What follows belongs to an exercise in optimizing a design on an open flow for small area, a short achievable clock period and few clock cycles per item; a production flow would make more cautious choices. At most, simulation tests tie the RTL to the original design; equivalence was not proved. The series may have gaps, and a smaller design here may also do less where the tests do not look. Only the layout flow was run in runs 2, 3 and 6 to 9; the RTL was not checked for function there.

Run 1, signal wires on met1:
Supply wires on this layer in gray. Cells faint in the background.
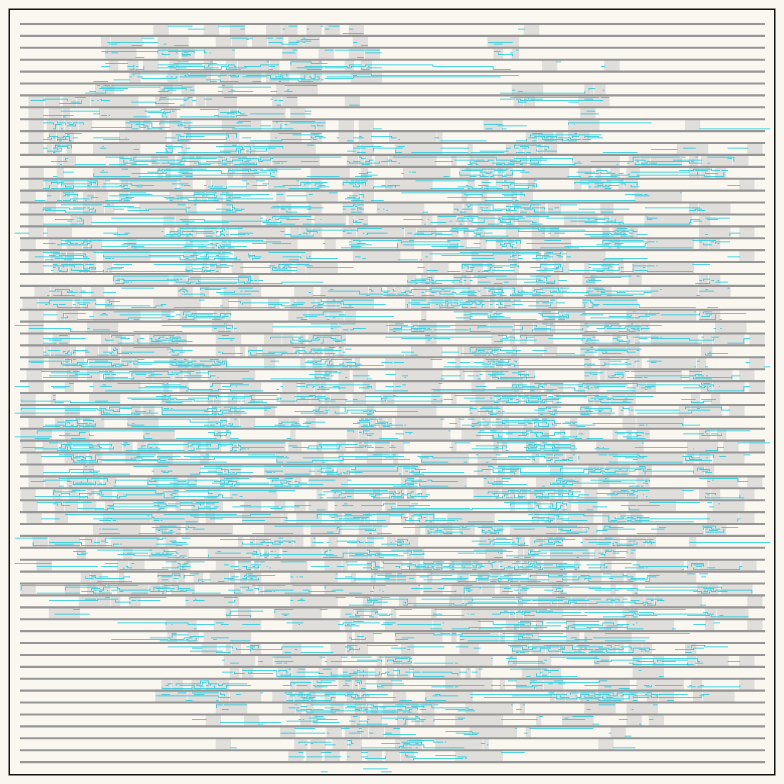
Run 1, the metal 2 layer:
Scale bar: 50 um. Cells faint in the background.
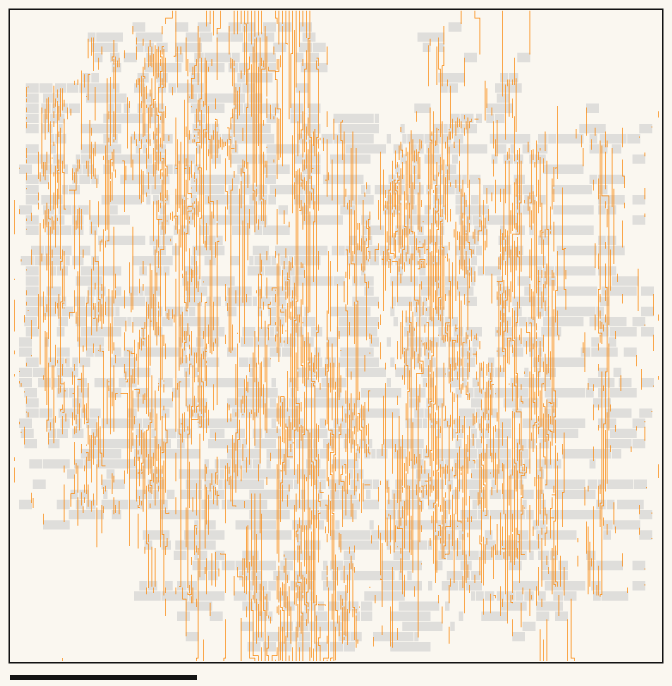
Run 1, metal 3:
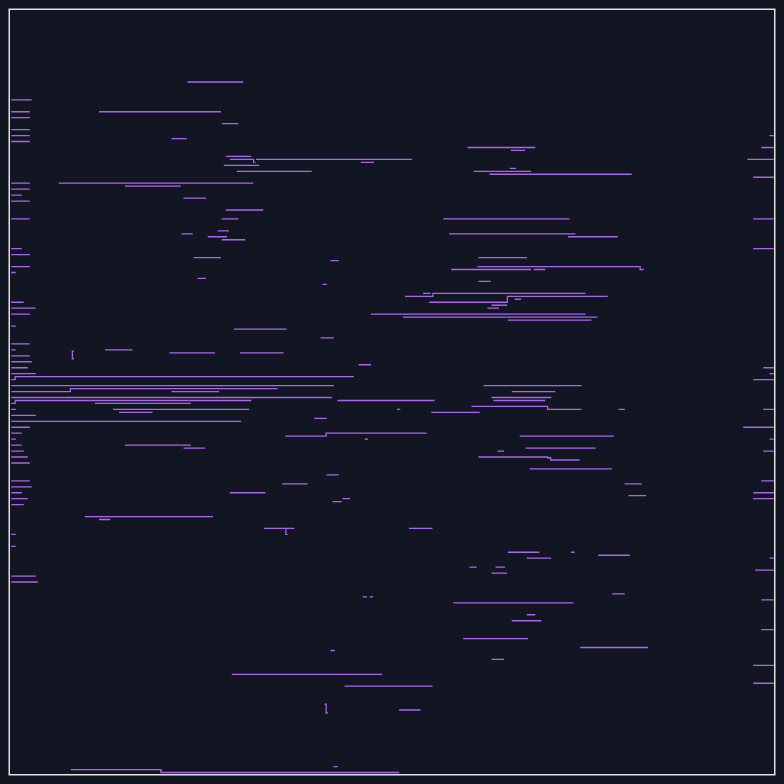
==> flow/design.v <==
module div(
    input                               clk,
    input                               resetn,
    input                               signed_div_i,
    input   [31:0]                   operand1_i,
    input   [31:0]                   operand2_i,
    input                               start_i,
    input                               annul_i,
    output  reg[63:0]          result_o,
    output  reg                         ready_o
);
wire[32:0] div_temp;
reg[64:0] dividend;
reg[5:0] cnt;
reg[1:0] state;
reg[31:0] divisor;
assign div_temp = {1'b0, dividend[63:32]} - {1'b0, divisor};
always @(posedge clk) begin
    if (resetn == 1'b0) begin
        state <= 2'b00;
        ready_o <= 1'b0;
        result_o <= {32'd0, 32'd0};
    end else begin
        case (state)
            2'b00: begin
                if ((start_i == 1'b1) && (annul_i == 1'b0)) begin
                    if (operand2_i == 32'd0) begin
                        state <= 2'b01;
                    end else begin
                        state <= 2'b10;
                        cnt <= 6'b000000;
                        dividend[63:33] <= 31'b0;
                        dividend[0] <= 1'b0;
                        if ((signed_div_i == 1'b1) && (operand1_i[31] == 1'b1)) begin
                            dividend[32:1] <= ~operand1_i + 1;
                        end else begin
                            dividend[32:1] <= operand1_i;
                        end
                        if ((signed_div_i == 1'b1) && (operand2_i[31] == 1'b1)) begin
                            divisor <= ~operand2_i + 1;
                        end else begin
                            divisor <= operand2_i;
                        end
                    end
                end else begin
                    ready_o <= 1'b0;
                    result_o <= {32'd0, 32'd0};
                end
            end
            2'b01: begin
                dividend <= {32'd0, 32'd0};
                state <= 2'b11;
            end
            2'b10: begin
                if (annul_i == 1'b0) begin
                    if (cnt != 6'b100000) begin
                        if (div_temp[32] == 1'b1) begin
                            dividend <= {dividend[63:0], 1'b0};
                        end else begin
                            dividend <= {div_temp[31:0], dividend[31:0], 1'b1};
                        end
                        cnt <= cnt + 1;
                    end else begin
                        if ((signed_div_i == 1'b1) && ((operand1_i[31] ^ operand2_i[31]) == 1'b1)) begin
                            dividend[31:0] <= (~dividend[31:0] + 1);
                        end
                        if ((signed_div_i == 1'b1) && ((operand1_i[31] ^ dividend[64]) == 1'b1)) begin
                            dividend[64:33] <= (~dividend[64:33] + 1);
                        end
                        state <= 2'b11;
                        cnt <= 6'b000000;
                    end
                end else begin
                    state <= 2'b00;
                end
            end
            2'b11: begin
                result_o <= {dividend[64:33], dividend[31:0]};
                ready_o <= 1'b1;
                if (start_i == 1'b0) begin
                    state <= 2'b00;
                    ready_o <= 1'b0;
                    result_o <= {32'd0, 32'd0};
                end
            end
        endcase
    end
end
endmodule
==> flow/run.sh <==
#!/bin/bash
# synth_recipe.tcl (not shown) runs the flow's synth.tcl, then flattens the netlist and writes it again
# the make line also repeats each setting of config.mk as NAME=value (left out here)
make -C /OpenROAD-flow-scripts/flow DESIGN_CONFIG=/design/flow/config.mk WORK_HOME=/design/flow/orfs CLKGATE_MAP_FILE= SYNTH_SCRIPT=/design/flow/synth_recipe.tcl finish
==> flow/config.mk <==
export PLATFORM = sky130hd
export DESIGN_NAME = div
export DESIGN_NICKNAME = div
export VERILOG_FILES = /design/flow/design.v
export SDC_FILE = /design/flow/constraint.sdc
export NUM_CORES = 8
export LEC_CHECK = 0
export CAP_MARGIN = 20
export CORE_MARGIN = 2
export CORE_UTILIZATION = 40
export SLEW_MARGIN = 20
==> flow/constraint.sdc <==
create_clock -name core_clock -period 5.0 [get_ports {clk}]
set_input_delay 1.0000 -clock core_clock [delete_from_list [all_inputs] [get_ports {clk}]]
set_output_delay 1.0000 -clock core_clock [all_outputs]
set_load 0.01 [all_outputs]
==> run_results.csv, run 1 <==
group,metric,value,unit
place,gp_congestion,0.9138,
clock_network,worstSkewPairLatency,0.45,ns
yosys,synth_seq_area_share,38.11,%
worst_setup_path,cp-end-kind,"register",
worst_setup_path,r2r_start,"dividend[33]",
worst_setup_path,path_max_fanout,31,
timing,totalNegativeSetupSlack,0,ns
final_layout,drive_gt1_share,6.245,%
grt,grt_usage,21.60,%
yosys,ys_ff_latch,170,
clock_network,cts.clk_slew.worst_paths,0.07,ns
die,fp.dieW,174.6,um
final_layout,postLayoutCoreUtil,48.21,%
place,io_buffers,133,
final_layout,area_growth_syn_to_layout,18.94,%
status,outcome,"finished clean",
die,core.rowCount,62,
drt,drt_iter0_drc,778,
die,ios,134,
clock_network,htreeDepth,4,
timing,worst_slack,1.217,ns
min_path,hold_path_class,"reg2reg",
drt,drtAntennaViolNets,0,
timing,clock.fmax,264.3,MHz
yosys,synthArstFlopShare,0,%
place,dp_slack,0.7712,ns
die,die-area,30470,um^2
yosys,syn_inst,1266,
clock_network,cts_buffers,17,
die,core_area,28700,um^2
grt,grt_max_degree,66,
timing,worst_clock_skew,0.01360,ns
grt,gr-total-overflow,0,
clock_network,cts_buffer_depth,2,
worst_setup_path,critPathKind,"in2reg",
grt,first_global_vias,9659,
yosys,netlist.area_leader.share,26.58,%
die,initial_core_util,40.54,%
timing,whs,0.5101,ns
drt,vias_per_cell,5.648,
timing,finalSetupViolCount,0,
yosys,synth.avg_cell_area,9.190,um^2
drt,dr.pass1.iters,6,
worst_setup_path,worstReg2RegEnd,"dividend[54]",
min_path,hold_start,"state[0]",
timing,rsz0062_at_grt,"false",
min_path,holdPathEnd,"state[0]",
timing,finalHoldViolations,0,
timing,maxSlewViolCount,0,
clock_network,cts_setup_buffers,0,
place,hpwl,24230,um
yosys,yosysTopAreaCell,"edfxtp_1",
clock_network,cts-root-buf,"clkbuf_16",
timing,min_period,3.783,ns
die,fp.dieH,174.6,um
worst_setup_path,rrSetupSlack,1.32,ns
worst_setup_path,startpoint_type,"primary input",
drt,routedWlPerCell,18.60,um
grt,antenna_found_initial,5,
yosys,yosysWarnings,1,
final_layout,nets,1476,
clock_network,cts_tree,"built",
run,max-cap-violations,0,
grt,grt_pass1_wl,52110,um
timing,worst_pin_slew,1.102,ns
drt,remaining_drc_errors,0,
worst_setup_path,arrival,3.87,ns
yosys,ys_types,87,
clock_network,cts_resized,0,
yosys,synth_enable_flop_cells,103,
clock_network,clock-sinks,170,
worst_setup_path,crit_required,5.09,ns
timing,slew_headroom,26.54,%
min_path,min_path_cells,2,
yosys,synthFlopType,"edfxtp_1",
yosys,yosys-top-cells-area,"edfxtp_1, dfxtp_1, xor2_1",
worst_setup_path,worstSetupStartpoint,"operand2_i[0]",
yosys,syn-num-nets,1378,
clock_network,postCtsHoldBufs,0,
worst_setup_path,reg2regPathDepth,10,
yosys,synth_area,11630,um^2
timing,finalCritPeriodShare,75.67,%
About 'signal wires on met1':
longest straight run	46.0 um
main direction	horizontal
share of all routed wire	44%
DR vias: 9974
routed wire length: 32850 um
M1 GR Usage: 27.63%

About 'the metal 2 layer':
nets with wire on the layer	1177
longest straight run	66.6 um
share of all routed wire	48%
main direction	vertical
global-route met2 utilization: 37.09%

About 'metal 3':
nets with wire on the layer	142
share of all routed wire	5.8%
longest straight run	77.3 um
main direction	horizontal
wire length on this layer	1900 um
met3 usage: 4.068%

==> run 1: worst max-delay path by stage <==
| stage | end | slack [ns] |
|---|---|---|
| 6_report | dividend[61] | 1.22 |
| 3_5_place_dp | dividend[58] | 0.77 |
| 2_1_floorplan | dividend[33] | 0.59 |
| 5_1_grt | dividend[50] | 1.10 |
| 3_3_place_gp | dividend[58] | 0.81 |
| 4_1_cts | dividend[63] | 1.23 |
==> run 1: cells in the mapped netlist (7+ instances only) <==
master / instances
a211oi_1: 11
a21o_1: 9
a21oi_1: 71
a22oi_1: 73
a31oi_1: 10
and2_1: 9
and3_1: 9
clkbuf_1: 49
dfxtp_1: 67
edfxtp_1: 103
ha_1: 42
inv_1: 56
mux2i_1: 20
nand2_1: 82
nand2b_1: 12
nand3_1: 25
nor2_1: 91
nor2b_1: 70
nor3_1: 31
nor4_1: 18
o211ai_1: 8
o21ai_0: 61
o221ai_1: 7
o22ai_1: 32
o31ai_1: 12
o41ai_1: 7
or3_1: 8
or4_1: 14
xnor2_1: 61
xor2_1: 64
==> run 1: final cells by class <==
class	count	area [um^2]
Clock buffer	17	425.4
Antenna cell	5	12.51
Tap cell	384	480.5
Multi-Input combinational cell	974	6680
Sequential cell	170	4434
Fill cell	2754	14860
Timing Repair Buffer	145	1416
Inverter	56	210.2
Clock inverter	15	178.9
==> run 1: cell usage in the layout, fill, tap and decap left out, types with 5 or more instances in the layout <==
master             n
clkdlybuf4s50_1  132
and2_1             9
o21ai_0           61
xnor2_1           61
a21oi_1           70
a221oi_1           6
and3_1             9
nor2_1            89
or4_1             14
nand2b_1          12
o311ai_0           6
diode_2            5
nor4_1            18
o221ai_1           7
a22oi_1           73
a21o_1             9
o2111ai_1          5
o21a_1             6
inv_1             56
or3_1              8
clkbuf_16         17
nand2_1           81
nand4_1            6
a31oi_1           10
nor2b_1           70
edfxtp_1         103
ha_1              42
o41ai_1            7
o211ai_1           8
o31ai_1           12
xor2_1            64
mux2i_1           20
nor3_1            31
dfxtp_1           67
o22ai_1           32
buf_4             12
nand3_1           25
nor3b_1            5
a211oi_1          11
==> run 1: metal layers <==
| layer | wire length (um) | share of wire, % | track usage, % | up-vias |
|---|---|---|---|---|
| met4 | 626 | 1.9 | 6.389 | 0 |
| li1 | - | - | - | 4929 |
| met3 | 1900 | 5.8 | 4.068 | 40 |
| met2 | 15890 | 48 | 37.09 | 269 |
| met5 | 0 | 0 | 0 | - |
| met1 | 14440 | 44 | 27.63 | 4736 |
==> run 1: kinds of logic after synthesis <==
kind of cell	count (synthesis)	share of synthesized area, %
AO/OA/AOI/OAI	364	21.20
XOR/XNOR	125	9.410
multiplexers	21	1.817
buffers and inverters	122	4.613
AND/OR/NAND/NOR	421	20.16
flip-flops	170	38.11
adder cells (fa/ha/maj)	43	4.689
==> run 1: worst max-delay path, cell delays in order <==
cell             delay (ns)
clkdlybuf4s50_1        0.55
inv_1                  0.07
ha_1                   0.24
and4bb_2               0.29
nand4_1                0.28
o21ai_0                0.15
a21oi_1                0.17
nor2_1                 0.06
or3b_2                 0.49
a21oi_2                0.12
buf_4                  0.42
==> run 1: sequential cells by signal, indices dropped and copies added (netlist names) <==
signal    count
cnt           6
dividend     65
divisor      32
ready_o       1
result_o     64
state         2
==> run 1: per-stage QoR <==
step                cell area [um^2]  instances
floorplan                      11630       1266
global placement               13220       1729
detailed placement             13220       1729
CTS                            13830       1761
global route                   13830       1762
finish                         13840       1766
Run 1, top view of the die:
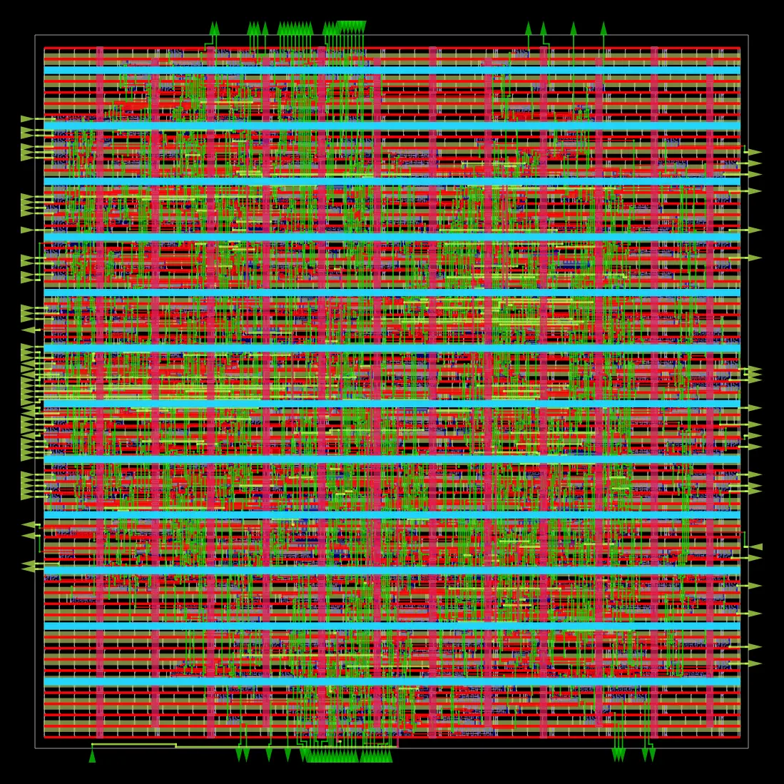

==> run 2, diff against run 1 <==
==> flow/design.v (replaced) <==
module div(
    input                               clk,
    input                               resetn,
    input                               signed_div_i,
    input   [31:0]                   operand1_i,
    input   [31:0]                   operand2_i,
    input                               start_i,
    input                               annul_i,
    output  reg[63:0]          result_o,
    output  reg                         ready_o
);
localparam S_IDLE = 3'd0;
localparam S_NEG  = 3'd1;
localparam S_NORM = 3'd2;
localparam S_ITER = 3'd3;
localparam S_DONE = 3'd4;
reg [2:0]  state;
reg [32:0] rem;
reg [32:0] dsr;
reg [31:0] quo;
reg [4:0]  cnt;
wire sa_in = signed_div_i & operand1_i[31];
wire sb_in = signed_div_i & operand2_i[31];
reg  sa;       
reg  neg_q;    
wire b_zero = ~|operand2_i;
wire [32:0] a_ext = {sa_in, operand1_i};
wire [32:0] b_ext = {sb_in, operand2_i};
wire sd = dsr[32];
wire do_add = ~sa & sd;
wire [33:0] x = {rem[32], rem};
wire [33:0] y = do_add ? {dsr[32], dsr} : ~{dsr[32], dsr};
wire [33:0] sum = x + y + {33'd0, ~do_add};
wire eq = (rem == dsr);
wire take = sa ? (sum[33] | eq) : ~sum[33];
function [5:0] lzc32;
    input [31:0] v;
    reg [15:0] v16;
    reg [7:0]  v8;
    reg [3:0]  v4;
    reg [1:0]  v2;
    reg [4:0]  n;
    begin
        n[4] = ~|v[31:16];
        v16  = n[4] ? v[15:0] : v[31:16];
        n[3] = ~|v16[15:8];
        v8   = n[3] ? v16[7:0] : v16[15:8];
        n[2] = ~|v8[7:4];
        v4   = n[2] ? v8[3:0] : v8[7:4];
        n[1] = ~|v4[3:2];
        v2   = n[1] ? v4[1:0] : v4[3:2];
        n[0] = ~v2[1];
        lzc32 = {~|v, n & {5{|v}}};
    end
endfunction
wire [5:0] lz_r = lzc32(rem[31:0] ^ {32{sa}});
wire [5:0] lz_d = lzc32((dsr[31:0] ^ {32{sd}}) | 32'd1);
wire [5:0] first = lz_d - lz_r + {5'd0, sa};
always @(*) begin
    result_o = {rem[31:0], quo};
end
always @(posedge clk) begin
    if (resetn == 1'b0) begin
        state   <= S_IDLE;
        ready_o <= 1'b0;
    end else begin
        case (state)
            S_IDLE: begin
                ready_o <= 1'b0;
                quo     <= 32'd0;
                dsr     <= b_ext;
                sa      <= sa_in;
                neg_q   <= sa_in ^ sb_in;
                if (sa_in & ~sb_in | b_zero) rem <= 33'd0;
                else                   rem <= a_ext;
                if (start_i && !annul_i) begin
                    if (b_zero) begin
                        state   <= S_DONE;
                        ready_o <= 1'b1;
                    end else if (sa_in & ~sb_in) begin
                        state <= S_NEG;
                    end else begin
                        state <= S_NORM;
                    end
                end
            end
            S_NEG: begin
                rem <= a_ext;
                dsr <= sum[32:0];
                state <= annul_i ? S_IDLE : S_NORM;
            end
            S_NORM: begin
                if (annul_i) begin
                    state <= S_IDLE;
                end else if (!take) begin
                    state   <= S_DONE;
                    ready_o <= 1'b1;
                end else begin
                    if (neg_q) rem <= sum[32:0];
                    quo   <= {32{neg_q}};
                    dsr   <= dsr << first[4:0];
                    cnt   <= first[4:0];
                    state <= S_ITER;
                end
            end
            S_ITER: begin
                if (annul_i) begin
                    state <= S_IDLE;
                end else begin
                    if (take) rem <= sum[32:0];
                    quo <= {quo[30:0], take ^ neg_q};
                    dsr <= {dsr[32], dsr[32:1]};
                    cnt <= cnt - 5'd1;
                    if (cnt == 5'd0) begin
                        state   <= S_DONE;
                        ready_o <= 1'b1;
                    end
                end
            end
            default: begin
                state   <= S_IDLE;
                ready_o <= 1'b0;
            end
        endcase
    end
end
endmodule
Run 2, top view of the die:
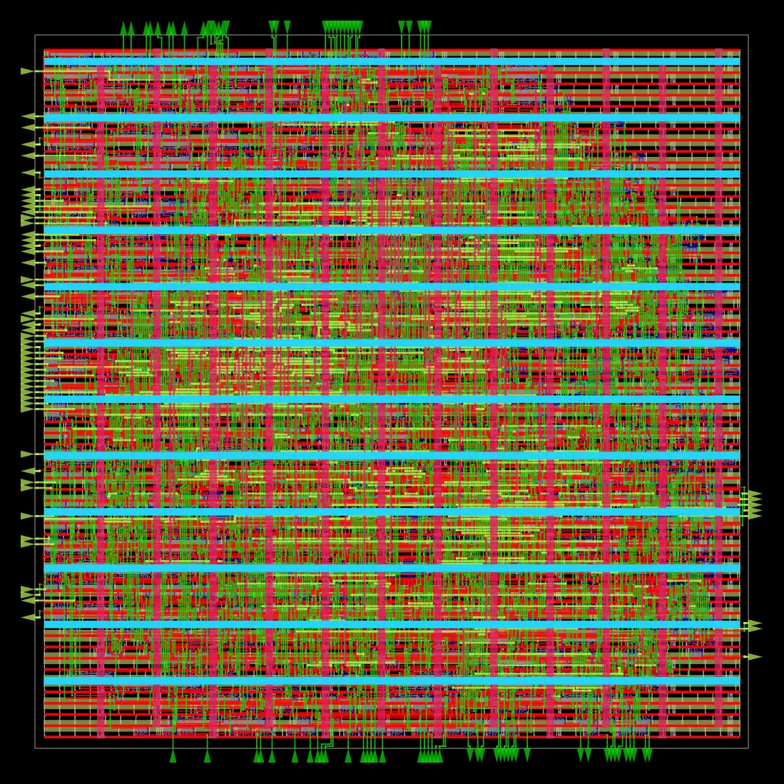
IO Count: 134
die area: 29690 um^2

Run 2, metal 3:
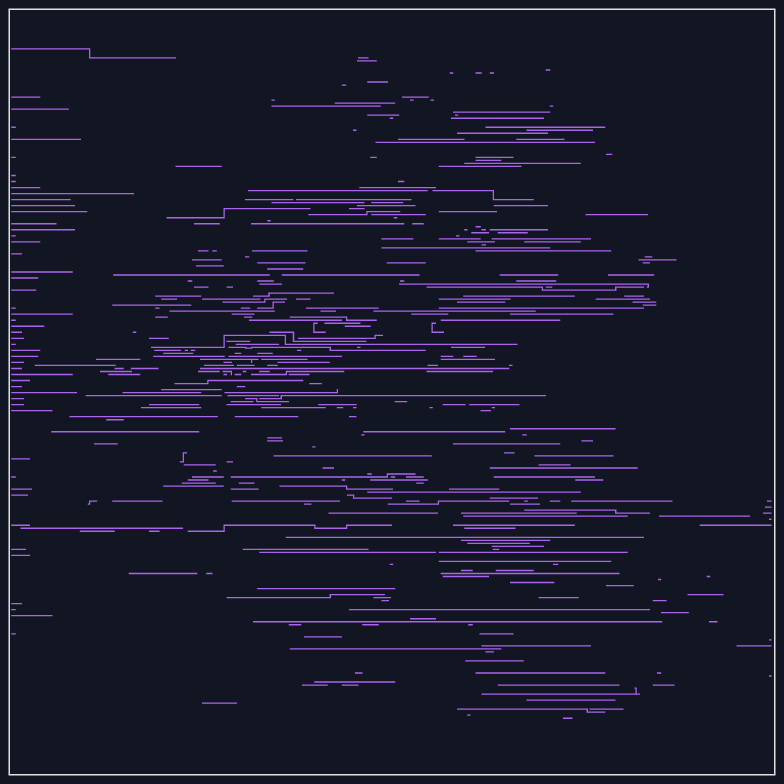
main direction	horizontal
nets with wire on the layer	261
longest straight run	92.0 um
routed wire length: 50570 um
met3 usage: 4.669%
DR vias: 12440

Run 2, the metal 2 layer:
Scale bar: 50 um. Cells faint in the background.
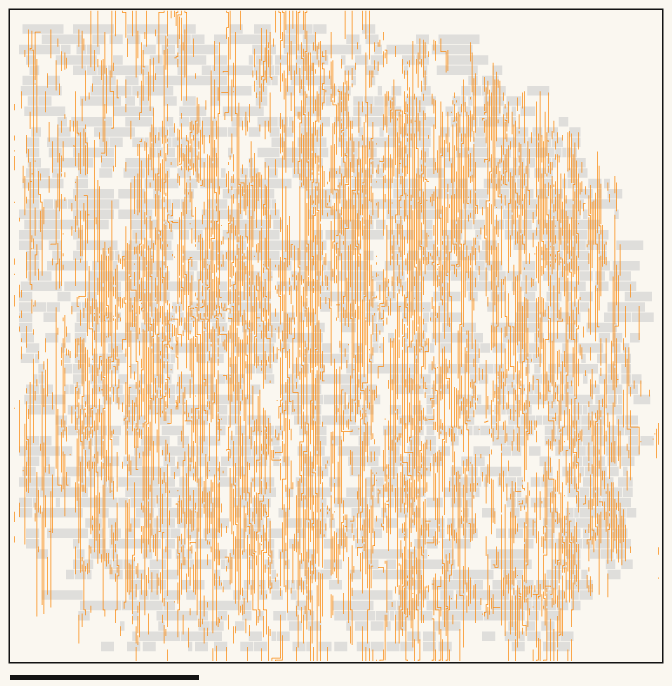
longest straight run	77.2 um
wire length on this layer	22.2 mm
main direction	vertical
nets with wire on the layer	1538
share of all routed wire	44%
global-route met2 utilization: 51.25%

==> run 2 against run 1 <==
  * Synthesized cell count grew 4.7%
  * Cell count grew 15%
  * Critical path type is now reg2reg
  * Cell area grew 19%
  * Wire length grew 54%
  * Via count grew 25%
  * Sequential cell count shrank 61
  * First-iteration DRC count grew 72%
  * Sequential share of layout area shrank 12 points
  * Die area shrank 2.6%
  * Synthesized area shrank 2.6%
  * Now fails the layout checks on negative setup slack
==> run_results.csv, run 2 <==
group,metric,value,unit
timing,finalCritPeriodShare,118.2,%
timing,worst_clock_skew,0.01464,ns
yosys,yosys-top-cells-area,"edfxtp_1, xnor2_1, ha_1",
yosys,synth_area,11330,um^2
clock_network,clock-sinks,109,
yosys,syn-num-nets,1440,
clock_network,worstSkewPairLatency,0.38,ns
worst_setup_path,max_stage_delay,0.63,ns
final_layout,layout_commonest_cell,"buf_4",
yosys,yosysMostFrequentCell,"nand2_1",
clock_network,postCtsHoldBufs,0,
place,dp_slack,-1.139,ns
final_layout,layout_common_cells,"buf_4, clkdlybuf4s50_1, nand2_1",
die,initial_core_util,40.67,%
drt,routedWlPerCell,24.80,um
yosys,synth.avg_cell_area,8.545,um^2
yosys,synthFlopType,"edfxtp_1",
clock_network,cts.clk_slew.worst_paths,0.10,ns
timing,finalHoldViolations,0,
yosys,ys_types,89,
run,max-cap-violations,0,
place,hpwl,38700,um
drt,dr.pass1.iters,5,
timing,finalSetupViolCount,34,
timing,maxSlewViolCount,0,
worst_setup_path,r2r_start,"sa",
yosys,synthArstFlopShare,0,%
yosys,yosysTopAreaCell,"edfxtp_1",
status,outcome,"finished with violations",
yosys,ys_top_cells_by_count,"nand2_1, edfxtp_1, o21ai_0, clkbuf_1, a21oi_1",
status,so.violations,"negative setup slack",
timing,worst_pin_slew,0.8144,ns
clock_network,cts_buffer_depth,2,
final_layout,drive_gt1_share,31.73,%
clock_network,cts_tree,"built",
min_path,hold_path_class,"reg2reg",
final_layout,ff_latch_area,3233,um^2
worst_setup_path,critPathKind,"reg2reg",
clock_network,htreeDepth,3,
final_layout,fin_area,16440,um^2
die,fp.dieW,172.3,um
worst_setup_path,crit_required,5.21,ns
timing,worst_slack,-0.9084,ns
worst_setup_path,startpoint_type,"register",
worst_setup_path,path_max_fanout,7,
worst_setup_path,cp_common_cell,"buf_6",
worst_setup_path,cp-end-kind,"register",
==> run 2: kinds of logic (layout without fill, tap and decap cells) <==
logic type,after synthesis,after routing,share of synthesized area [%]
flops,109,109,28.53
mux,68,68,7.343
buf+inv,170,504,7.078
fa+ha+maj,45,45,5.102
simple gates,391,392,17.10
compound gates,432,432,26.26
xor+xnor,111,111,8.580
==> run 2: layout make-up <==
type,instances,share of cell area [%]
Timing Repair Buffer,458,24.82
Multi-Input combinational cell,1048,49.94
Tap cell,378,2.876
Sequential cell,109,19.66
Clock inverter,7,0.5859
Inverter,30,0.7457
Clock buffer,9,1.370
==> run 2: worst max-delay path: cells and delay by family (launching register included) <==
kind	cells	cell delay [ns]
simple gates	6	0.53
fa+ha+maj	3	1.01
compound gates	9	2.34
flops	1	0.47
buf+inv	11	1.25
mux	1	0.15
==> run 2: stage by stage <==
step	util [%]	hold slack, ns
floorplan	-	0.5414
global placement	53.35	0.4958
detailed placement	53.35	0.5048
CTS	56.60	0.5336
global route	59.03	0.5704
finish	59.03	0.5330
==> run 2: final timing paths <==
check	slack, ns	end	depth (start not counted)
max	-0.91	dsr[30]	30
min	0.53	ready_o	1
max reg2reg	-0.91	dsr[30]	30
min reg2reg	0.53	ready_o	1
==> run 2: what timing repair did <==
action | in CTS | in global routing
hold endpoints to repair | 0 | 0
buffers inserted | 31 | 23
gates resized for setup | 80 | 122
pin swaps | 48 | 70
endpoints found under the setup margin | 35 | 134
gates cloned | 2 | 0
==> run 2: per-layer routing <==
| metal | vias to the layer above | wire (um) | GRT usage [%] |
|---|---|---|---|
| li1 | 5634 | - | - |
| met1 | 6050 | 21530 | 47.18 |
| met2 | 623 | 22200 | 51.25 |
| met3 | 131 | 4478 | 4.669 |
| met4 | 0 | 2361 | 14.25 |
| met5 | - | 0 | 0 |
Run 2, signal wires on met1:
Supply wires on this layer in gray. Cells faint in the background.
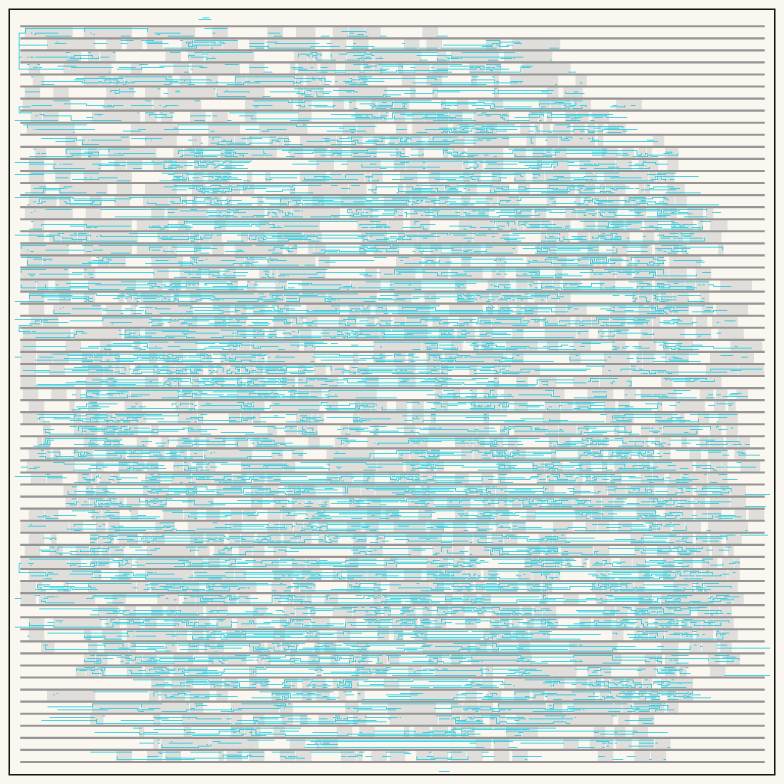

==> run 3, diff against run 2 <==
--- a/flow/design.v
+++ b/flow/design.v
@@ -19,20 +19,15 @@
 reg [32:0] dsr;
 reg [31:0] quo;
 reg [4:0]  cnt;
+reg [5:0]  lz_a;      
+reg [5:0]  lz_b;      
+reg        sa;        
+reg        neg_q;     
 wire sa_in = signed_div_i & operand1_i[31];
 wire sb_in = signed_div_i & operand2_i[31];
-reg  sa;       
-reg  neg_q;    
 wire b_zero = ~|operand2_i;
 wire [32:0] a_ext = {sa_in, operand1_i};
 wire [32:0] b_ext = {sb_in, operand2_i};
-wire sd = dsr[32];
-wire do_add = ~sa & sd;
-wire [33:0] x = {rem[32], rem};
-wire [33:0] y = do_add ? {dsr[32], dsr} : ~{dsr[32], dsr};
-wire [33:0] sum = x + y + {33'd0, ~do_add};
-wire eq = (rem == dsr);
-wire take = sa ? (sum[33] | eq) : ~sum[33];
 function [5:0] lzc32;
     input [31:0] v;
     reg [15:0] v16;
@@ -53,9 +48,40 @@
         lzc32 = {~|v, n & {5{|v}}};
     end
 endfunction
-wire [5:0] lz_r = lzc32(rem[31:0] ^ {32{sa}});
-wire [5:0] lz_d = lzc32((dsr[31:0] ^ {32{sd}}) | 32'd1);
-wire [5:0] first = lz_d - lz_r + {5'd0, sa};
+wire [5:0] lz_a_in = lzc32(operand1_i ^ {32{sa_in}});
+wire [5:0] lz_b_in = lzc32((operand2_i ^ {32{sb_in}}) | 32'd1);
+wire small_in = (lz_b_in + {5'd0, sa_in}) < lz_a_in;
+wire sd = dsr[32];
+wire sub = sa | ~sd;
+wire [33:0] x = {rem[32], rem};
+wire [33:0] y = {dsr[32], dsr} ^ {34{sub}};
+wire [33:0] g0 = x & y;
+wire [33:0] p0 = x ^ y;
+wire [33:0] gg [0:6];
+wire [33:0] pp [0:6];
+assign gg[0] = g0;
+assign pp[0] = p0;
+genvar k, i;
+generate
+    for (k = 0; k < 6; k = k + 1) begin : ks
+        for (i = 0; i < 34; i = i + 1) begin : kb
+            if (i >= (1 << k)) begin : comb
+                assign gg[k+1][i] = gg[k][i] | (pp[k][i] & gg[k][i - (1 << k)]);
+                assign pp[k+1][i] = pp[k][i] & pp[k][i - (1 << k)];
+            end else begin : pass
+                assign gg[k+1][i] = gg[k][i];
+                assign pp[k+1][i] = pp[k][i];
+            end
+        end
+    end
+endgenerate
+wire [33:0] gt = gg[6];
+wire [33:0] pt = pp[6];
+wire [33:0] carry = {gt[32:0] | (pt[32:0] & {33{sub}}), sub};
+wire [33:0] sum = p0 ^ carry;
+wire neg_le = p0[33] ^ gt[32];
+wire take = sa ? neg_le : ~sum[33];
+wire [5:0] first = lz_b - lz_a + {5'd0, sa};
 always @(*) begin
     result_o = {rem[31:0], quo};
 end
@@ -69,12 +95,14 @@
                 ready_o <= 1'b0;
                 quo     <= 32'd0;
                 dsr     <= b_ext;
+                lz_a    <= lz_a_in;
+                lz_b    <= lz_b_in;
                 sa      <= sa_in;
                 neg_q   <= sa_in ^ sb_in;
-                if (sa_in & ~sb_in | b_zero) rem <= 33'd0;
-                else                   rem <= a_ext;
+                if (b_zero | ~small_in & sa_in & ~sb_in) rem <= 33'd0;
+                else                                    rem <= a_ext;
                 if (start_i && !annul_i) begin
-                    if (b_zero) begin
+                    if (b_zero | small_in) begin
                         state   <= S_DONE;
                         ready_o <= 1'b1;
                     end else if (sa_in & ~sb_in) begin
Run 3, signal wires on met1:
Supply wires on this layer in gray. Cells faint in the background.
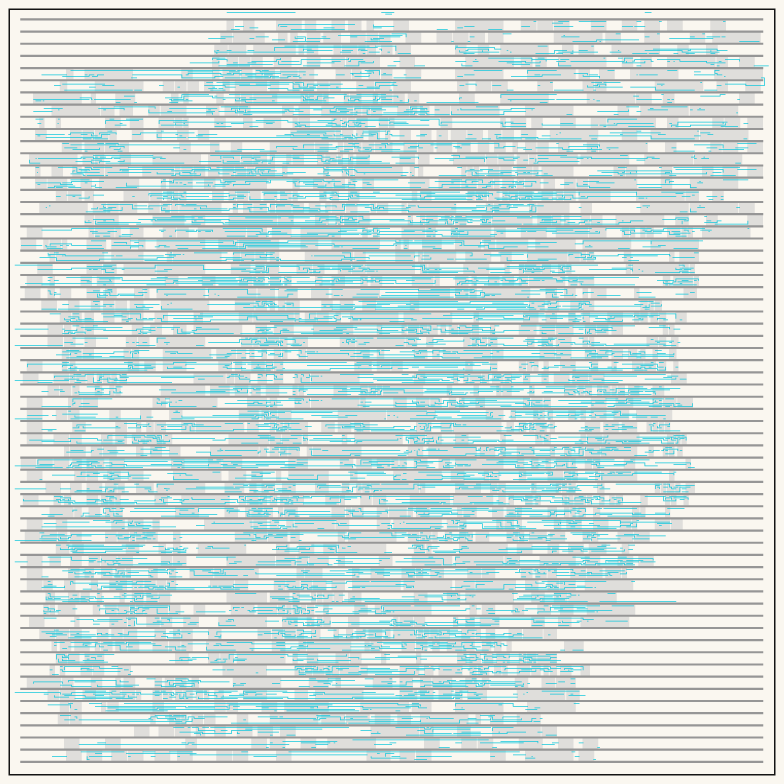
share of all routed wire	42%
longest straight run	61.2 um
wire length on this layer	18200 um
main direction	horizontal
nets with wire on the layer	1508
M1 GR Usage: 41.01%
routed wire length: 43740 um
DR vias: 11400

Run 3, the metal 4 layer:
Scale bar: 50 um. Supply wires on this layer in gray. Cells faint in the background.
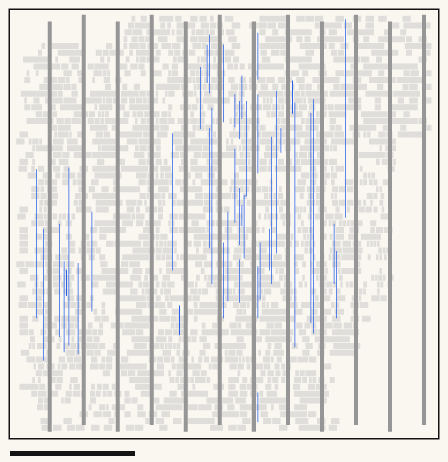
share of all routed wire	3.5%
wire length on this layer	1550 um
main direction	vertical

==> run 3 against run 2 <==
  * The layout still fails its checks (negative setup slack)
  * Setup slack gained 0.32 ns
  * Critical path type is now in2reg
  * Critical endpoint is now rem[16]
  * Cell area shrank 8.3%
  * Maximum frequency grew 5.7%
  * Highest routed layer unchanged
  * Sequential cell count grew 10
  * Synthesized cell count shrank 4.8%
  * Synthesized area shrank 1.8%
  * Register-to-register slack gained 1.3 ns
  * Sequential share of layout area grew 3.8 points
  * Count of clock-buffer cells in the layout grew 8
==> run_results.csv, run 3 <==
group,metric,value,unit
final_layout,postLayoutCoreUtil,54.70,%
yosys,synthArstFlopShare,0,%
die,ios,134,
timing,worst_slack,-0.5921,ns
drt,vias_per_cell,6.018,
timing,worst_pin_slew,1.082,ns
min_path,hold_path_class,"reg2reg",
timing,slew_headroom,27.69,%
final_layout,layout_commonest_cell,"buf_4",
grt,grt_pass1_wl,65650,um
yosys,ys_ff_latch,119,
final_layout,area_growth_syn_to_layout,35.50,%
grt,gr-total-overflow,0,
timing,min_period,5.592,ns
yosys,synth_enable_flop_cells,115,
place,gp_congestion,0.9955,
yosys,ys_top_cells_by_count,"edfxtp_1, nand2_1, nor2_1, a21oi_1, o21ai_0",
drt,drt_iter0_drc,1220,
clock_network,cts_buffers,17,
timing,maxSlewViolCount,0,
clock_network,worstSkewPairLatency,0.44,ns
grt,grt_usage,29.92,%
worst_setup_path,rrSetupSlack,0.36,ns
yosys,yosysMostFrequentCell,"edfxtp_1",
worst_setup_path,startpoint_type,"primary input",
timing,finalCritPeriodShare,111.8,%
clock_network,clock-sinks,119,
place,io_buffers,133,
worst_setup_path,cp-end-kind,"register",
place,dp_slack,-1.283,ns
place,hpwl,33250,um
yosys,ys_types,83,
clock_network,postCtsHoldBufs,0,
yosys,synth_area,11120,um^2
die,initial_core_util,40.37,%
grt,first_global_vias,10950,
yosys,yosysTopAreaCell,"edfxtp_1",
yosys,synth_seq_area_share,31.77,%
grt,antenna_found_initial,0,
drt,dr.pass1.iters,7,
clock_network,cts.clk_slew.worst_paths,0.07,ns
clock_network,htreeDepth,4,
final_layout,fill_cells,2569,
clock_network,cts_buffer_depth,2,
timing,finalHoldViolations,0,
yosys,synthFlopType,"edfxtp_1",
timing,totalNegativeSetupSlack,-19.63,ns
final_layout,nets,1625,
status,so.violations,"negative setup slack",
drt,routedWlPerCell,23.08,um
yosys,syn-num-nets,1384,
timing,worst_clock_skew,0.01591,ns
final_layout,fin_cells,1895,
worst_setup_path,crit_required,5.28,ns
final_layout,layout_common_cells,"buf_4, clkdlybuf4s50_1, edfxtp_1",
place,dp.cells,1841,
clock_network,cts_tree,"built",
yosys,netlist.area_leader.share,31.05,%
run,max-cap-violations,0,
status,outcome,"finished with violations",
yosys,yosys-top-cells-area,"edfxtp_1, ha_1, xnor2_1",
clock_network,cts-root-buf,"clkbuf_16",
worst_setup_path,critPathKind,"in2reg",
timing,finalSetupViolCount,37,
die,core_area,27550,um^2
worst_setup_path,cp_common_cell,"buf_12",
yosys,yosysWarnings,1,
drt,drtAntennaViolNets,0,
yosys,synth.avg_cell_area,8.806,um^2
drt,remaining_drc_errors,0,
worst_setup_path,arrival,5.87,ns
timing,clock.fmax,178.8,MHz
final_layout,drive_gt1_share,22.81,%
yosys,syn_inst,1263,
worst_setup_path,cp_slowest_cell,"or4_4",
worst_setup_path,path_max_fanout,8,
final_layout,n_antenna_cell,0,
grt,grt_max_degree,47,
timing,rsz0062_at_grt,"true",
final_layout,top_regs,"dsr (33), rem (33), quo (32)",
worst_setup_path,max_stage_delay,0.54,ns
Run 3, top view of the die:
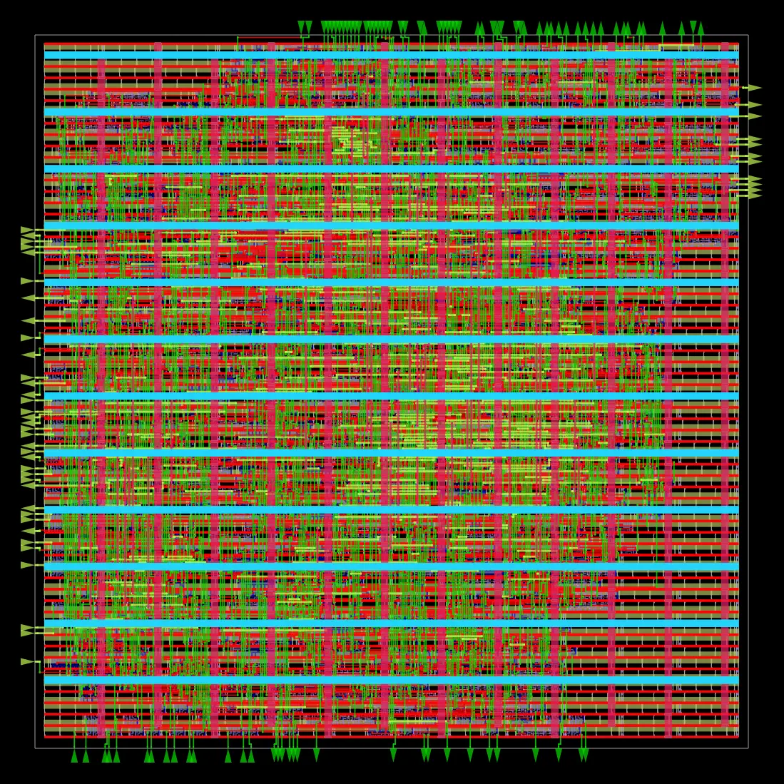
FP Rows: 61
die area: 29150 um^2
Die Wd: 170.7 um
post-route cell area: 15070 um^2

==> run 3: changes by cell type in the layout (fill, tap and decap cells not counted), moves of 16 or more <==
cell	previous run	this run
a211oi_1	9	25
a21oi_1	55	89
buf_4	285	186
clkdlybuf4s50_1	133	116
nand3_1	17	38
nor2_1	60	99
o21ai_1	21	1
==> run 3: per-stage QoR <==
| step | cell area (um^2) | hold slack [ns] |
|---|---|---|
| after floorplan | 11270 | 0.5697 |
| after global placement | 13930 | 0.5263 |
| after detailed placement | 13930 | 0.5351 |
| after CTS | 14970 | 0.5462 |
| after global routing | 15070 | 0.5639 |
| final | 15070 | 0.5423 |
==> run 3: cell families (layout without fill, tap and decap cells) <==
logic type               Yosys count  after routing  synth area share [%]
AO/OA/AOI/OAI                    428            428                 27.06
AND/OR/NAND/NOR                  365            365                 15.36
flip-flops                       119            119                 31.77
adder cells (fa/ha/maj)           52             52                 5.917
XOR/XNOR                          89             89                 7.009
buffers and inverters            147            401                 6.446
multiplexers                      63             63                 6.446
==> run 3: repair_timing <==
item / in CTS / in global routing
gates resized for setup: 87 / 27
endpoints found under the setup margin: 37 / 37
cloned: 3 / 0
setup buffers: 22 / 4
pin swaps: 24 / 29
==> run 3: per-layer routing <==
| layer | up-vias | share of wire, % | global-route usage [%] |
|---|---|---|---|
| met3 | 93 | 8.6 | 4.488 |
| li1 | 5260 | - | - |
| met5 | - | 0 | 0 |
| met4 | 0 | 3.5 | 11.41 |
| met1 | 5484 | 42 | 41.01 |
| met2 | 567 | 46 | 47.61 |
==> run 3: final timing paths <==
path,cells past startpoint,start,end
worst min-delay path,1,quo[13],quo[14]
worst max register to register,14,dsr[32],dsr[2]
worst min register to register,1,quo[13],quo[14]
worst max-delay path,26,operand2_i[26],rem[16]
==> run 3: layout make-up <==
type / instances / area, um^2 / area share (%)
clock buffers: 17 / 425.4 / 2.823
clock inverters: 15 / 175.2 / 1.162
inverters: 34 / 132.6 / 0.8800
multi-input cells: 997 / 7351 / 48.78
flip-flops and latches: 119 / 3533 / 23.45
well taps: 378 / 473.0 / 3.138
repair buffers: 335 / 2980 / 19.78
==> run 3: worst max-delay path, delay by kind of cell <==
family / cells / cell delay, ns
fa+ha+maj: 2 / 0.50
compound gates: 15 / 2.78
simple gates: 4 / 0.92
buf+inv: 5 / 0.66
Run 3, metal 3:
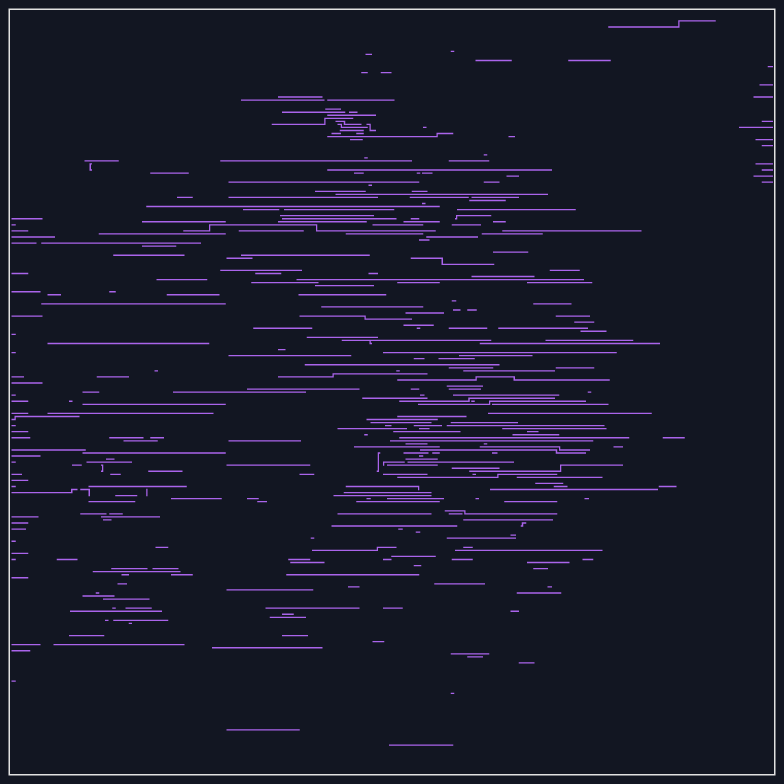

## Run 4: files that changed since run 3, shown whole
==> flow/design.v <==
module div(
    input                               clk,
    input                               resetn,
    input                               signed_div_i,
    input   [31:0]                   operand1_i,
    input   [31:0]                   operand2_i,
    input                               start_i,
    input                               annul_i,
    output  reg[63:0]          result_o,
    output  reg                         ready_o
);
localparam S_IDLE = 3'd0;
localparam S_NEG  = 3'd1;
localparam S_NORM = 3'd2;
localparam S_ITER = 3'd3;
localparam S_DONE = 3'd4;
reg [2:0]  state;
reg [32:0] rem;
reg [32:0] dsr;       
reg [31:0] quo;
reg [4:0]  cnt;
reg [5:0]  lz_a;      
reg [5:0]  lz_b;      
reg        sa;        
reg        sub;       
reg        neg_q;     
reg        is_small;     
wire sa_in = signed_div_i & operand1_i[31];
wire sb_in = signed_div_i & operand2_i[31];
wire b_zero = ~|operand2_i;
wire [32:0] a_ext = {sa_in, operand1_i};
wire [32:0] b_ext = {sb_in, operand2_i};
wire neg_first = sa_in & ~sb_in;      
wire [31:0] ua = operand1_i ^ {32{sa_in}};
wire [31:0] ub = (operand2_i ^ {32{sb_in}}) | 32'd1;
wire [7:0] nz_a, nz_b;
genvar k, i;
generate
    for (k = 0; k < 8; k = k + 1) begin : nib
        assign nz_a[k] = |ua[4*k+3:4*k];
        assign nz_b[k] = |ub[4*k+3:4*k];
    end
endgenerate
function [5:0] lzc32;
    input [31:0] v;
    input [7:0]  nz;
    reg [2:0] hn;
    reg [3:0] nb;
    begin
        casez (nz)
            8'b1???????: hn = 3'd0;
            8'b01??????: hn = 3'd1;
            8'b001?????: hn = 3'd2;
            8'b0001????: hn = 3'd3;
            8'b00001???: hn = 3'd4;
            8'b000001??: hn = 3'd5;
            8'b0000001?: hn = 3'd6;
            default:     hn = 3'd7;
        endcase
        nb = v[31 - 4*hn -: 4];
        casez (nb)
            4'b1???: lzc32 = {1'b0, hn, 2'd0};
            4'b01??: lzc32 = {1'b0, hn, 2'd1};
            4'b001?: lzc32 = {1'b0, hn, 2'd2};
            4'b0001: lzc32 = {1'b0, hn, 2'd3};
            default: lzc32 = 6'd32;
        endcase
    end
endfunction
wire [7:0] nz_b_above;    
assign nz_b_above[7] = 1'b0;
generate
    for (k = 0; k < 7; k = k + 1) begin : above
        assign nz_b_above[k] = |nz_b[7:k+1];
    end
endgenerate
wire small_in = ~sa_in & ~|(nz_a & ~nz_b_above);
wire [33:0] x = {rem[32], rem};
wire [33:0] y = {dsr[32], dsr};
wire [33:0] g0 = x & y;
wire [33:0] p0 = x ^ y;
wire [33:0] gg [0:6];
wire [33:0] pp [0:6];
assign gg[0] = g0;
assign pp[0] = p0;
generate
    for (k = 0; k < 6; k = k + 1) begin : ks
        for (i = 0; i < 34; i = i + 1) begin : kb
            if (i >= (1 << k)) begin : comb
                assign gg[k+1][i] = gg[k][i] | (pp[k][i] & gg[k][i - (1 << k)]);
                assign pp[k+1][i] = pp[k][i] & pp[k][i - (1 << k)];
            end else begin : pass
                assign gg[k+1][i] = gg[k][i];
                assign pp[k+1][i] = pp[k][i];
            end
        end
    end
endgenerate
wire [33:0] gt = gg[6];
wire [33:0] pt = pp[6];
wire [33:0] carry = {gt[32:0] | (pt[32:0] & {33{sub}}), sub};
wire [33:0] sum = p0 ^ carry;
wire neg_le = p0[33] ^ gt[32];
wire take = sa ? neg_le : ~sum[33];
wire [5:0] first = lz_b - lz_a + {5'd0, sa};
always @(*) begin
    result_o = {rem[31:0], quo};
end
always @(posedge clk) begin
    if (resetn == 1'b0) begin
        state   <= S_IDLE;
        ready_o <= 1'b0;
    end else begin
        case (state)
            S_IDLE: begin
                ready_o <= 1'b0;
                quo     <= 32'd0;
                dsr     <= b_ext ^ {33{sa_in | ~sb_in}};
                lz_a    <= lzc32(ua, nz_a);
                lz_b    <= lzc32(ub, nz_b);
                sa      <= sa_in;
                sub     <= sa_in | ~sb_in;
                neg_q   <= sa_in ^ sb_in;
                is_small   <= small_in;
                if (b_zero | neg_first) rem <= 33'd0;
                else                    rem <= a_ext;
                if (start_i && !annul_i) begin
                    if (b_zero | small_in) begin
                        state   <= S_DONE;
                        ready_o <= 1'b1;
                    end else if (neg_first) begin
                        state <= S_NEG;
                    end else begin
                        state <= S_NORM;
                    end
                end
            end
            S_NEG: begin
                rem   <= a_ext;
                dsr   <= ~sum[32:0];
                state <= annul_i ? S_IDLE : S_NORM;
            end
            S_NORM: begin
                dsr <= (dsr << first[4:0]) | ~({33{1'b1}} << first[4:0]) & {33{sub}};
                cnt <= first[4:0];
                quo <= {32{neg_q & take}};
                if (take & neg_q) rem <= sum[32:0];
                if (annul_i) begin
                    state <= S_IDLE;
                end else if (!take) begin
                    state   <= S_DONE;
                    ready_o <= 1'b1;
                end else begin
                    state <= S_ITER;
                end
            end
            S_ITER: begin
                if (take) rem <= sum[32:0];
                quo <= {quo[30:0], take ^ neg_q};
                dsr <= {dsr[32], dsr[32:1]};
                cnt <= cnt - 5'd1;
                if (annul_i) begin
                    state <= S_IDLE;
                end else if (cnt == 5'd0) begin
                    state   <= S_DONE;
                    ready_o <= 1'b1;
                end
            end
            default: begin
                state   <= S_IDLE;
                ready_o <= 1'b0;
            end
        endcase
    end
end
endmodule
==> flow/config.mk <==
export PLATFORM = sky130hd
export DESIGN_NAME = div
export DESIGN_NICKNAME = div
export VERILOG_FILES = /design/flow/design.v
export SDC_FILE = /design/flow/constraint.sdc
export NUM_CORES = 8
export LEC_CHECK = 0
export CAP_MARGIN = 20
export CORE_MARGIN = 2
export CORE_UTILIZATION = 40
export SETUP_SLACK_MARGIN = 2.0
export SLEW_MARGIN = 20
Run 4, metal 3:
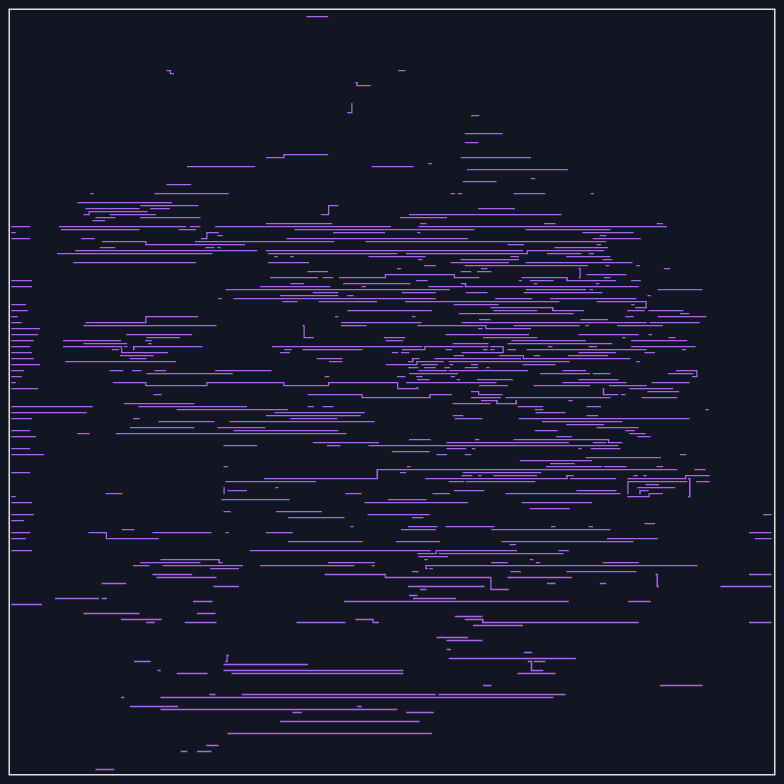
wire length on this layer	5280 um
main direction	horizontal
longest straight run	88.8 um
met3 usage: 6.838%
routed wire length: 51770 um
DR vias: 12600

Run 4, signal wires on met1:
Supply wires on this layer in gray. Cells faint in the background.
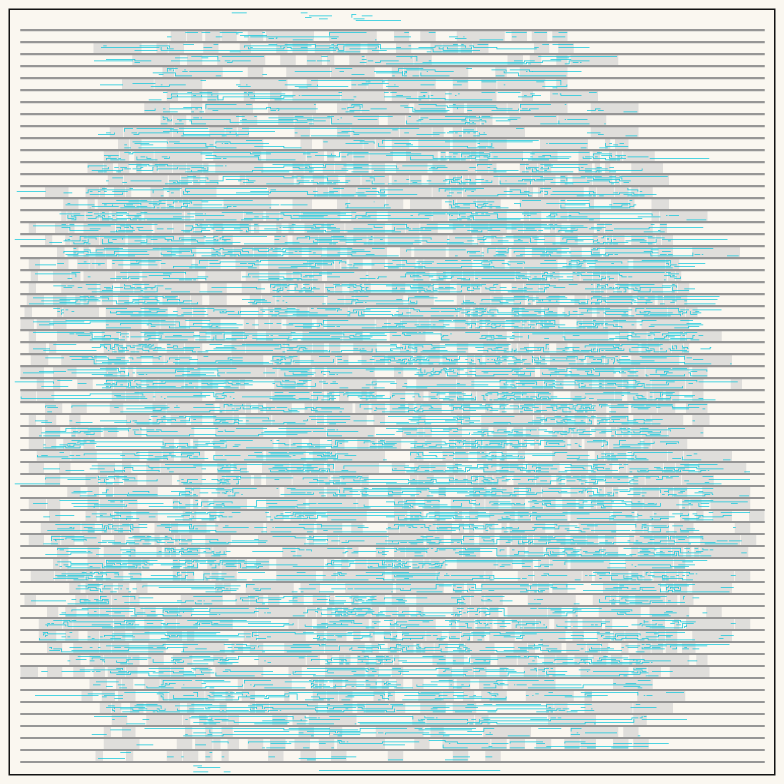
main direction	horizontal
longest straight run	56.6 um
nets with wire on the layer	1597
M1 GR Usage: 42.07%

Run 4, the metal 4 layer:
Scale bar: 50 um. Supply wires on this layer in gray. Cells faint in the background.
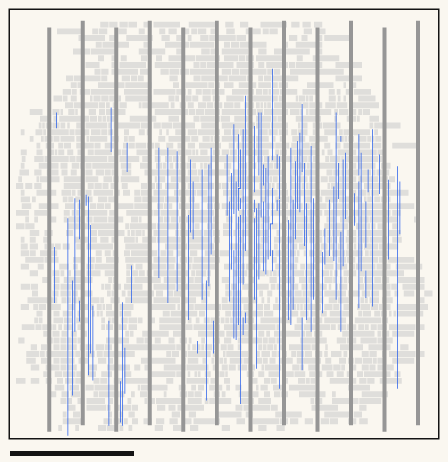
longest straight run	89.8 um
share of all routed wire	6.4%
main direction	vertical

==> run 4 against run 3 <==
  * The run now finishes clean
  * Maximum frequency rose by 40%
  * Synthesized area rose by 3.0%
  * Sequential cell count rose by 1
  * Cell area rose by 19%
  * Core utilization rose by 9.2 points
  * Register-to-register slack improved by 0.84 ns
  * Non-clock buffer count rose by 72
  * First-iteration DRC count rose by 45%
  * Cell count rose by 4.3%
  * Hold slack improved by 0.0097 ns
  * Critical path depth fell by 12
  * Critical path type unchanged
  * Largest cell class unchanged
==> run_results.csv, run 4 <==
group,metric,value,unit
timing,maxSlewViolCount,0,
clock_network,cts_tree,"built",
die,core.rowCount,61,
die,fp.dieH,173.2,um
grt,grt_pass1_wl,73690,um
final_layout,top_regs,"dsr (33), rem (33), quo (32)",
final_layout,fill_cells,2181,
place,dp_slack,0.1388,ns
place,gp_congestion,0.9419,
run,max-cap-violations,0,
grt,antenna_found_initial,2,
min_path,hold_path_class,"reg2reg",
timing,min_period,4.006,ns
place,hpwl,32740,um
final_layout,n_antenna_cell,0,
timing,rsz0062_at_grt,"true",
grt,grt_usage,32.21,%
die,core_area,28010,um^2
drt,drtAntennaViolNets,0,
drt,drt_iter0_drc,1774,
yosys,synth_seq_area_share,31.12,%
place,io_buffers,133,
worst_setup_path,startpoint_type,"primary input",
final_layout,layout_commonest_cell,"buf_4",
timing,worst_pin_slew,1.184,ns
final_layout,nets,1706,
clock_network,cts_buffers,17,
yosys,netlist.area_leader.share,30.42,%
die,ios,134,
grt,grt_max_degree,51,
timing,worst_clock_skew,0.01127,ns
yosys,synth_area,11450,um^2
grt,gr-total-overflow,0,
worst_setup_path,arrival,4.18,ns
status,outcome,"finished clean",
yosys,synthFlopType,"edfxtp_1",
final_layout,multi_input_area,9186,um^2
grt,first_global_vias,11730,
final_layout,ff_latch_area,3563,um^2
drt,vias_per_cell,6.371,
clock_network,cts_buffer_depth,2,
timing,slew_headroom,20.52,%
die,die-area,30000,um^2
final_layout,drive_gt1_share,41.40,%
final_layout,layout_common_cells,"buf_4, edfxtp_1, nand2_1",
timing,finalCritPeriodShare,80.11,%
yosys,synth_enable_flop_cells,116,
timing,totalNegativeSetupSlack,0,ns
yosys,syn_inst,1270,
yosys,yosys-top-cells-area,"edfxtp_1, mux2i_1, ha_1",
yosys,ys_top_cells_by_count,"nand2_1, edfxtp_1, a21oi_1, o21ai_0, nor2_1",
drt,routedWlPerCell,26.19,um
yosys,syn-num-nets,1390,
timing,whs,0.5520,ns
final_layout,area_growth_syn_to_layout,56.21,%
yosys,yosysTopAreaCell,"edfxtp_1",
yosys,ys_ff_latch,120,
yosys,yosysMostFrequentCell,"nand2_1",
timing,finalSetupViolCount,0,
worst_setup_path,crit_required,5.18,ns
timing,worst_slack,0.9943,ns
drt,remaining_drc_errors,0,
worst_setup_path,critPathKind,"in2reg",
timing,finalHoldViolations,0,
clock_network,worstSkewPairLatency,0.44,ns
yosys,synthArstFlopShare,0,%
yosys,yosysWarnings,1,
yosys,ys_types,97,
clock_network,cts.clk_slew.worst_paths,0.06,ns
yosys,synth.avg_cell_area,9.018,um^2
clock_network,clock-sinks,120,
drt,dr.pass1.iters,8,
clock_network,cts-root-buf,"clkbuf_16",
clock_network,htreeDepth,4,
die,initial_core_util,40.89,%
worst_setup_path,cp-end-kind,"register",
timing,clock.fmax,249.6,MHz
worst_setup_path,path_max_fanout,7,
die,fp.dieW,173.2,um
Testbench counts for the RTL of run 4, summed over its fixed seeds: cycles 72,428, divisions 8,000.
==> run 4: cells by family after synthesis <==
logic type,share of synthesized area (%)
compound gates,24.81
xor+xnor,7.495
fa+ha+maj,5.703
buf+inv,6.227
flops,31.12
mux,10.55
simple gates,14.09
==> run 4: cell type report <==
| class | count | area share (%) |
|---|---|---|
| Clock buffer | 17 | 2.378 |
| Clock inverter | 15 | 0.7903 |
| Inverter | 31 | 0.8323 |
| Multi-Input combinational cell | 1008 | 51.35 |
| Sequential cell | 120 | 19.92 |
| Tap cell | 378 | 2.644 |
| Timing Repair Buffer | 407 | 22.04 |
| Timing Repair inverter | 1 | 0.04896 |
==> run 4: repair_timing <==
| action | 4_1_cts | 5_1_grt |
|---|---|---|
| hold buffers | 0 | 0 |
| gates resized for setup | 446 | 196 |
| endpoints found under the hold margin | 0 | 0 |
| setup endpoints to repair | 151 | 129 |
| pin swaps | 150 | 155 |
| cloned | 17 | 0 |
| setup buffers | 135 | 55 |
==> run 4: critical path: stages <==
cell and delay, ns:
buf_8 0.09, or4_4 0.52, mux2_4 0.27, or2_4 0.25, o21ai_4 0.15, ha_4 0.24
buf_6 0.11, buf_6 0.12, a311o_2 0.31, a211o_1 0.33, nor3_4 0.28, o221ai_4 0.18
a21oi_4 0.25, a21oi_2 0.07
==> run 4: stage by stage <==
| step | cell area [um^2] | util [%] | instances |
|---|---|---|---|
| floorplan | 11830 | - | 1270 |
| global route | 17890 | 63.87 | 1977 |
| detailed placement | 13540 | 48.34 | 1737 |
| global placement | 13540 | 48.34 | 1737 |
| finish | 17890 | 63.87 | 1977 |
| CTS | 16750 | 59.81 | 1921 |
==> run 4: worst paths after layout <==
check	start	to	slack, ns	cells past startpoint
max reg2reg	dsr[30]	rem[19]	1.20	16
min reg2reg	quo[4]	quo[5]	0.55	1
max	operand1_i[26]	lz_a[2]	0.99	14
min	quo[4]	quo[5]	0.55	1
==> run 4: per-layer routing <==
layer	vias to the layer above	global-route usage, %	part of all wire (%)
met2	812	50.82	45
met3	220	6.838	10
met4	2	15.47	6.4
li1	5455	-	-
met1	6106	42.07	38
met5	-	0	0.025
Run 4, top view of the die:
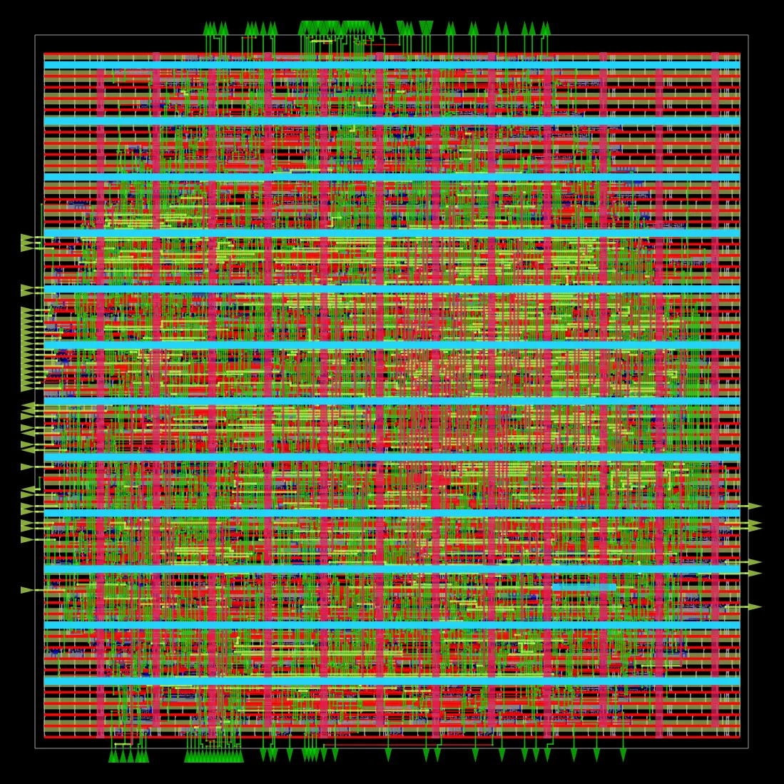

==> run 5, diff against run 4 <==
--- a/flow/config.mk
+++ b/flow/config.mk
@@ -8,5 +8,4 @@
 export CAP_MARGIN = 20
 export CORE_MARGIN = 2
 export CORE_UTILIZATION = 40
-export SETUP_SLACK_MARGIN = 2.0
 export SLEW_MARGIN = 20
Run 5, top view of the die:
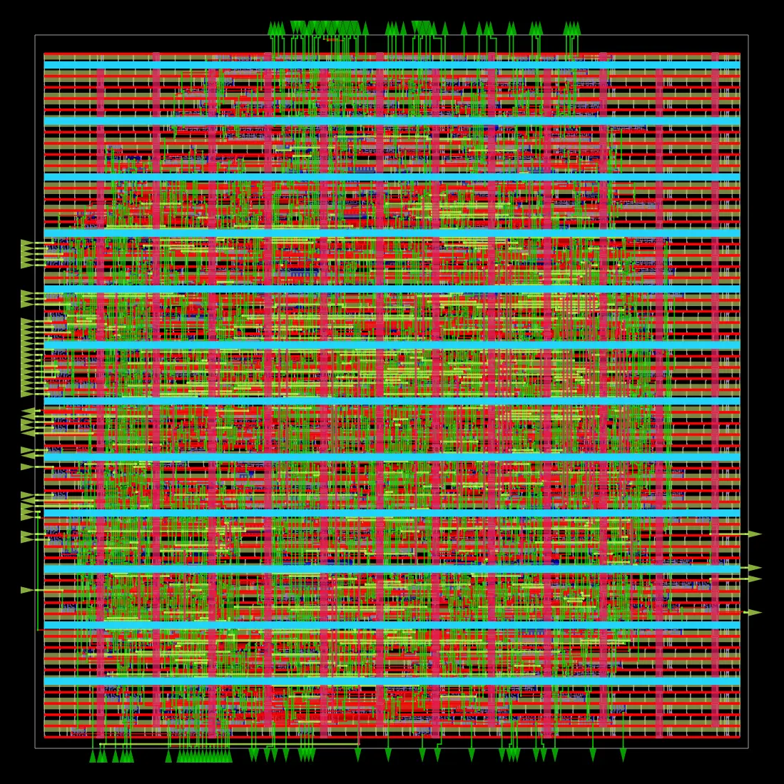
post-route cell area: 14060 um^2
final core occ: 50.20%
Layout Cells excl Fill: 1778

Run 5, the metal 2 layer:
Scale bar: 50 um. Cells faint in the background.
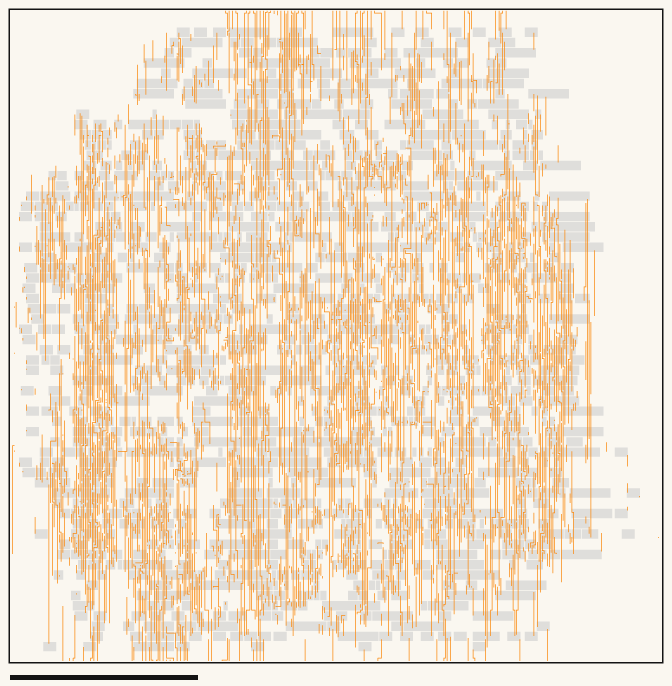
main direction	vertical
nets with wire on the layer	1274
wire length on this layer	18800 um
longest straight run	69.0 um
global-route met2 utilization: 42.80%
routed wire length: 41900 um
DR vias: 10940

Run 5, metal 3:
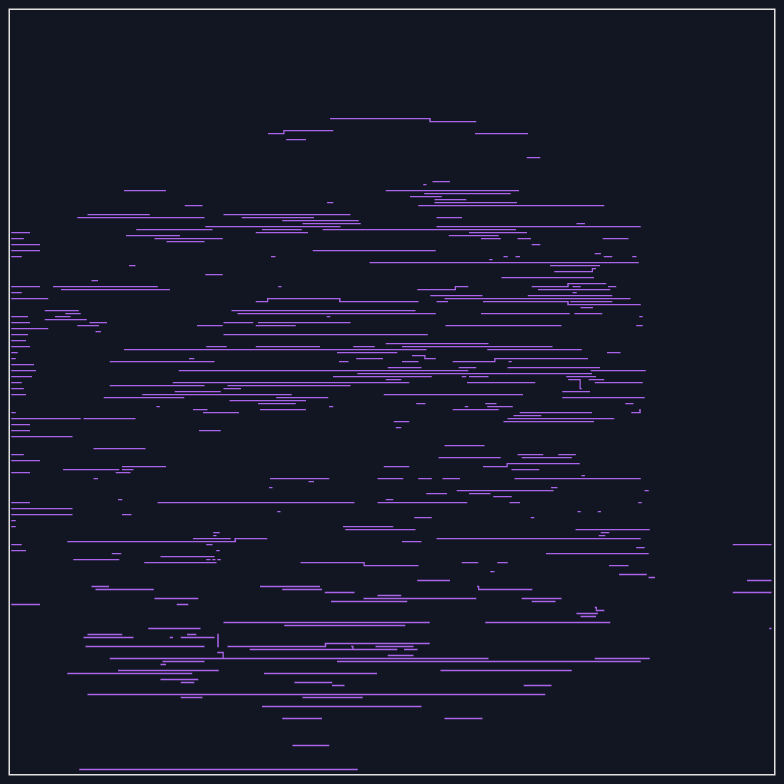
share of all routed wire	9.1%
longest straight run	104 um
wire length on this layer	3830 um
met3 usage: 5.343%

==> run 5 against run 4 <==
  * Still clean
  * Synthesized area did not move
  * Cell area fell by 21%
  * Count of clock-buffer cells in the layout rose by 2
  * Cell count fell by 10%
  * Sequential share of layout area rose by 5.4 points
  * Critical path type unchanged
  * Largest cell class unchanged
==> run_results.csv, run 5 <==
group,metric,value,unit
final_layout,top_regs,"dsr (33), rem (33), quo (32)",
timing,whs,0.5448,ns
final_layout,n_antenna_cell,0,
status,outcome,"finished clean",
worst_setup_path,rrSetupSlack,0.74,ns
timing,finalSetupViolCount,0,
grt,grt_usage,27.56,%
place,hpwl,32530,um
yosys,yosysMostFrequentCell,"nand2_1",
timing,rsz0062_at_grt,"false",
drt,drtAntennaViolNets,0,
final_layout,layout_commonest_cell,"clkdlybuf4s50_1",
die,ios,134,
timing,maxSlewViolCount,0,
yosys,synthArstFlopShare,0,%
timing,totalNegativeSetupSlack,0,ns
timing,slew_headroom,26.40,%
grt,grt_busiest_layer,"met2",
drt,dr.pass1.iters,5,
worst_setup_path,crit_required,5.17,ns
clock_network,cts.clk_slew.worst_paths,0.06,ns
clock_network,cts_buffer_depth,2,
grt,grt_pass1_wl,63270,um
grt,grt_util_met1,37.59,%
clock_network,cts_resized,0,
yosys,yosysWarnings,1,
yosys,yosysTopAreaCell,"edfxtp_1",
grt,grt_max_degree,42,
timing,clock.fmax,218.6,MHz
drt,vias_per_cell,6.152,
clock_network,cts_setup_buffers,0,
yosys,synth_seq_area_share,31.12,%
die,die-area,30000,um^2
die,fp.dieW,173.2,um
timing,min_period,4.574,ns
grt,antenna_found_initial,0,
final_layout,layout_common_cells,"clkdlybuf4s50_1, nand2_1, edfxtp_1",
worst_setup_path,startpoint_type,"primary input",
clock_network,clock-sinks,120,
clock_network,cts_buffers,17,
clock_network,cts_tree,"built",
final_layout,nets,1507,
yosys,ys_ff_latch,120,
timing,finalCritPeriodShare,91.48,%
worst_setup_path,cp-end-kind,"register",
final_layout,drive_gt1_share,12.57,%
die,fp.dieH,173.2,um
yosys,synth_enable_flop_cells,116,
timing,worst_clock_skew,0.009522,ns
place,gp_congestion,1.009,
yosys,netlist.area_leader.share,30.42,%
yosys,ys_types,97,
place,dp_slack,0.09509,ns
drt,drt_iter0_drc,1225,
clock_network,cts-root-buf,"clkbuf_16",
timing,worst_slack,0.4259,ns
yosys,synth.avg_cell_area,9.018,um^2
yosys,syn-num-nets,1390,
worst_setup_path,critPathKind,"in2reg",
final_layout,area_growth_syn_to_layout,22.78,%
worst_setup_path,arrival,4.75,ns
run,max-cap-violations,0,
die,initial_core_util,40.89,%
min_path,hold_path_class,"reg2reg",
clock_network,htreeDepth,4,
yosys,synthFlopType,"edfxtp_1",
worst_setup_path,path_max_fanout,11,
timing,worst_pin_slew,1.103,ns
clock_network,postCtsHoldBufs,0,
drt,remaining_drc_errors,0,
drt,routedWlPerCell,23.56,um
yosys,synth_area,11450,um^2
die,core_area,28010,um^2
die,core.rowCount,61,
yosys,ys_top_cells_by_count,"nand2_1, edfxtp_1, a21oi_1, o21ai_0, nor2_1",
timing,finalHoldViolations,0,
grt,gr-total-overflow,0,
clock_network,worstSkewPairLatency,0.43,ns
yosys,yosys-top-cells-area,"edfxtp_1, mux2i_1, ha_1",
yosys,syn_inst,1270,
place,io_buffers,133,
grt,first_global_vias,10420,
## run 5: cell counts after synthesis
Identical to the previous run, type by type.
## run 5: layout make-up
| cell class | count | area [um^2] |
|---|---|---|
| fillers | 2686 | 13950 |
| multi-input cells | 1005 | 7283 |
| flip-flops and latches | 120 | 3563 |
| repair buffers | 212 | 1957 |
| well taps | 378 | 473.0 |
| clock buffers | 19 | 452.9 |
| clock inverters | 13 | 215.2 |
| inverters | 31 | 116.4 |
## run 5: worst paths after layout
check	from	to	cells after the start
hold reg to reg	quo[12]	quo[13]	1
setup / recovery	operand1_i[23]	lz_a[3]	15
hold / removal	quo[12]	quo[13]	1
setup reg to reg	dsr[1]	rem[2]	13
## run 5: layer usage
metal | part of all wire, % | vias to the layer above
met5 | 0 | -
met4 | 3.9 | 0
met3 | 9.1 | 91
met2 | 45 | 561
met1 | 42 | 5244
li1 | - | 5042
## run 5: cells by family (layout without fill, tap and decap cells)
kind of cell | count (synthesis) | count (layout) | synth area share, %
adders and majority gates | 51 | 51 | 5.703
DFF | 120 | 120 | 31.12
muxes | 101 | 101 | 10.55
AOI/OAI and AO/OA | 421 | 421 | 24.81
and+or+nand+nor | 334 | 334 | 14.09
buffers and inverters | 145 | 275 | 6.227
xor gates and xnor gates | 98 | 98 | 7.495
## run 5: critical path: stages
cell	delay, ns
clkdlybuf4s50_1	0.49
nor4_1	0.37
mux2i_1	0.20
or2_2	0.36
o211ai_1	0.25
ha_1	0.29
buf_4	0.19
inv_1	0.18
nor2_1	0.13
nand3_1	0.10
mux2i_1	0.12
a2111oi_4	0.48
o221ai_1	0.24
a21oi_2	0.24
a21oi_1	0.10
## run 5: metrics by stage
step / instances / area, um^2
floorplan: 1270 / 11450
global placement: 1745 / 13370
detailed placement: 1746 / 13390
CTS: 1778 / 14060
global route: 1778 / 14060
finish: 1778 / 14060
Run 5, the metal 4 layer:
Scale bar: 50 um. Supply wires on this layer in gray. Cells faint in the background.
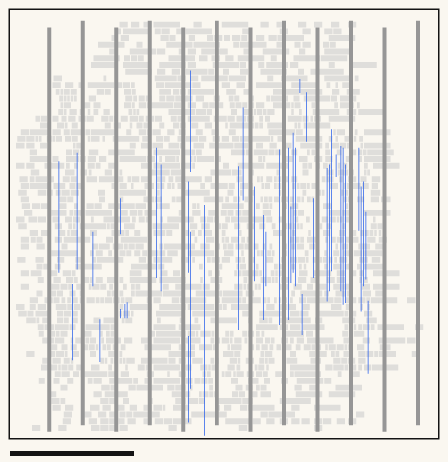

==> run 6: a larger rewrite; changed files in full <==
==> flow/design.v <==
module div(
    input                               clk,
    input                               resetn,
    input                               signed_div_i,
    input   [31:0]                   operand1_i,
    input   [31:0]                   operand2_i,
    input                               start_i,
    input                               annul_i,
    output  reg[63:0]          result_o,
    output  reg                         ready_o
);
localparam S_IDLE = 3'd0;
localparam S_NEG  = 3'd1;
localparam S_NORM = 3'd2;
localparam S_ITER = 3'd3;
localparam S_DONE = 3'd4;
reg [2:0]  state;
reg [32:0] rem;
reg [32:0] dsr;       
reg [31:0] quo;
reg [4:0]  cnt;
reg [5:0]  lz_a;      
reg [5:0]  lz_b;      
reg        sa;        
reg        sub;       
reg        neg_q;     
wire sa_in = signed_div_i & operand1_i[31];
wire sb_in = signed_div_i & operand2_i[31];
wire b_zero = ~|operand2_i;
wire [32:0] a_ext = {sa_in, operand1_i};
wire [32:0] b_ext = {sb_in, operand2_i};
wire neg_first = sa_in & ~sb_in;      
wire [31:0] ua = operand1_i ^ {32{sa_in}};
wire [31:0] ub = (operand2_i ^ {32{sb_in}}) | 32'd1;
genvar k, i;
function [5:0] lzc32;
    input [31:0] v;
    reg [7:0] nz;
    reg [7:0] oh;
    reg [1:0] lo;
    reg [2:0] hi;
    integer n;
    begin
        for (n = 0; n < 8; n = n + 1)
            nz[n] = |v[4*n +: 4];
        for (n = 0; n < 8; n = n + 1)
            oh[n] = nz[n] & ~|(nz >> (n + 1));
        lo = 2'd0;
        hi = 3'd0;
        for (n = 0; n < 8; n = n + 1) begin
            lo = lo | ({2{oh[n]}} & {~v[4*n+3] & ~v[4*n+2],
                                     ~v[4*n+3] & (v[4*n+2] | ~v[4*n+1])});
            hi = hi | ({3{oh[n]}} & (3'd7 - n[2:0]));
        end
        lzc32 = {~|nz, hi, lo};
    end
endfunction
wire [7:0] nz_a, nz_b, nz_b_above;
generate
    for (k = 0; k < 8; k = k + 1) begin : nib
        assign nz_a[k] = |ua[4*k+3:4*k];
        assign nz_b[k] = |ub[4*k+3:4*k];
        if (k == 7) begin : top
            assign nz_b_above[k] = 1'b0;
        end else begin : below
            assign nz_b_above[k] = |nz_b[7:k+1];
        end
    end
endgenerate
wire small_in = ~sa_in & ~|(nz_a & ~nz_b_above);
wire [33:0] x = {rem[32], rem};
wire [33:0] y = {dsr[32], dsr};
wire [33:0] g0 = x & y;
wire [33:0] p0 = x ^ y;
wire [33:0] gg [0:6];
wire [33:0] pp [0:6];
assign gg[0] = g0;
assign pp[0] = p0;
generate
    for (k = 0; k < 6; k = k + 1) begin : ks
        for (i = 0; i < 34; i = i + 1) begin : kb
            if (i >= (1 << k)) begin : comb
                assign gg[k+1][i] = gg[k][i] | (pp[k][i] & gg[k][i - (1 << k)]);
                assign pp[k+1][i] = pp[k][i] & pp[k][i - (1 << k)];
            end else begin : pass
                assign gg[k+1][i] = gg[k][i];
                assign pp[k+1][i] = pp[k][i];
            end
        end
    end
endgenerate
wire [33:0] gt = gg[6];
wire [33:0] pt = pp[6];
wire [33:0] carry = {gt[32:0] | (pt[32:0] & {33{sub}}), sub};
wire [33:0] sum = p0 ^ carry;
wire neg_le = p0[33] ^ gt[32];
wire take = sa ? neg_le : ~sum[33];
wire [5:0] first = lz_b - lz_a + {5'd0, sa};
always @(*) begin
    result_o = {rem[31:0], quo};
    ready_o  = (state == S_DONE);
end
always @(posedge clk) begin
    lz_a  <= lzc32(ua);
    lz_b  <= lzc32(ub);
    sa    <= sa_in;
    sub   <= sa_in | ~sb_in;
    neg_q <= sa_in ^ sb_in;
    case (state)
        S_IDLE:  dsr <= b_ext ^ {33{sa_in | ~sb_in}};
        S_NEG:   dsr <= ~sum[32:0];     
        S_NORM:  dsr <= (dsr << first[4:0]) | ~({33{1'b1}} << first[4:0]) & {33{sub}};
        default: dsr <= {dsr[32], dsr[32:1]};
    endcase
    if (state == S_NORM) cnt <= first[4:0];
    else                 cnt <= cnt - 5'd1;
    case (state)
        S_IDLE:  quo <= 32'd0;
        S_NEG:   quo <= 32'd0;
        S_NORM:  quo <= {32{neg_q & take}};
        default: quo <= {quo[30:0], take ^ neg_q};
    endcase
    case (state)
        S_IDLE:  rem <= (b_zero | neg_first) ? 33'd0 : a_ext;
        S_NEG:   rem <= a_ext;
        S_NORM:  if (take & neg_q) rem <= sum[32:0];
        S_ITER:  if (take) rem <= sum[32:0];
        default: ;
    endcase
    if (resetn == 1'b0) begin
        state <= S_IDLE;
    end else begin
        case (state)
            S_IDLE: begin
                if (start_i && !annul_i) begin
                    if (b_zero | small_in) state <= S_DONE;
                    else if (neg_first)    state <= S_NEG;
                    else                   state <= S_NORM;
                end
            end
            S_NEG:  state <= annul_i ? S_IDLE : S_NORM;
            S_NORM: begin
                if (annul_i)    state <= S_IDLE;
                else if (!take) state <= S_DONE;     
                else            state <= S_ITER;
            end
            S_ITER: begin
                if (annul_i)           state <= S_IDLE;
                else if (cnt == 5'd0)  state <= S_DONE;
            end
            default: state <= S_IDLE;
        endcase
    end
end
endmodule
Run 6, the metal 4 layer:
Scale bar: 50 um. Supply wires on this layer in gray. Cells faint in the background.
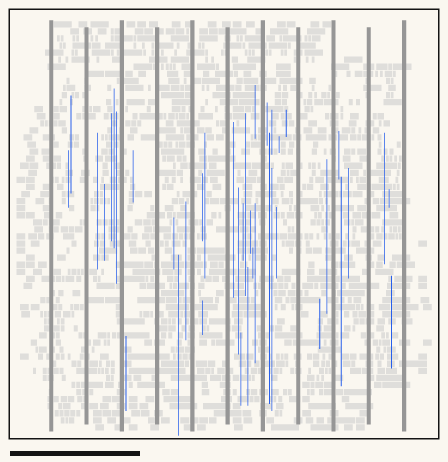
wire length on this layer	1600 um
share of all routed wire	3.9%
nets with wire on the layer	34
main direction	vertical
longest straight run	104 um
DR vias: 10730
routed wire length: 41150 um

Run 6, the metal 2 layer:
Scale bar: 50 um. Cells faint in the background.
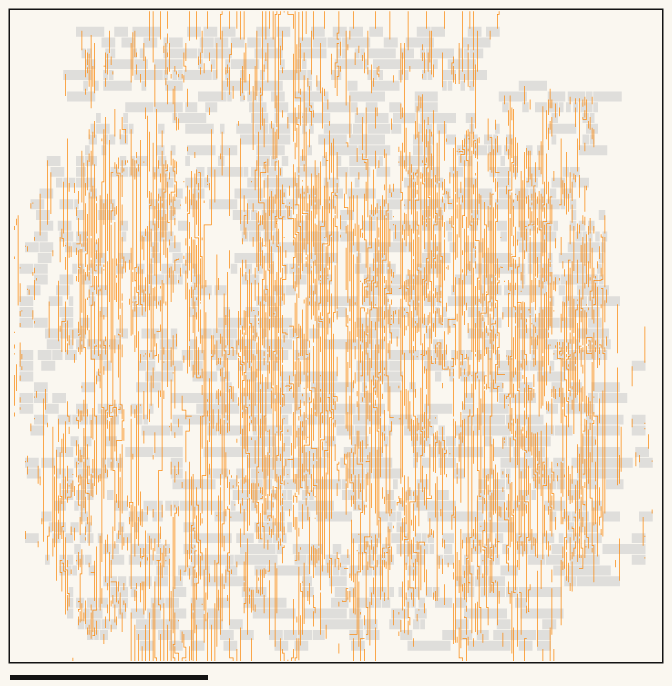
share of all routed wire	43%
nets with wire on the layer	1227
longest straight run	66.3 um
global-route met2 utilization: 44.64%

Run 6, metal 3:
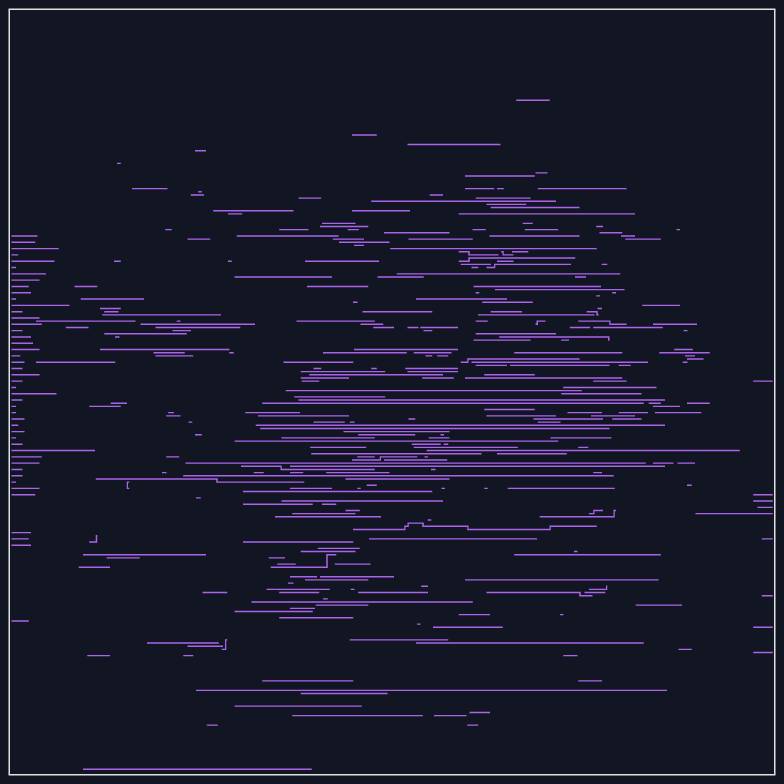
wire length on this layer	4070 um
nets with wire on the layer	238
longest straight run	101 um
main direction	horizontal
met3 usage: 7.961%

==> run 6 against run 5 <==
  * Still clean on timing, DRC and antenna
  * Synthesized cell count increased by 1.1%
  * Register-to-register slack better by 0.25 ns
  * Setup slack gained 0.56 ns
  * Die area shrank 9.7%
  * Clock skew increased by 0.0054 ns
  * Wire length decreased by 1.8%
  * Maximum frequency rose by 14%
  * Count of clock-buffer cells in the layout unchanged
  * Sequential share of layout area is 3.3 points lower
==> run_results.csv, run 6 <==
group,metric,value,unit
grt,gr-total-overflow,0,
die,initial_core_util,40.87,%
yosys,ys_top_cells_by_count,"nand2_1, dfxtp_1, a21oi_1, nor2_1, o21ai_0",
min_path,hold_path_class,"reg2reg",
timing,whs,0.4325,ns
final_layout,nets,1477,
worst_setup_path,crit_required,5.29,ns
timing,finalHoldViolations,0,
yosys,synth_area,10320,um^2
clock_network,clock-sinks,119,
die,fp.dieH,164.6,um
final_layout,layout_commonest_cell,"nand2_1",
final_layout,layout_common_cells,"nand2_1, clkdlybuf4s50_1, dfxtp_1",
final_layout,top_regs,"dsr (33), rem (33), quo (32)",
die,core.rowCount,58,
grt,grt_usage,30.25,%
final_layout,ff_latch_area,2723,um^2
yosys,synthArstFlopShare,0,%
drt,dr.pass1.iters,7,
drt,remaining_drc_errors,0,
die,die-area,27100,um^2
yosys,synthFlopType,"dfxtp_1",
worst_setup_path,cp_top_family,"adder cells",
worst_setup_path,arrival,4.30,ns
yosys,synth_fa_ha_area_share,5.964,%
grt,grt_pass1_wl,60780,um
die,ios,134,
grt,antenna_found_initial,0,
yosys,synth-simple-area-share,19.75,%
worst_setup_path,reg2regPathDepth,12,
timing,totalNegativeSetupSlack,0,ns
yosys,ys_ff_latch,119,
place,gp_congestion,0.9897,
yosys,synth_compound_area_share,26.39,%
clock_network,cts_buffer_depth,2,
worst_setup_path,cp_num_cells,12,
yosys,ys_types,84,
die,fp.dieW,164.6,um
worst_setup_path,max_stage_delay,1.08,ns
worst_setup_path,crit_chain,"inv_1 > ha_1 > inv_1 > ha_2 > fa_2 > mux4_2 > nand2_1 > a21oi_1 > o31ai_1 > o21ai_0 > nor3_1 > a21oi_1",
run,max-cap-violations,0,
worst_setup_path,path_max_fanout,30,
worst_setup_path,startpoint_type,"register",
clock_network,cts_buffers,17,
clock_network,cts-root-buf,"clkbuf_16",
final_layout,multi_input_area,6939,um^2
worst_setup_path,cp-end-kind,"register",
yosys,yosysTopAreaCell,"dfxtp_1",
yosys,synth_seq_area_share,26.38,%
die,core_area,25250,um^2
drt,routedWlPerCell,24.15,um
clock_network,cts_setup_buffers,0,
clock_network,cts_tree,"built",
yosys,synth.avg_cell_area,8.038,um^2
worst_setup_path,worstReg2RegEnd,"dsr[27]",
grt,grt_max_degree,59,
status,outcome,"finished clean",
worst_setup_path,worstSetupStartpoint,"sa",
final_layout,area_growth_syn_to_layout,19.74,%
clock_network,htreeDepth,4,
grt,first_global_vias,9904,
worst_setup_path,critPathKind,"reg2reg",
clock_network,cts.clk_slew.worst_paths,0.06,ns
yosys,synth_top_family_by_area,"compound AO/OA/AOI/OAI gates",
timing,maxSlewViolCount,0,
worst_setup_path,rrSetupSlack,0.99,ns
timing,min_period,4.011,ns
timing,worst_pin_slew,0.8918,ns
yosys,syn_inst,1284,
yosys,muxShareOfSynthArea,8.704,%
yosys,netlist.area_leader.share,16.49,%
timing,clock.fmax,249.3,MHz
timing,slew_headroom,39.92,%
worst_setup_path,cp_slowest_cell,"fa_2",
yosys,yosys-top-cells-area,"dfxtp_1, edfxtp_1, nand2_1",
yosys,yosysMostFrequentCell,"nand2_1",
drt,drtAntennaViolNets,0,
place,io_buffers,133,
worst_setup_path,r2r_start,"sa",
clock_network,worstSkewPairLatency,0.43,ns
final_layout,fill_cells,2483,
drt,vias_per_cell,6.294,
timing,worst_clock_skew,0.01494,ns
drt,drt_iter0_drc,1104,
final_layout,drive_gt1_share,8.449,%
place,hpwl,32210,um
worst_setup_path,endpoint,"dsr[27]",
yosys,synth_xor_area_share,5.831,%
timing,finalSetupViolCount,0,
worst_setup_path,path_buf_inv,2,
yosys,syn-num-nets,1401,
clock_network,cts_resized,0,
yosys,yosysWarnings,1,
timing,rsz0062_at_grt,"false",
yosys,synth_enable_flop_cells,34,
timing,finalCritPeriodShare,80.21,%
clock_network,postCtsHoldBufs,0,
==> run 6: cell count changes in the layout (fill, tap and decap cells not counted), moves of 20 or more <==
cell and delta:
buf_4 -51, nor3_1 +20, nand2_1 +63, edfxtp_1 -82, mux2i_1 -27, dfxtp_1 +81, a21o_1 -48
==> run 6: worst min-delay path by stage <==
stage,from,end,cells past startpoint
floorplan,cnt[0],cnt[0],1
global placement,quo[22],quo[23],2
detailed placement,quo[25],quo[26],2
CTS,quo[25],quo[26],2
global route,quo[25],quo[26],2
finish,quo[25],quo[26],2
==> run 6: tightest hold or removal path, cell delays in order (launching register included) <==
cell	delay, ns
dfxtp_1	0.31
nand2_1	0.05
nand2_1	0.04
==> run 6: metal layers <==
metal,share of wire (%),routed length [um],up-vias,track usage [%]
li1,-,-,4961,-
met1,43,17700,5093,41.41
met2,43,17780,584,44.64
met3,9.9,4069,87,7.961
met4,3.9,1600,0,13.48
met5,0,0,-,0
==> run 6: kinds of logic after synthesis <==
| kind of cell | count (synthesis) |
|---|---|
| AO/OA/AOI/OAI | 395 |
| XOR/XNOR | 67 |
| adder cells (fa/ha/maj) | 48 |
| buffers and inverters | 148 |
| flip-flops | 119 |
| multiplexers | 69 |
| AND/OR/NAND/NOR | 438 |
==> run 6: per-stage QoR <==
stage | std cells | util [%] | instance area, um^2 | setup slack (ns)
finish | 1704 | 48.93 | 12360 | 0.9894
global route | 1703 | 48.92 | 12360 | 0.7969
CTS | 1702 | 48.84 | 12330 | 1.052
detailed placement | 1670 | 46.58 | 11760 | 0.6544
global placement | 1670 | 46.58 | 11760 | 0.6127
floorplan | 1284 | - | 10320 | 0.6841
==> run 6: area by class of cell <==
class / count / share of cell area, %
Tap cell: 330 / 3.341
Antenna cell: 1 / 0.02025
Clock buffer: 19 / 3.847
Clock inverter: 13 / 0.7695
Sequential cell: 119 / 22.03
Multi-Input combinational cell: 1017 / 56.15
Inverter: 45 / 1.367
Timing Repair Buffer: 160 / 12.47
==> run 7, diff against run 6 <==
--- a/flow/config.mk
+++ b/flow/config.mk
@@ -8,4 +8,5 @@
 export CAP_MARGIN = 20
 export CORE_MARGIN = 2
 export CORE_UTILIZATION = 40
+export SETUP_SLACK_MARGIN = 0.6
 export SLEW_MARGIN = 20
Run 7, top view of the die:
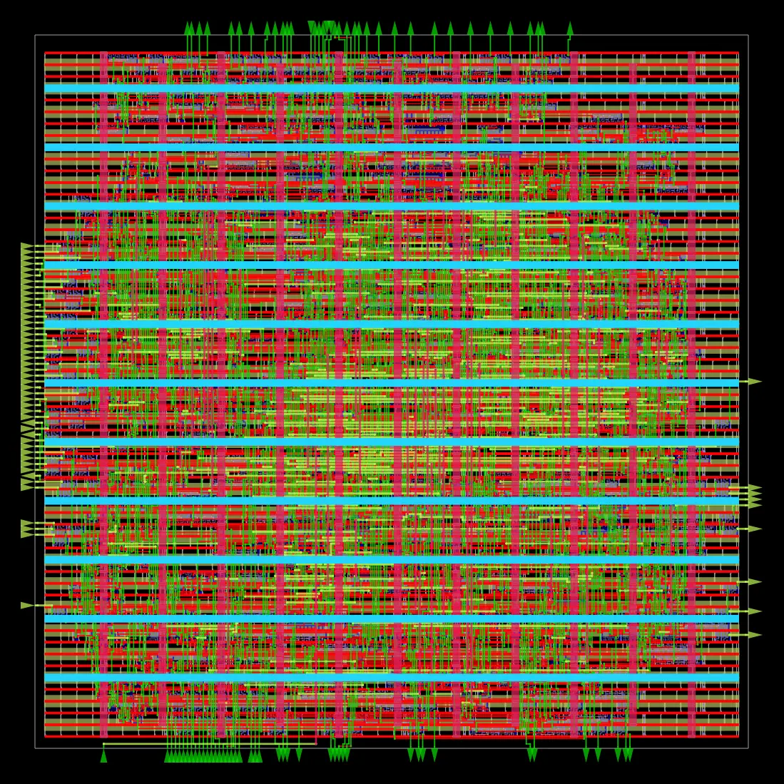
Die Wd: 164.6 um
Layout Cells excl Fill: 1704
post-route cell area: 12360 um^2

==> run 7 against run 6 <==
  * Cell count unchanged
  * Sequential share of layout area unchanged
  * Critical path depth unchanged
  * First-iteration DRC count unchanged
  * Synthesized cell count unchanged
  * Still clean on timing, DRC and antenna
  * Core utilization unchanged
  * Count of clock-buffer cells in the layout unchanged
==> run_results.csv, run 7 <==
group,metric,value,unit
drt,drtAntennaViolNets,0,
yosys,synthArstFlopShare,0,%
worst_setup_path,crit_required,5.29,ns
timing,totalNegativeSetupSlack,0,ns
worst_setup_path,max_stage_delay,1.08,ns
drt,wirelength,41150,um
yosys,netlist.area_leader.share,16.49,%
timing,maxSlewViolCount,0,
timing,finalHoldViolations,0,
timing,worst_clock_skew,0.01494,ns
worst_setup_path,crit_chain,"inv_1 > ha_1 > inv_1 > ha_2 > fa_2 > mux4_2 > nand2_1 > a21oi_1 > o31ai_1 > o21ai_0 > nor3_1 > a21oi_1",
yosys,synthFlopType,"dfxtp_1",
worst_setup_path,cp_slowest_cell,"fa_2",
clock_network,cts_tree,"built",
drt,routedWlPerCell,24.15,um
drt,remaining_drc_errors,0,
run,max-cap-violations,0,
die,core_area,25250,um^2
yosys,yosysWarnings,1,
timing,finalSetupViolCount,0,
die,ios,134,
clock_network,cts.clk_slew.worst_paths,0.06,ns
die,initial_core_util,40.87,%
final_layout,fill_cells,2483,
drt,vias,10730,
grt,grt_usage,30.25,%
grt,grt_max_degree,59,
yosys,synth_area,10320,um^2
final_layout,area_growth_syn_to_layout,19.74,%
clock_network,cts_setup_buffers,0,
final_layout,ff_latch_area,2723,um^2
grt,grt_pass1_wl,60780,um
clock_network,postCtsHoldBufs,0,
die,core.rowCount,58,
yosys,yosysTopAreaCell,"dfxtp_1",
min_path,hold_path_class,"reg2reg",
grt,first_global_vias,9904,
status,outcome,"finished clean",
timing,min_period,4.011,ns
worst_setup_path,critPathKind,"reg2reg",
worst_setup_path,path_max_fanout,30,
place,gp_congestion,0.9897,
clock_network,cts_resized,0,
yosys,yosys-top-cells-area,"dfxtp_1, edfxtp_1, nand2_1",
final_layout,top_regs,"dsr (33), rem (33), quo (32)",
yosys,syn_inst,1284,
clock_network,worstSkewPairLatency,0.43,ns
worst_setup_path,startpoint_type,"register",
drt,dr.pass1.iters,7,
final_layout,multi_input_area,6939,um^2
timing,finalCritPeriodShare,80.21,%
Run 7, signal wires on met1:
Supply wires on this layer in gray. Cells faint in the background.
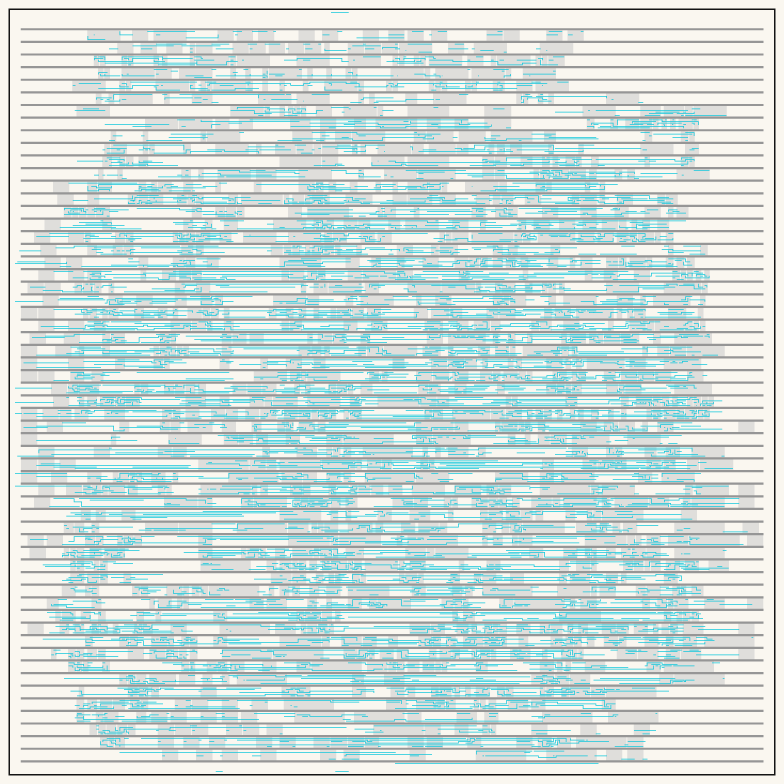
nets with wire on the layer	1379
main direction	horizontal
share of all routed wire	43%
M1 GR Usage: 41.41%

[run 7: cells by family after synthesis]
kind of cell | synth area share, %
AOI/OAI and AO/OA | 26.39
xor gates and xnor gates | 5.831
adders and majority gates | 5.964
buffers and inverters | 6.983
DFF | 26.38
muxes | 8.704
and+or+nand+nor | 19.75
[run 7: area by class of cell]
class / instances / share of cell area (%)
tap: 330 / 3.341
sequential: 119 / 22.03
multi-input combinational: 1017 / 56.15
antenna: 1 / 0.02025
timing repair buffer: 160 / 12.47
inverter: 45 / 1.367
clock buffer: 19 / 3.847
clock inverter: 13 / 0.7695
[run 7: metrics by stage]
step / util (%) / worst slack [ns] / cells / hold WS, ns
3_3_place_gp: 46.58 / 0.6127 / 1670 / 0.4278
4_1_cts: 48.84 / 1.052 / 1702 / 0.4317
6_report: 48.93 / 0.9894 / 1704 / 0.4325
2_1_floorplan: - / 0.6841 / 1284 / 0.4293
5_1_grt: 48.92 / 0.7969 / 1703 / 0.4452
3_5_place_dp: 46.58 / 0.6544 / 1670 / 0.4321
[run 7: per-layer routing]
| metal | GRT usage (%) | share of wire [%] | vias to the layer above |
|---|---|---|---|
| met4 | 13.48 | 3.9 | 0 |
| li1 | - | - | 4961 |
| met2 | 44.64 | 43 | 584 |
| met3 | 7.961 | 9.9 | 87 |
| met1 | 41.41 | 43 | 5093 |
| met5 | 0 | 0 | - |
[run 7: path summary, 6_finish.rpt]
| kind | cells after the start | to | slack (ns) | startpoint |
|---|---|---|---|---|
| setup / recovery | 12 | dsr[27] | 0.99 | sa |
| hold / removal | 2 | quo[26] | 0.43 | quo[25] |
| setup reg to reg | 12 | dsr[27] | 0.99 | sa |
| hold reg to reg | 2 | quo[26] | 0.43 | quo[25] |
[run 7: worst max-delay path: cells and delay by family (launching register included)]
kind | cells | cell delay [ns]
and+or+nand+nor | 2 | 0.28
adders and majority gates | 3 | 1.59
buffers and inverters | 2 | 0.13
AOI/OAI and AO/OA | 4 | 0.88
DFF | 1 | 0.37
muxes | 1 | 0.62
==> run 8, diff against run 7 <==
--- a/flow/config.mk
+++ b/flow/config.mk
@@ -8,5 +8,5 @@
 export CAP_MARGIN = 20
 export CORE_MARGIN = 2
 export CORE_UTILIZATION = 40
-export SETUP_SLACK_MARGIN = 0.6
+export SETUP_SLACK_MARGIN = 1.2
 export SLEW_MARGIN = 20
Run 8, signal wires on met1:
Supply wires on this layer in gray. Cells faint in the background.
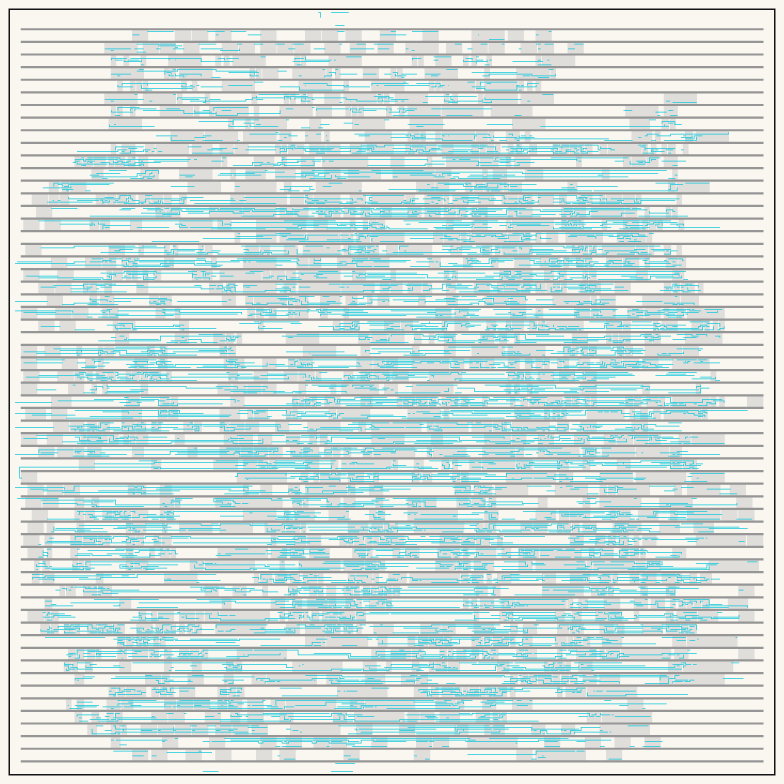
longest straight run	60.3 um
wire length on this layer	17700 um
routed wire length: 42180 um
DR vias: 10880
M1 GR Usage: 42.34%

Run 8, top view of the die:
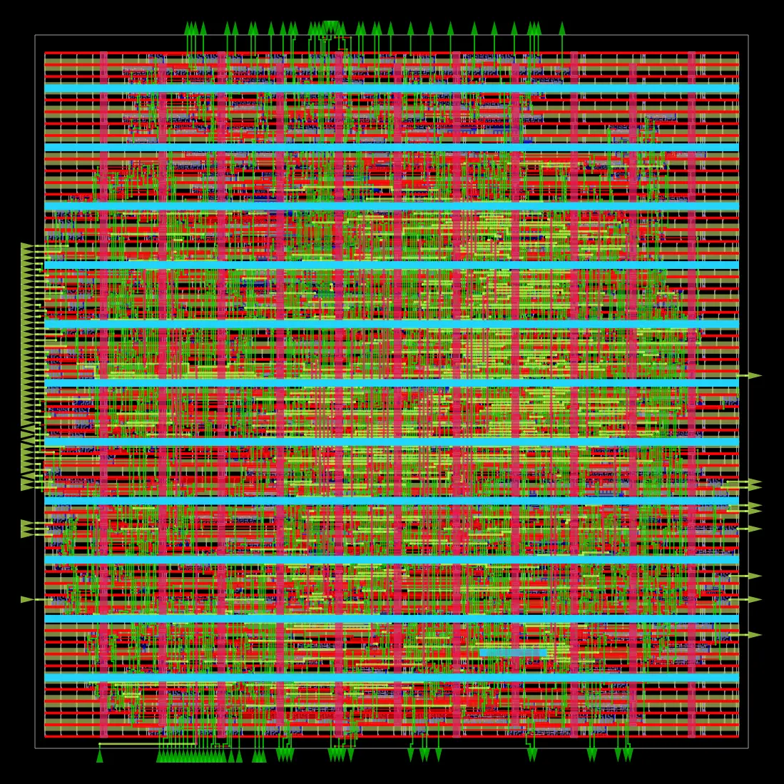
die height: 164.6 um
final core occ: 49.54%

Run 8, the metal 4 layer:
Scale bar: 50 um. Supply wires on this layer in gray. Cells faint in the background.
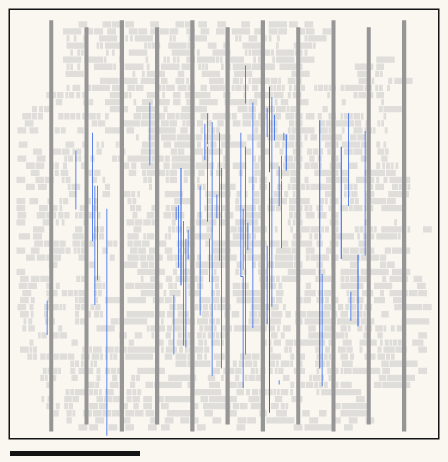
main direction	vertical
wire length on this layer	1750 um
share of all routed wire	4.2%
longest straight run	97.2 um

==> run 8 against run 7 <==
  * Critical endpoint is now ready_o
  * First-iteration DRC count is 16% higher
  * Still clean
  * Sequential cell count stayed put
  * Largest cell class unchanged
  * Wire length is 2.5% higher
==> run_results.csv, run 8 <==
group,metric,value,unit
worst_setup_path,reg2regPathDepth,13,
yosys,synth.avg_cell_area,8.038,um^2
timing,clock.fmax,271.1,MHz
yosys,yosysWarnings,1,
final_layout,top_regs,"dsr (33), rem (33), quo (32)",
yosys,synthArstFlopShare,0,%
drt,drt_iter0_drc,1276,
die,core.rowCount,58,
timing,worst_pin_slew,1.082,ns
final_layout,fin_cells,1710,
status,outcome,"finished clean",
timing,finalSetupViolCount,0,
place,dp_slack,0.7939,ns
place,dp.cells,1669,
worst_setup_path,crit_required,4.00,ns
yosys,netlist.area_leader.share,16.49,%
drt,drtAntennaViolNets,0,
grt,antenna_found_initial,1,
timing,worst_slack,1.312,ns
clock_network,cts_tree,"built",
timing,worst_clock_skew,0.01622,ns
drt,met3WireLength,4473,um
grt,gr-total-overflow,0,
final_layout,multi_input_area,6999,um^2
drt,wl_met1,17650,um
yosys,synth_seq_area_share,26.38,%
drt,routedWlPerCell,24.66,um
clock_network,cts-root-buf,"clkbuf_16",
grt,first_global_vias,9966,
final_layout,layout_common_cells,"nand2_1, clkdlybuf4s50_1, dfxtp_1",
final_layout,ff_latch_area,2723,um^2
place,gp_congestion,0.9888,
grt,grt_usage,30.93,%
clock_network,htreeDepth,4,
worst_setup_path,critPathKind,"reg2out",
timing,maxSlewViolCount,0,
final_layout,n_antenna_cell,0,
yosys,syn_inst,1284,
worst_setup_path,max_stage_delay,0.77,ns
yosys,synthFlopType,"dfxtp_1",
worst_setup_path,crit_chain,"clkinv_1 > nor3_1 > clkdlybuf4s50_1",
place,io_buffers,133,
final_layout,layout_commonest_cell,"nand2_1",
worst_setup_path,worstReg2RegEnd,"dsr[30]",
die,initial_core_util,40.87,%
run,max-cap-violations,0,
final_layout,nets,1484,
grt,grt_max_degree,59,
yosys,synth_area,10320,um^2
worst_setup_path,path_max_fanout,12,
yosys,ys_ff_latch,119,
min_path,hold_start,"quo[30]",
yosys,syn-num-nets,1401,
timing,whs,0.4361,ns
timing,min_period,3.688,ns
yosys,yosysTopAreaCell,"dfxtp_1",
die,ios,134,
final_layout,drive_gt1_share,9.493,%
clock_network,clock-sinks,119,
min_path,min_path_cells,2,
yosys,ys_top_cells_by_count,"nand2_1, dfxtp_1, a21oi_1, nor2_1, o21ai_0",
drt,dr.max_layer_used,"met5",
timing,rsz0062_at_grt,"false",
timing,finalCritPeriodShare,73.76,%
grt,grt_pass1_wl,61910,um
yosys,synth_enable_flop_cells,34,
worst_setup_path,cp-end-kind,"output pin",
final_layout,fill_cells,2425,
clock_network,worstSkewPairLatency,0.44,ns
worst_setup_path,r2r_start,"sa",
clock_network,cts.clk_slew.worst_paths,0.07,ns
worst_setup_path,cp_num_cells,3,
yosys,yosysMostFrequentCell,"nand2_1",
yosys,yosys-top-cells-area,"dfxtp_1, edfxtp_1, nand2_1",
clock_network,cts_buffers,17,
drt,remaining_drc_errors,0,
worst_setup_path,path_buf_inv,2,
worst_setup_path,cp_top_family,"buffers and inverters",
final_layout,area_growth_syn_to_layout,21.21,%
clock_network,cts_buffer_depth,2,
worst_setup_path,arrival,2.69,ns
clock_network,postCtsHoldBufs,0,
worst_setup_path,rrSetupSlack,1.35,ns
min_path,hold_path_class,"reg2reg",
timing,finalHoldViolations,0,
yosys,ys_types,84,
die,die-area,27100,um^2
timing,totalNegativeSetupSlack,0,ns
place,hpwl,32460,um
die,core_area,25250,um^2
drt,vias_per_cell,6.360,
worst_setup_path,startpoint_type,"register",
min_path,holdPathEnd,"quo[31]",
drt,wl_met2,18290,um
timing,slew_headroom,27.66,%
die,fp.dieW,164.6,um
worst_setup_path,cp_slowest_cell,"dfxtp_1",
drt,dr.pass1.iters,7,
-- run 8: metrics by stage --
stage / cell area (um^2) / utilization [%]
5_1_grt: 12510 / 49.54
3_5_place_dp: 11770 / 46.60
4_1_cts: 12360 / 48.94
2_1_floorplan: 10320 / -
6_report: 12510 / 49.54
3_3_place_gp: 11770 / 46.60
-- run 8: tightest hold or removal path, stage by stage (launching register included) --
cell	delay (ns)
dfxtp_1	0.31
nand2_1	0.06
nand2_1	0.04
-- run 8: cell type report --
| class | count | area share (%) |
|---|---|---|
| Multi-Input combinational cell | 1017 | 55.95 |
| Sequential cell | 119 | 21.76 |
| Timing Repair Buffer | 167 | 13.05 |
| Clock buffer | 17 | 3.400 |
| Tap cell | 330 | 3.300 |
| Inverter | 45 | 1.410 |
| Clock inverter | 15 | 1.130 |
-- run 8: timing repair --
item | 4_1_cts | 5_1_grt
pin swaps | 1 | 3
endpoints found under the setup margin | 42 | 52
gates resized for setup | 2 | 17
setup buffers | 1 | 8
-- run 8: routing by layer --
layer	GRT usage [%]	vias up
met2	46.44	652
met3	7.584	112
met5	0	-
met4	12.96	2
li1	-	4981
met1	42.34	5129
-- run 8: worst max-delay path by stage --
stage	slack (ns)	end	startpoint
after global placement	0.84	lz_a[1]	signed_div_i
after detailed placement	0.79	state[2]	signed_div_i
final	1.31	ready_o	state[2]
after floorplan	1.39	rem[0]	rem[26]
after CTS	1.22	rem[21]	rem[24]
after global routing	1.20	dsr[30]	sa
-- run 8: cells by family (layout without fill, tap and decap cells) --
| family | after synthesis | in the layout | synth area share, % |
|---|---|---|---|
| compound gates | 395 | 395 | 26.39 |
| xor+xnor | 67 | 67 | 5.831 |
| fa+ha+maj | 48 | 48 | 5.964 |
| buf+inv | 148 | 244 | 6.983 |
| flops | 119 | 119 | 26.38 |
| mux | 69 | 69 | 8.704 |
| simple gates | 438 | 438 | 19.75 |
Run 8, the metal 2 layer:
Scale bar: 50 um. Cells faint in the background.
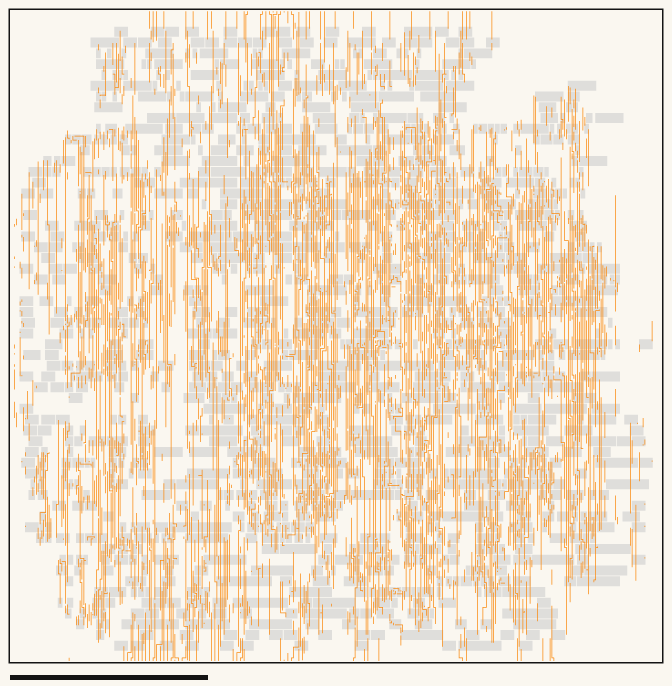

==> run 9, diff against run 8 <==
--- a/flow/config.mk
+++ b/flow/config.mk
@@ -8,5 +8,5 @@
 export CAP_MARGIN = 20
 export CORE_MARGIN = 2
 export CORE_UTILIZATION = 40
-export SETUP_SLACK_MARGIN = 1.2
+export SETUP_SLACK_MARGIN = 1.6
 export SLEW_MARGIN = 20
Run 9, the metal 2 layer:
Scale bar: 50 um. Cells faint in the background.
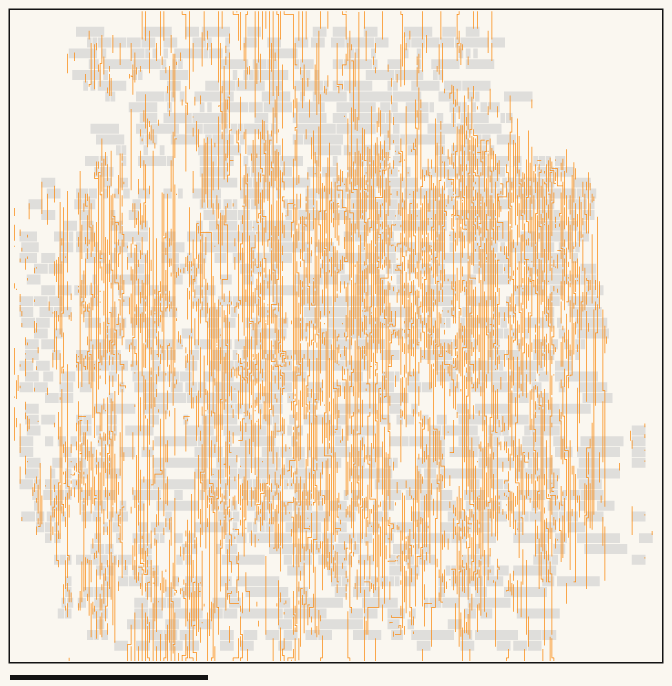
main direction	vertical
longest straight run	74.8 um
nets with wire on the layer	1300
wire length on this layer	18400 um
DR vias: 11280
routed wire length: 43230 um
global-route met2 utilization: 45.23%

Run 9, metal 3:
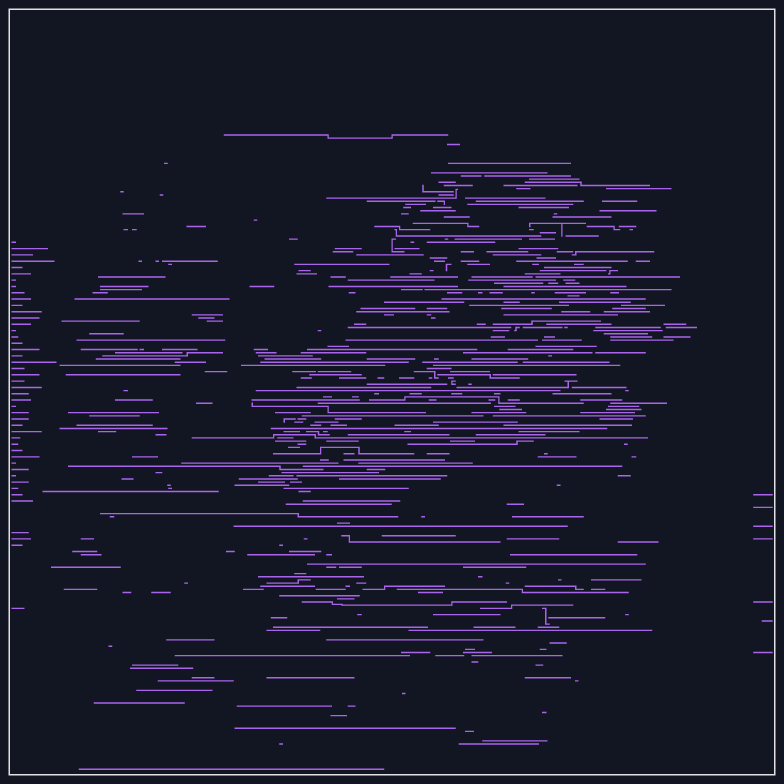
longest straight run	72.7 um
wire length on this layer	4920 um
met3 usage: 7.308%

==> run 9 against run 8 <==
  * Hold slack lost 0.0052 ns
  * Setup slack better by 0.27 ns
  * First-iteration DRC count rose by 3.8%
  * Register-to-register slack better by 0.24 ns
  * Cell area rose by 6.6%
  * Synthesized area did not move
  * Non-clock buffer count up 28
==> run_results.csv, run 9 <==
group,metric,value,unit
status,outcome,"finished clean",
worst_setup_path,crit_chain,"inv_4 > ha_4 > inv_2 > ha_4 > fa_2 > buf_6 > mux4_2 > nand2_1 > nand2_1 > mux4_2 > a222oi_1 > o21ai_1",
place,dp_slack,0.7348,ns
yosys,syn_inst,1284,
clock_network,clock-sinks,119,
grt,grt_max_degree,59,
drt,remaining_drc_errors,0,
die,initial_core_util,40.87,%
final_layout,layout_commonest_cell,"nand2_1",
grt,grt_usage,30.84,%
worst_setup_path,reg2regPathDepth,12,
die,fp.dieH,164.6,um
worst_setup_path,critPathKind,"reg2reg",
grt,gr-total-overflow,0,
timing,maxSlewViolCount,0,
yosys,yosys-top-cells-area,"dfxtp_1, edfxtp_1, nand2_1",
min_path,hold_path_class,"reg2reg",
yosys,netlist.area_leader.share,16.49,%
drt,vias_per_cell,6.475,
clock_network,cts-root-buf,"clkbuf_16",
place,place_area,11740,um^2
drt,drt_iter0_drc,1324,
clock_network,postCtsHoldBufs,0,
worst_setup_path,crit_required,5.30,ns
timing,totalNegativeSetupSlack,0,ns
yosys,synthFlopType,"dfxtp_1",
yosys,synth_seq_area_share,26.38,%
worst_setup_path,cp-end-kind,"register",
final_layout,nets,1515,
worst_setup_path,startpoint_type,"register",
timing,finalCritPeriodShare,68.27,%
timing,clock.fmax,292.9,MHz
yosys,yosysMostFrequentCell,"nand2_1",
clock_network,htreeDepth,4,
grt,antenna_found_initial,1,
place,hpwl,31740,um
clock_network,worstSkewPairLatency,0.44,ns
yosys,yosysTopAreaCell,"dfxtp_1",
final_layout,area_growth_syn_to_layout,29.24,%
Run 9, top view of the die:
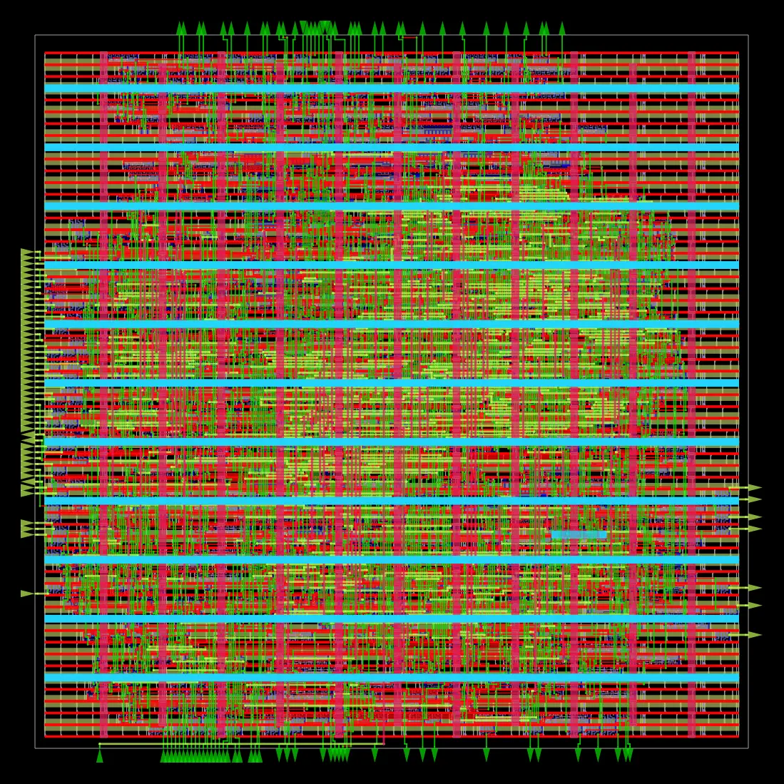
final core occ: 52.82%
die area: 27100 um^2
Layout Cells excl Fill: 1742
FP Rows: 58
post-route cell area: 13340 um^2

-- run 9: layer usage --
| metal | vias up | GRT usage, % | wire, um |
|---|---|---|---|
| met1 | 5323 | 42.47 | 17520 |
| li1 | 5021 | - | - |
| met5 | - | 0 | 11 |
| met2 | 773 | 45.23 | 18400 |
| met4 | 2 | 14.94 | 2375 |
| met3 | 160 | 7.308 | 4924 |
-- run 9: worst max path at each step --
| stage | startpoint | slack [ns] | end | cells after the start |
|---|---|---|---|---|
| global placement | operand1_i[31] | 0.82 | state[1] | 10 |
| floorplan | sa | 1.62 | dsr[32] | 11 |
| CTS | sa | 1.58 | dsr[32] | 11 |
| global route | sa | 1.54 | dsr[23] | 12 |
| finish | sa | 1.59 | dsr[23] | 12 |
| detailed placement | operand1_i[31] | 0.73 | state[1] | 10 |
-- run 9: what timing repair did --
item / CTS / global route
endpoints found under the setup margin: 133 / 125
hold endpoints to repair: 0 / 0
gates resized for setup: 44 / 87
cloned: 2 / 5
buffers inserted: 9 / 26
pin swaps: 5 / 16
-- run 9: area by class of cell --
type | count | area, um^2
diodes | 1 | 2.502
clock buffers | 20 | 489.2
clock inverters | 12 | 161.4
fillers | 2391 | 11920
inverters | 45 | 181.4
multi-input cells | 1018 | 7412
flip-flops and latches | 119 | 2738
well taps | 330 | 412.9
repair buffers | 195 | 1929
repair inverters | 2 | 12.51
-- run 9: worst reg2reg max path, cell delays in order, from the launching register on --
cell	delay [ns]
dfxtp_4	0.37
inv_4	0.06
ha_4	0.26
inv_2	0.04
ha_4	0.16
fa_2	0.65
buf_6	0.18
mux4_2	0.53
nand2_1	0.09
nand2_1	0.07
mux4_2	0.46
a222oi_1	0.30
o21ai_1	0.11
-- run 9: cells by family after synthesis --
family / after synthesis / synth area share [%]
AOI/OAI and AO/OA: 395 / 26.39
xor gates and xnor gates: 67 / 5.831
adders and majority gates: 48 / 5.964
buffers and inverters: 148 / 6.983
DFF: 119 / 26.38
muxes: 69 / 8.704
and+or+nand+nor: 438 / 19.75

==> layout pictures side by side <==
The metal 4 layer.
Scale bar: 50 um. Supply wires on this layer in gray. Cells faint in the background.
panel A
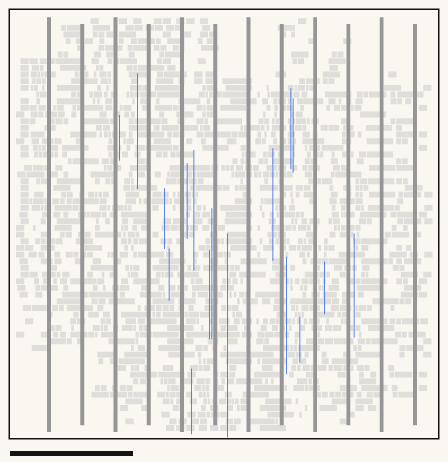
panel B
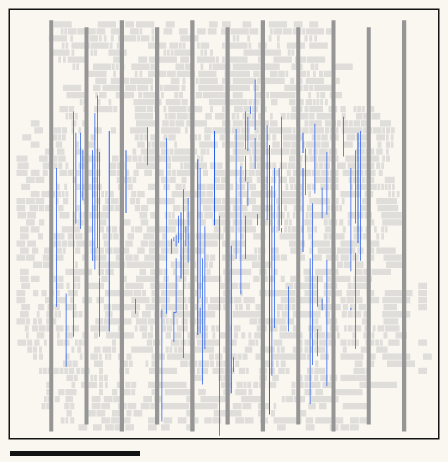
panel C
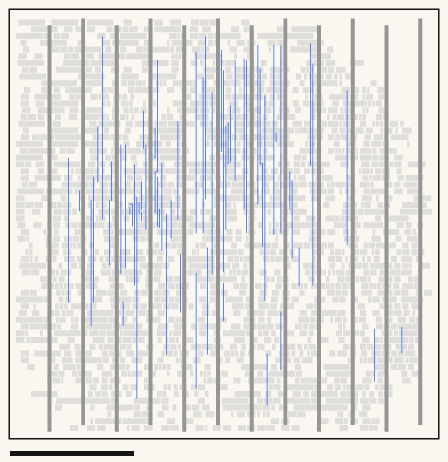
Panel C comes from run 2.
Panel A comes from run 1.
Panel B comes from run 9.

Key to panel A:
main direction	vertical
share of all routed wire	1.9%

## separate check: timing with driven ports
No port has a modelled driver above. Below, the same layouts with a new extraction and two added sets of constraints. Step 1 assumes that a clkbuf_16 drives the clock port and a buf_2 every other input. Step 2 times the ports against the registers' clock, not the clock port: input delays grow and output delays shrink by t, the midpoint of the rising clock arrivals with the driver on. Three values: ideal ports, drivers, drivers and shift; two values: the first two.
run	shift t [ns]	slack for setup (ns)	worst setup path at the end	worst register clock-pin slew, ns
run 1	0.488	1.217 / 1.228 / 0.740	input to register	0.08 / 0.08
run 2	0.421	-0.908 / -0.908 / -0.908	register to register	0.10 / 0.10
run 3	0.481	-0.592 / -0.578 / -1.059	input to register	0.07 / 0.07
run 4	0.487	0.994 / 1.010 / 0.523	input to register	0.07 / 0.07
run 5	0.477	0.426 / 0.447 / -0.030	input to register	0.06 / 0.06
run 6	0.469	0.989 / 0.989 / 0.666	input to register	0.07 / 0.07
run 7	0.469	0.989 / 0.989 / 0.666	input to register	0.07 / 0.07
run 8	0.484	1.312 / 1.260 / 1.073	input to register	0.07 / 0.07
run 9	0.478	1.586 / 1.586 / 1.201	input to register	0.07 / 0.07
With both steps, setup timing fails in run 5, where it was met with ideal ports. The setup slack of run 1, which loses most, moves by +0.011 ns with the drivers and by -0.477 ns with both steps.
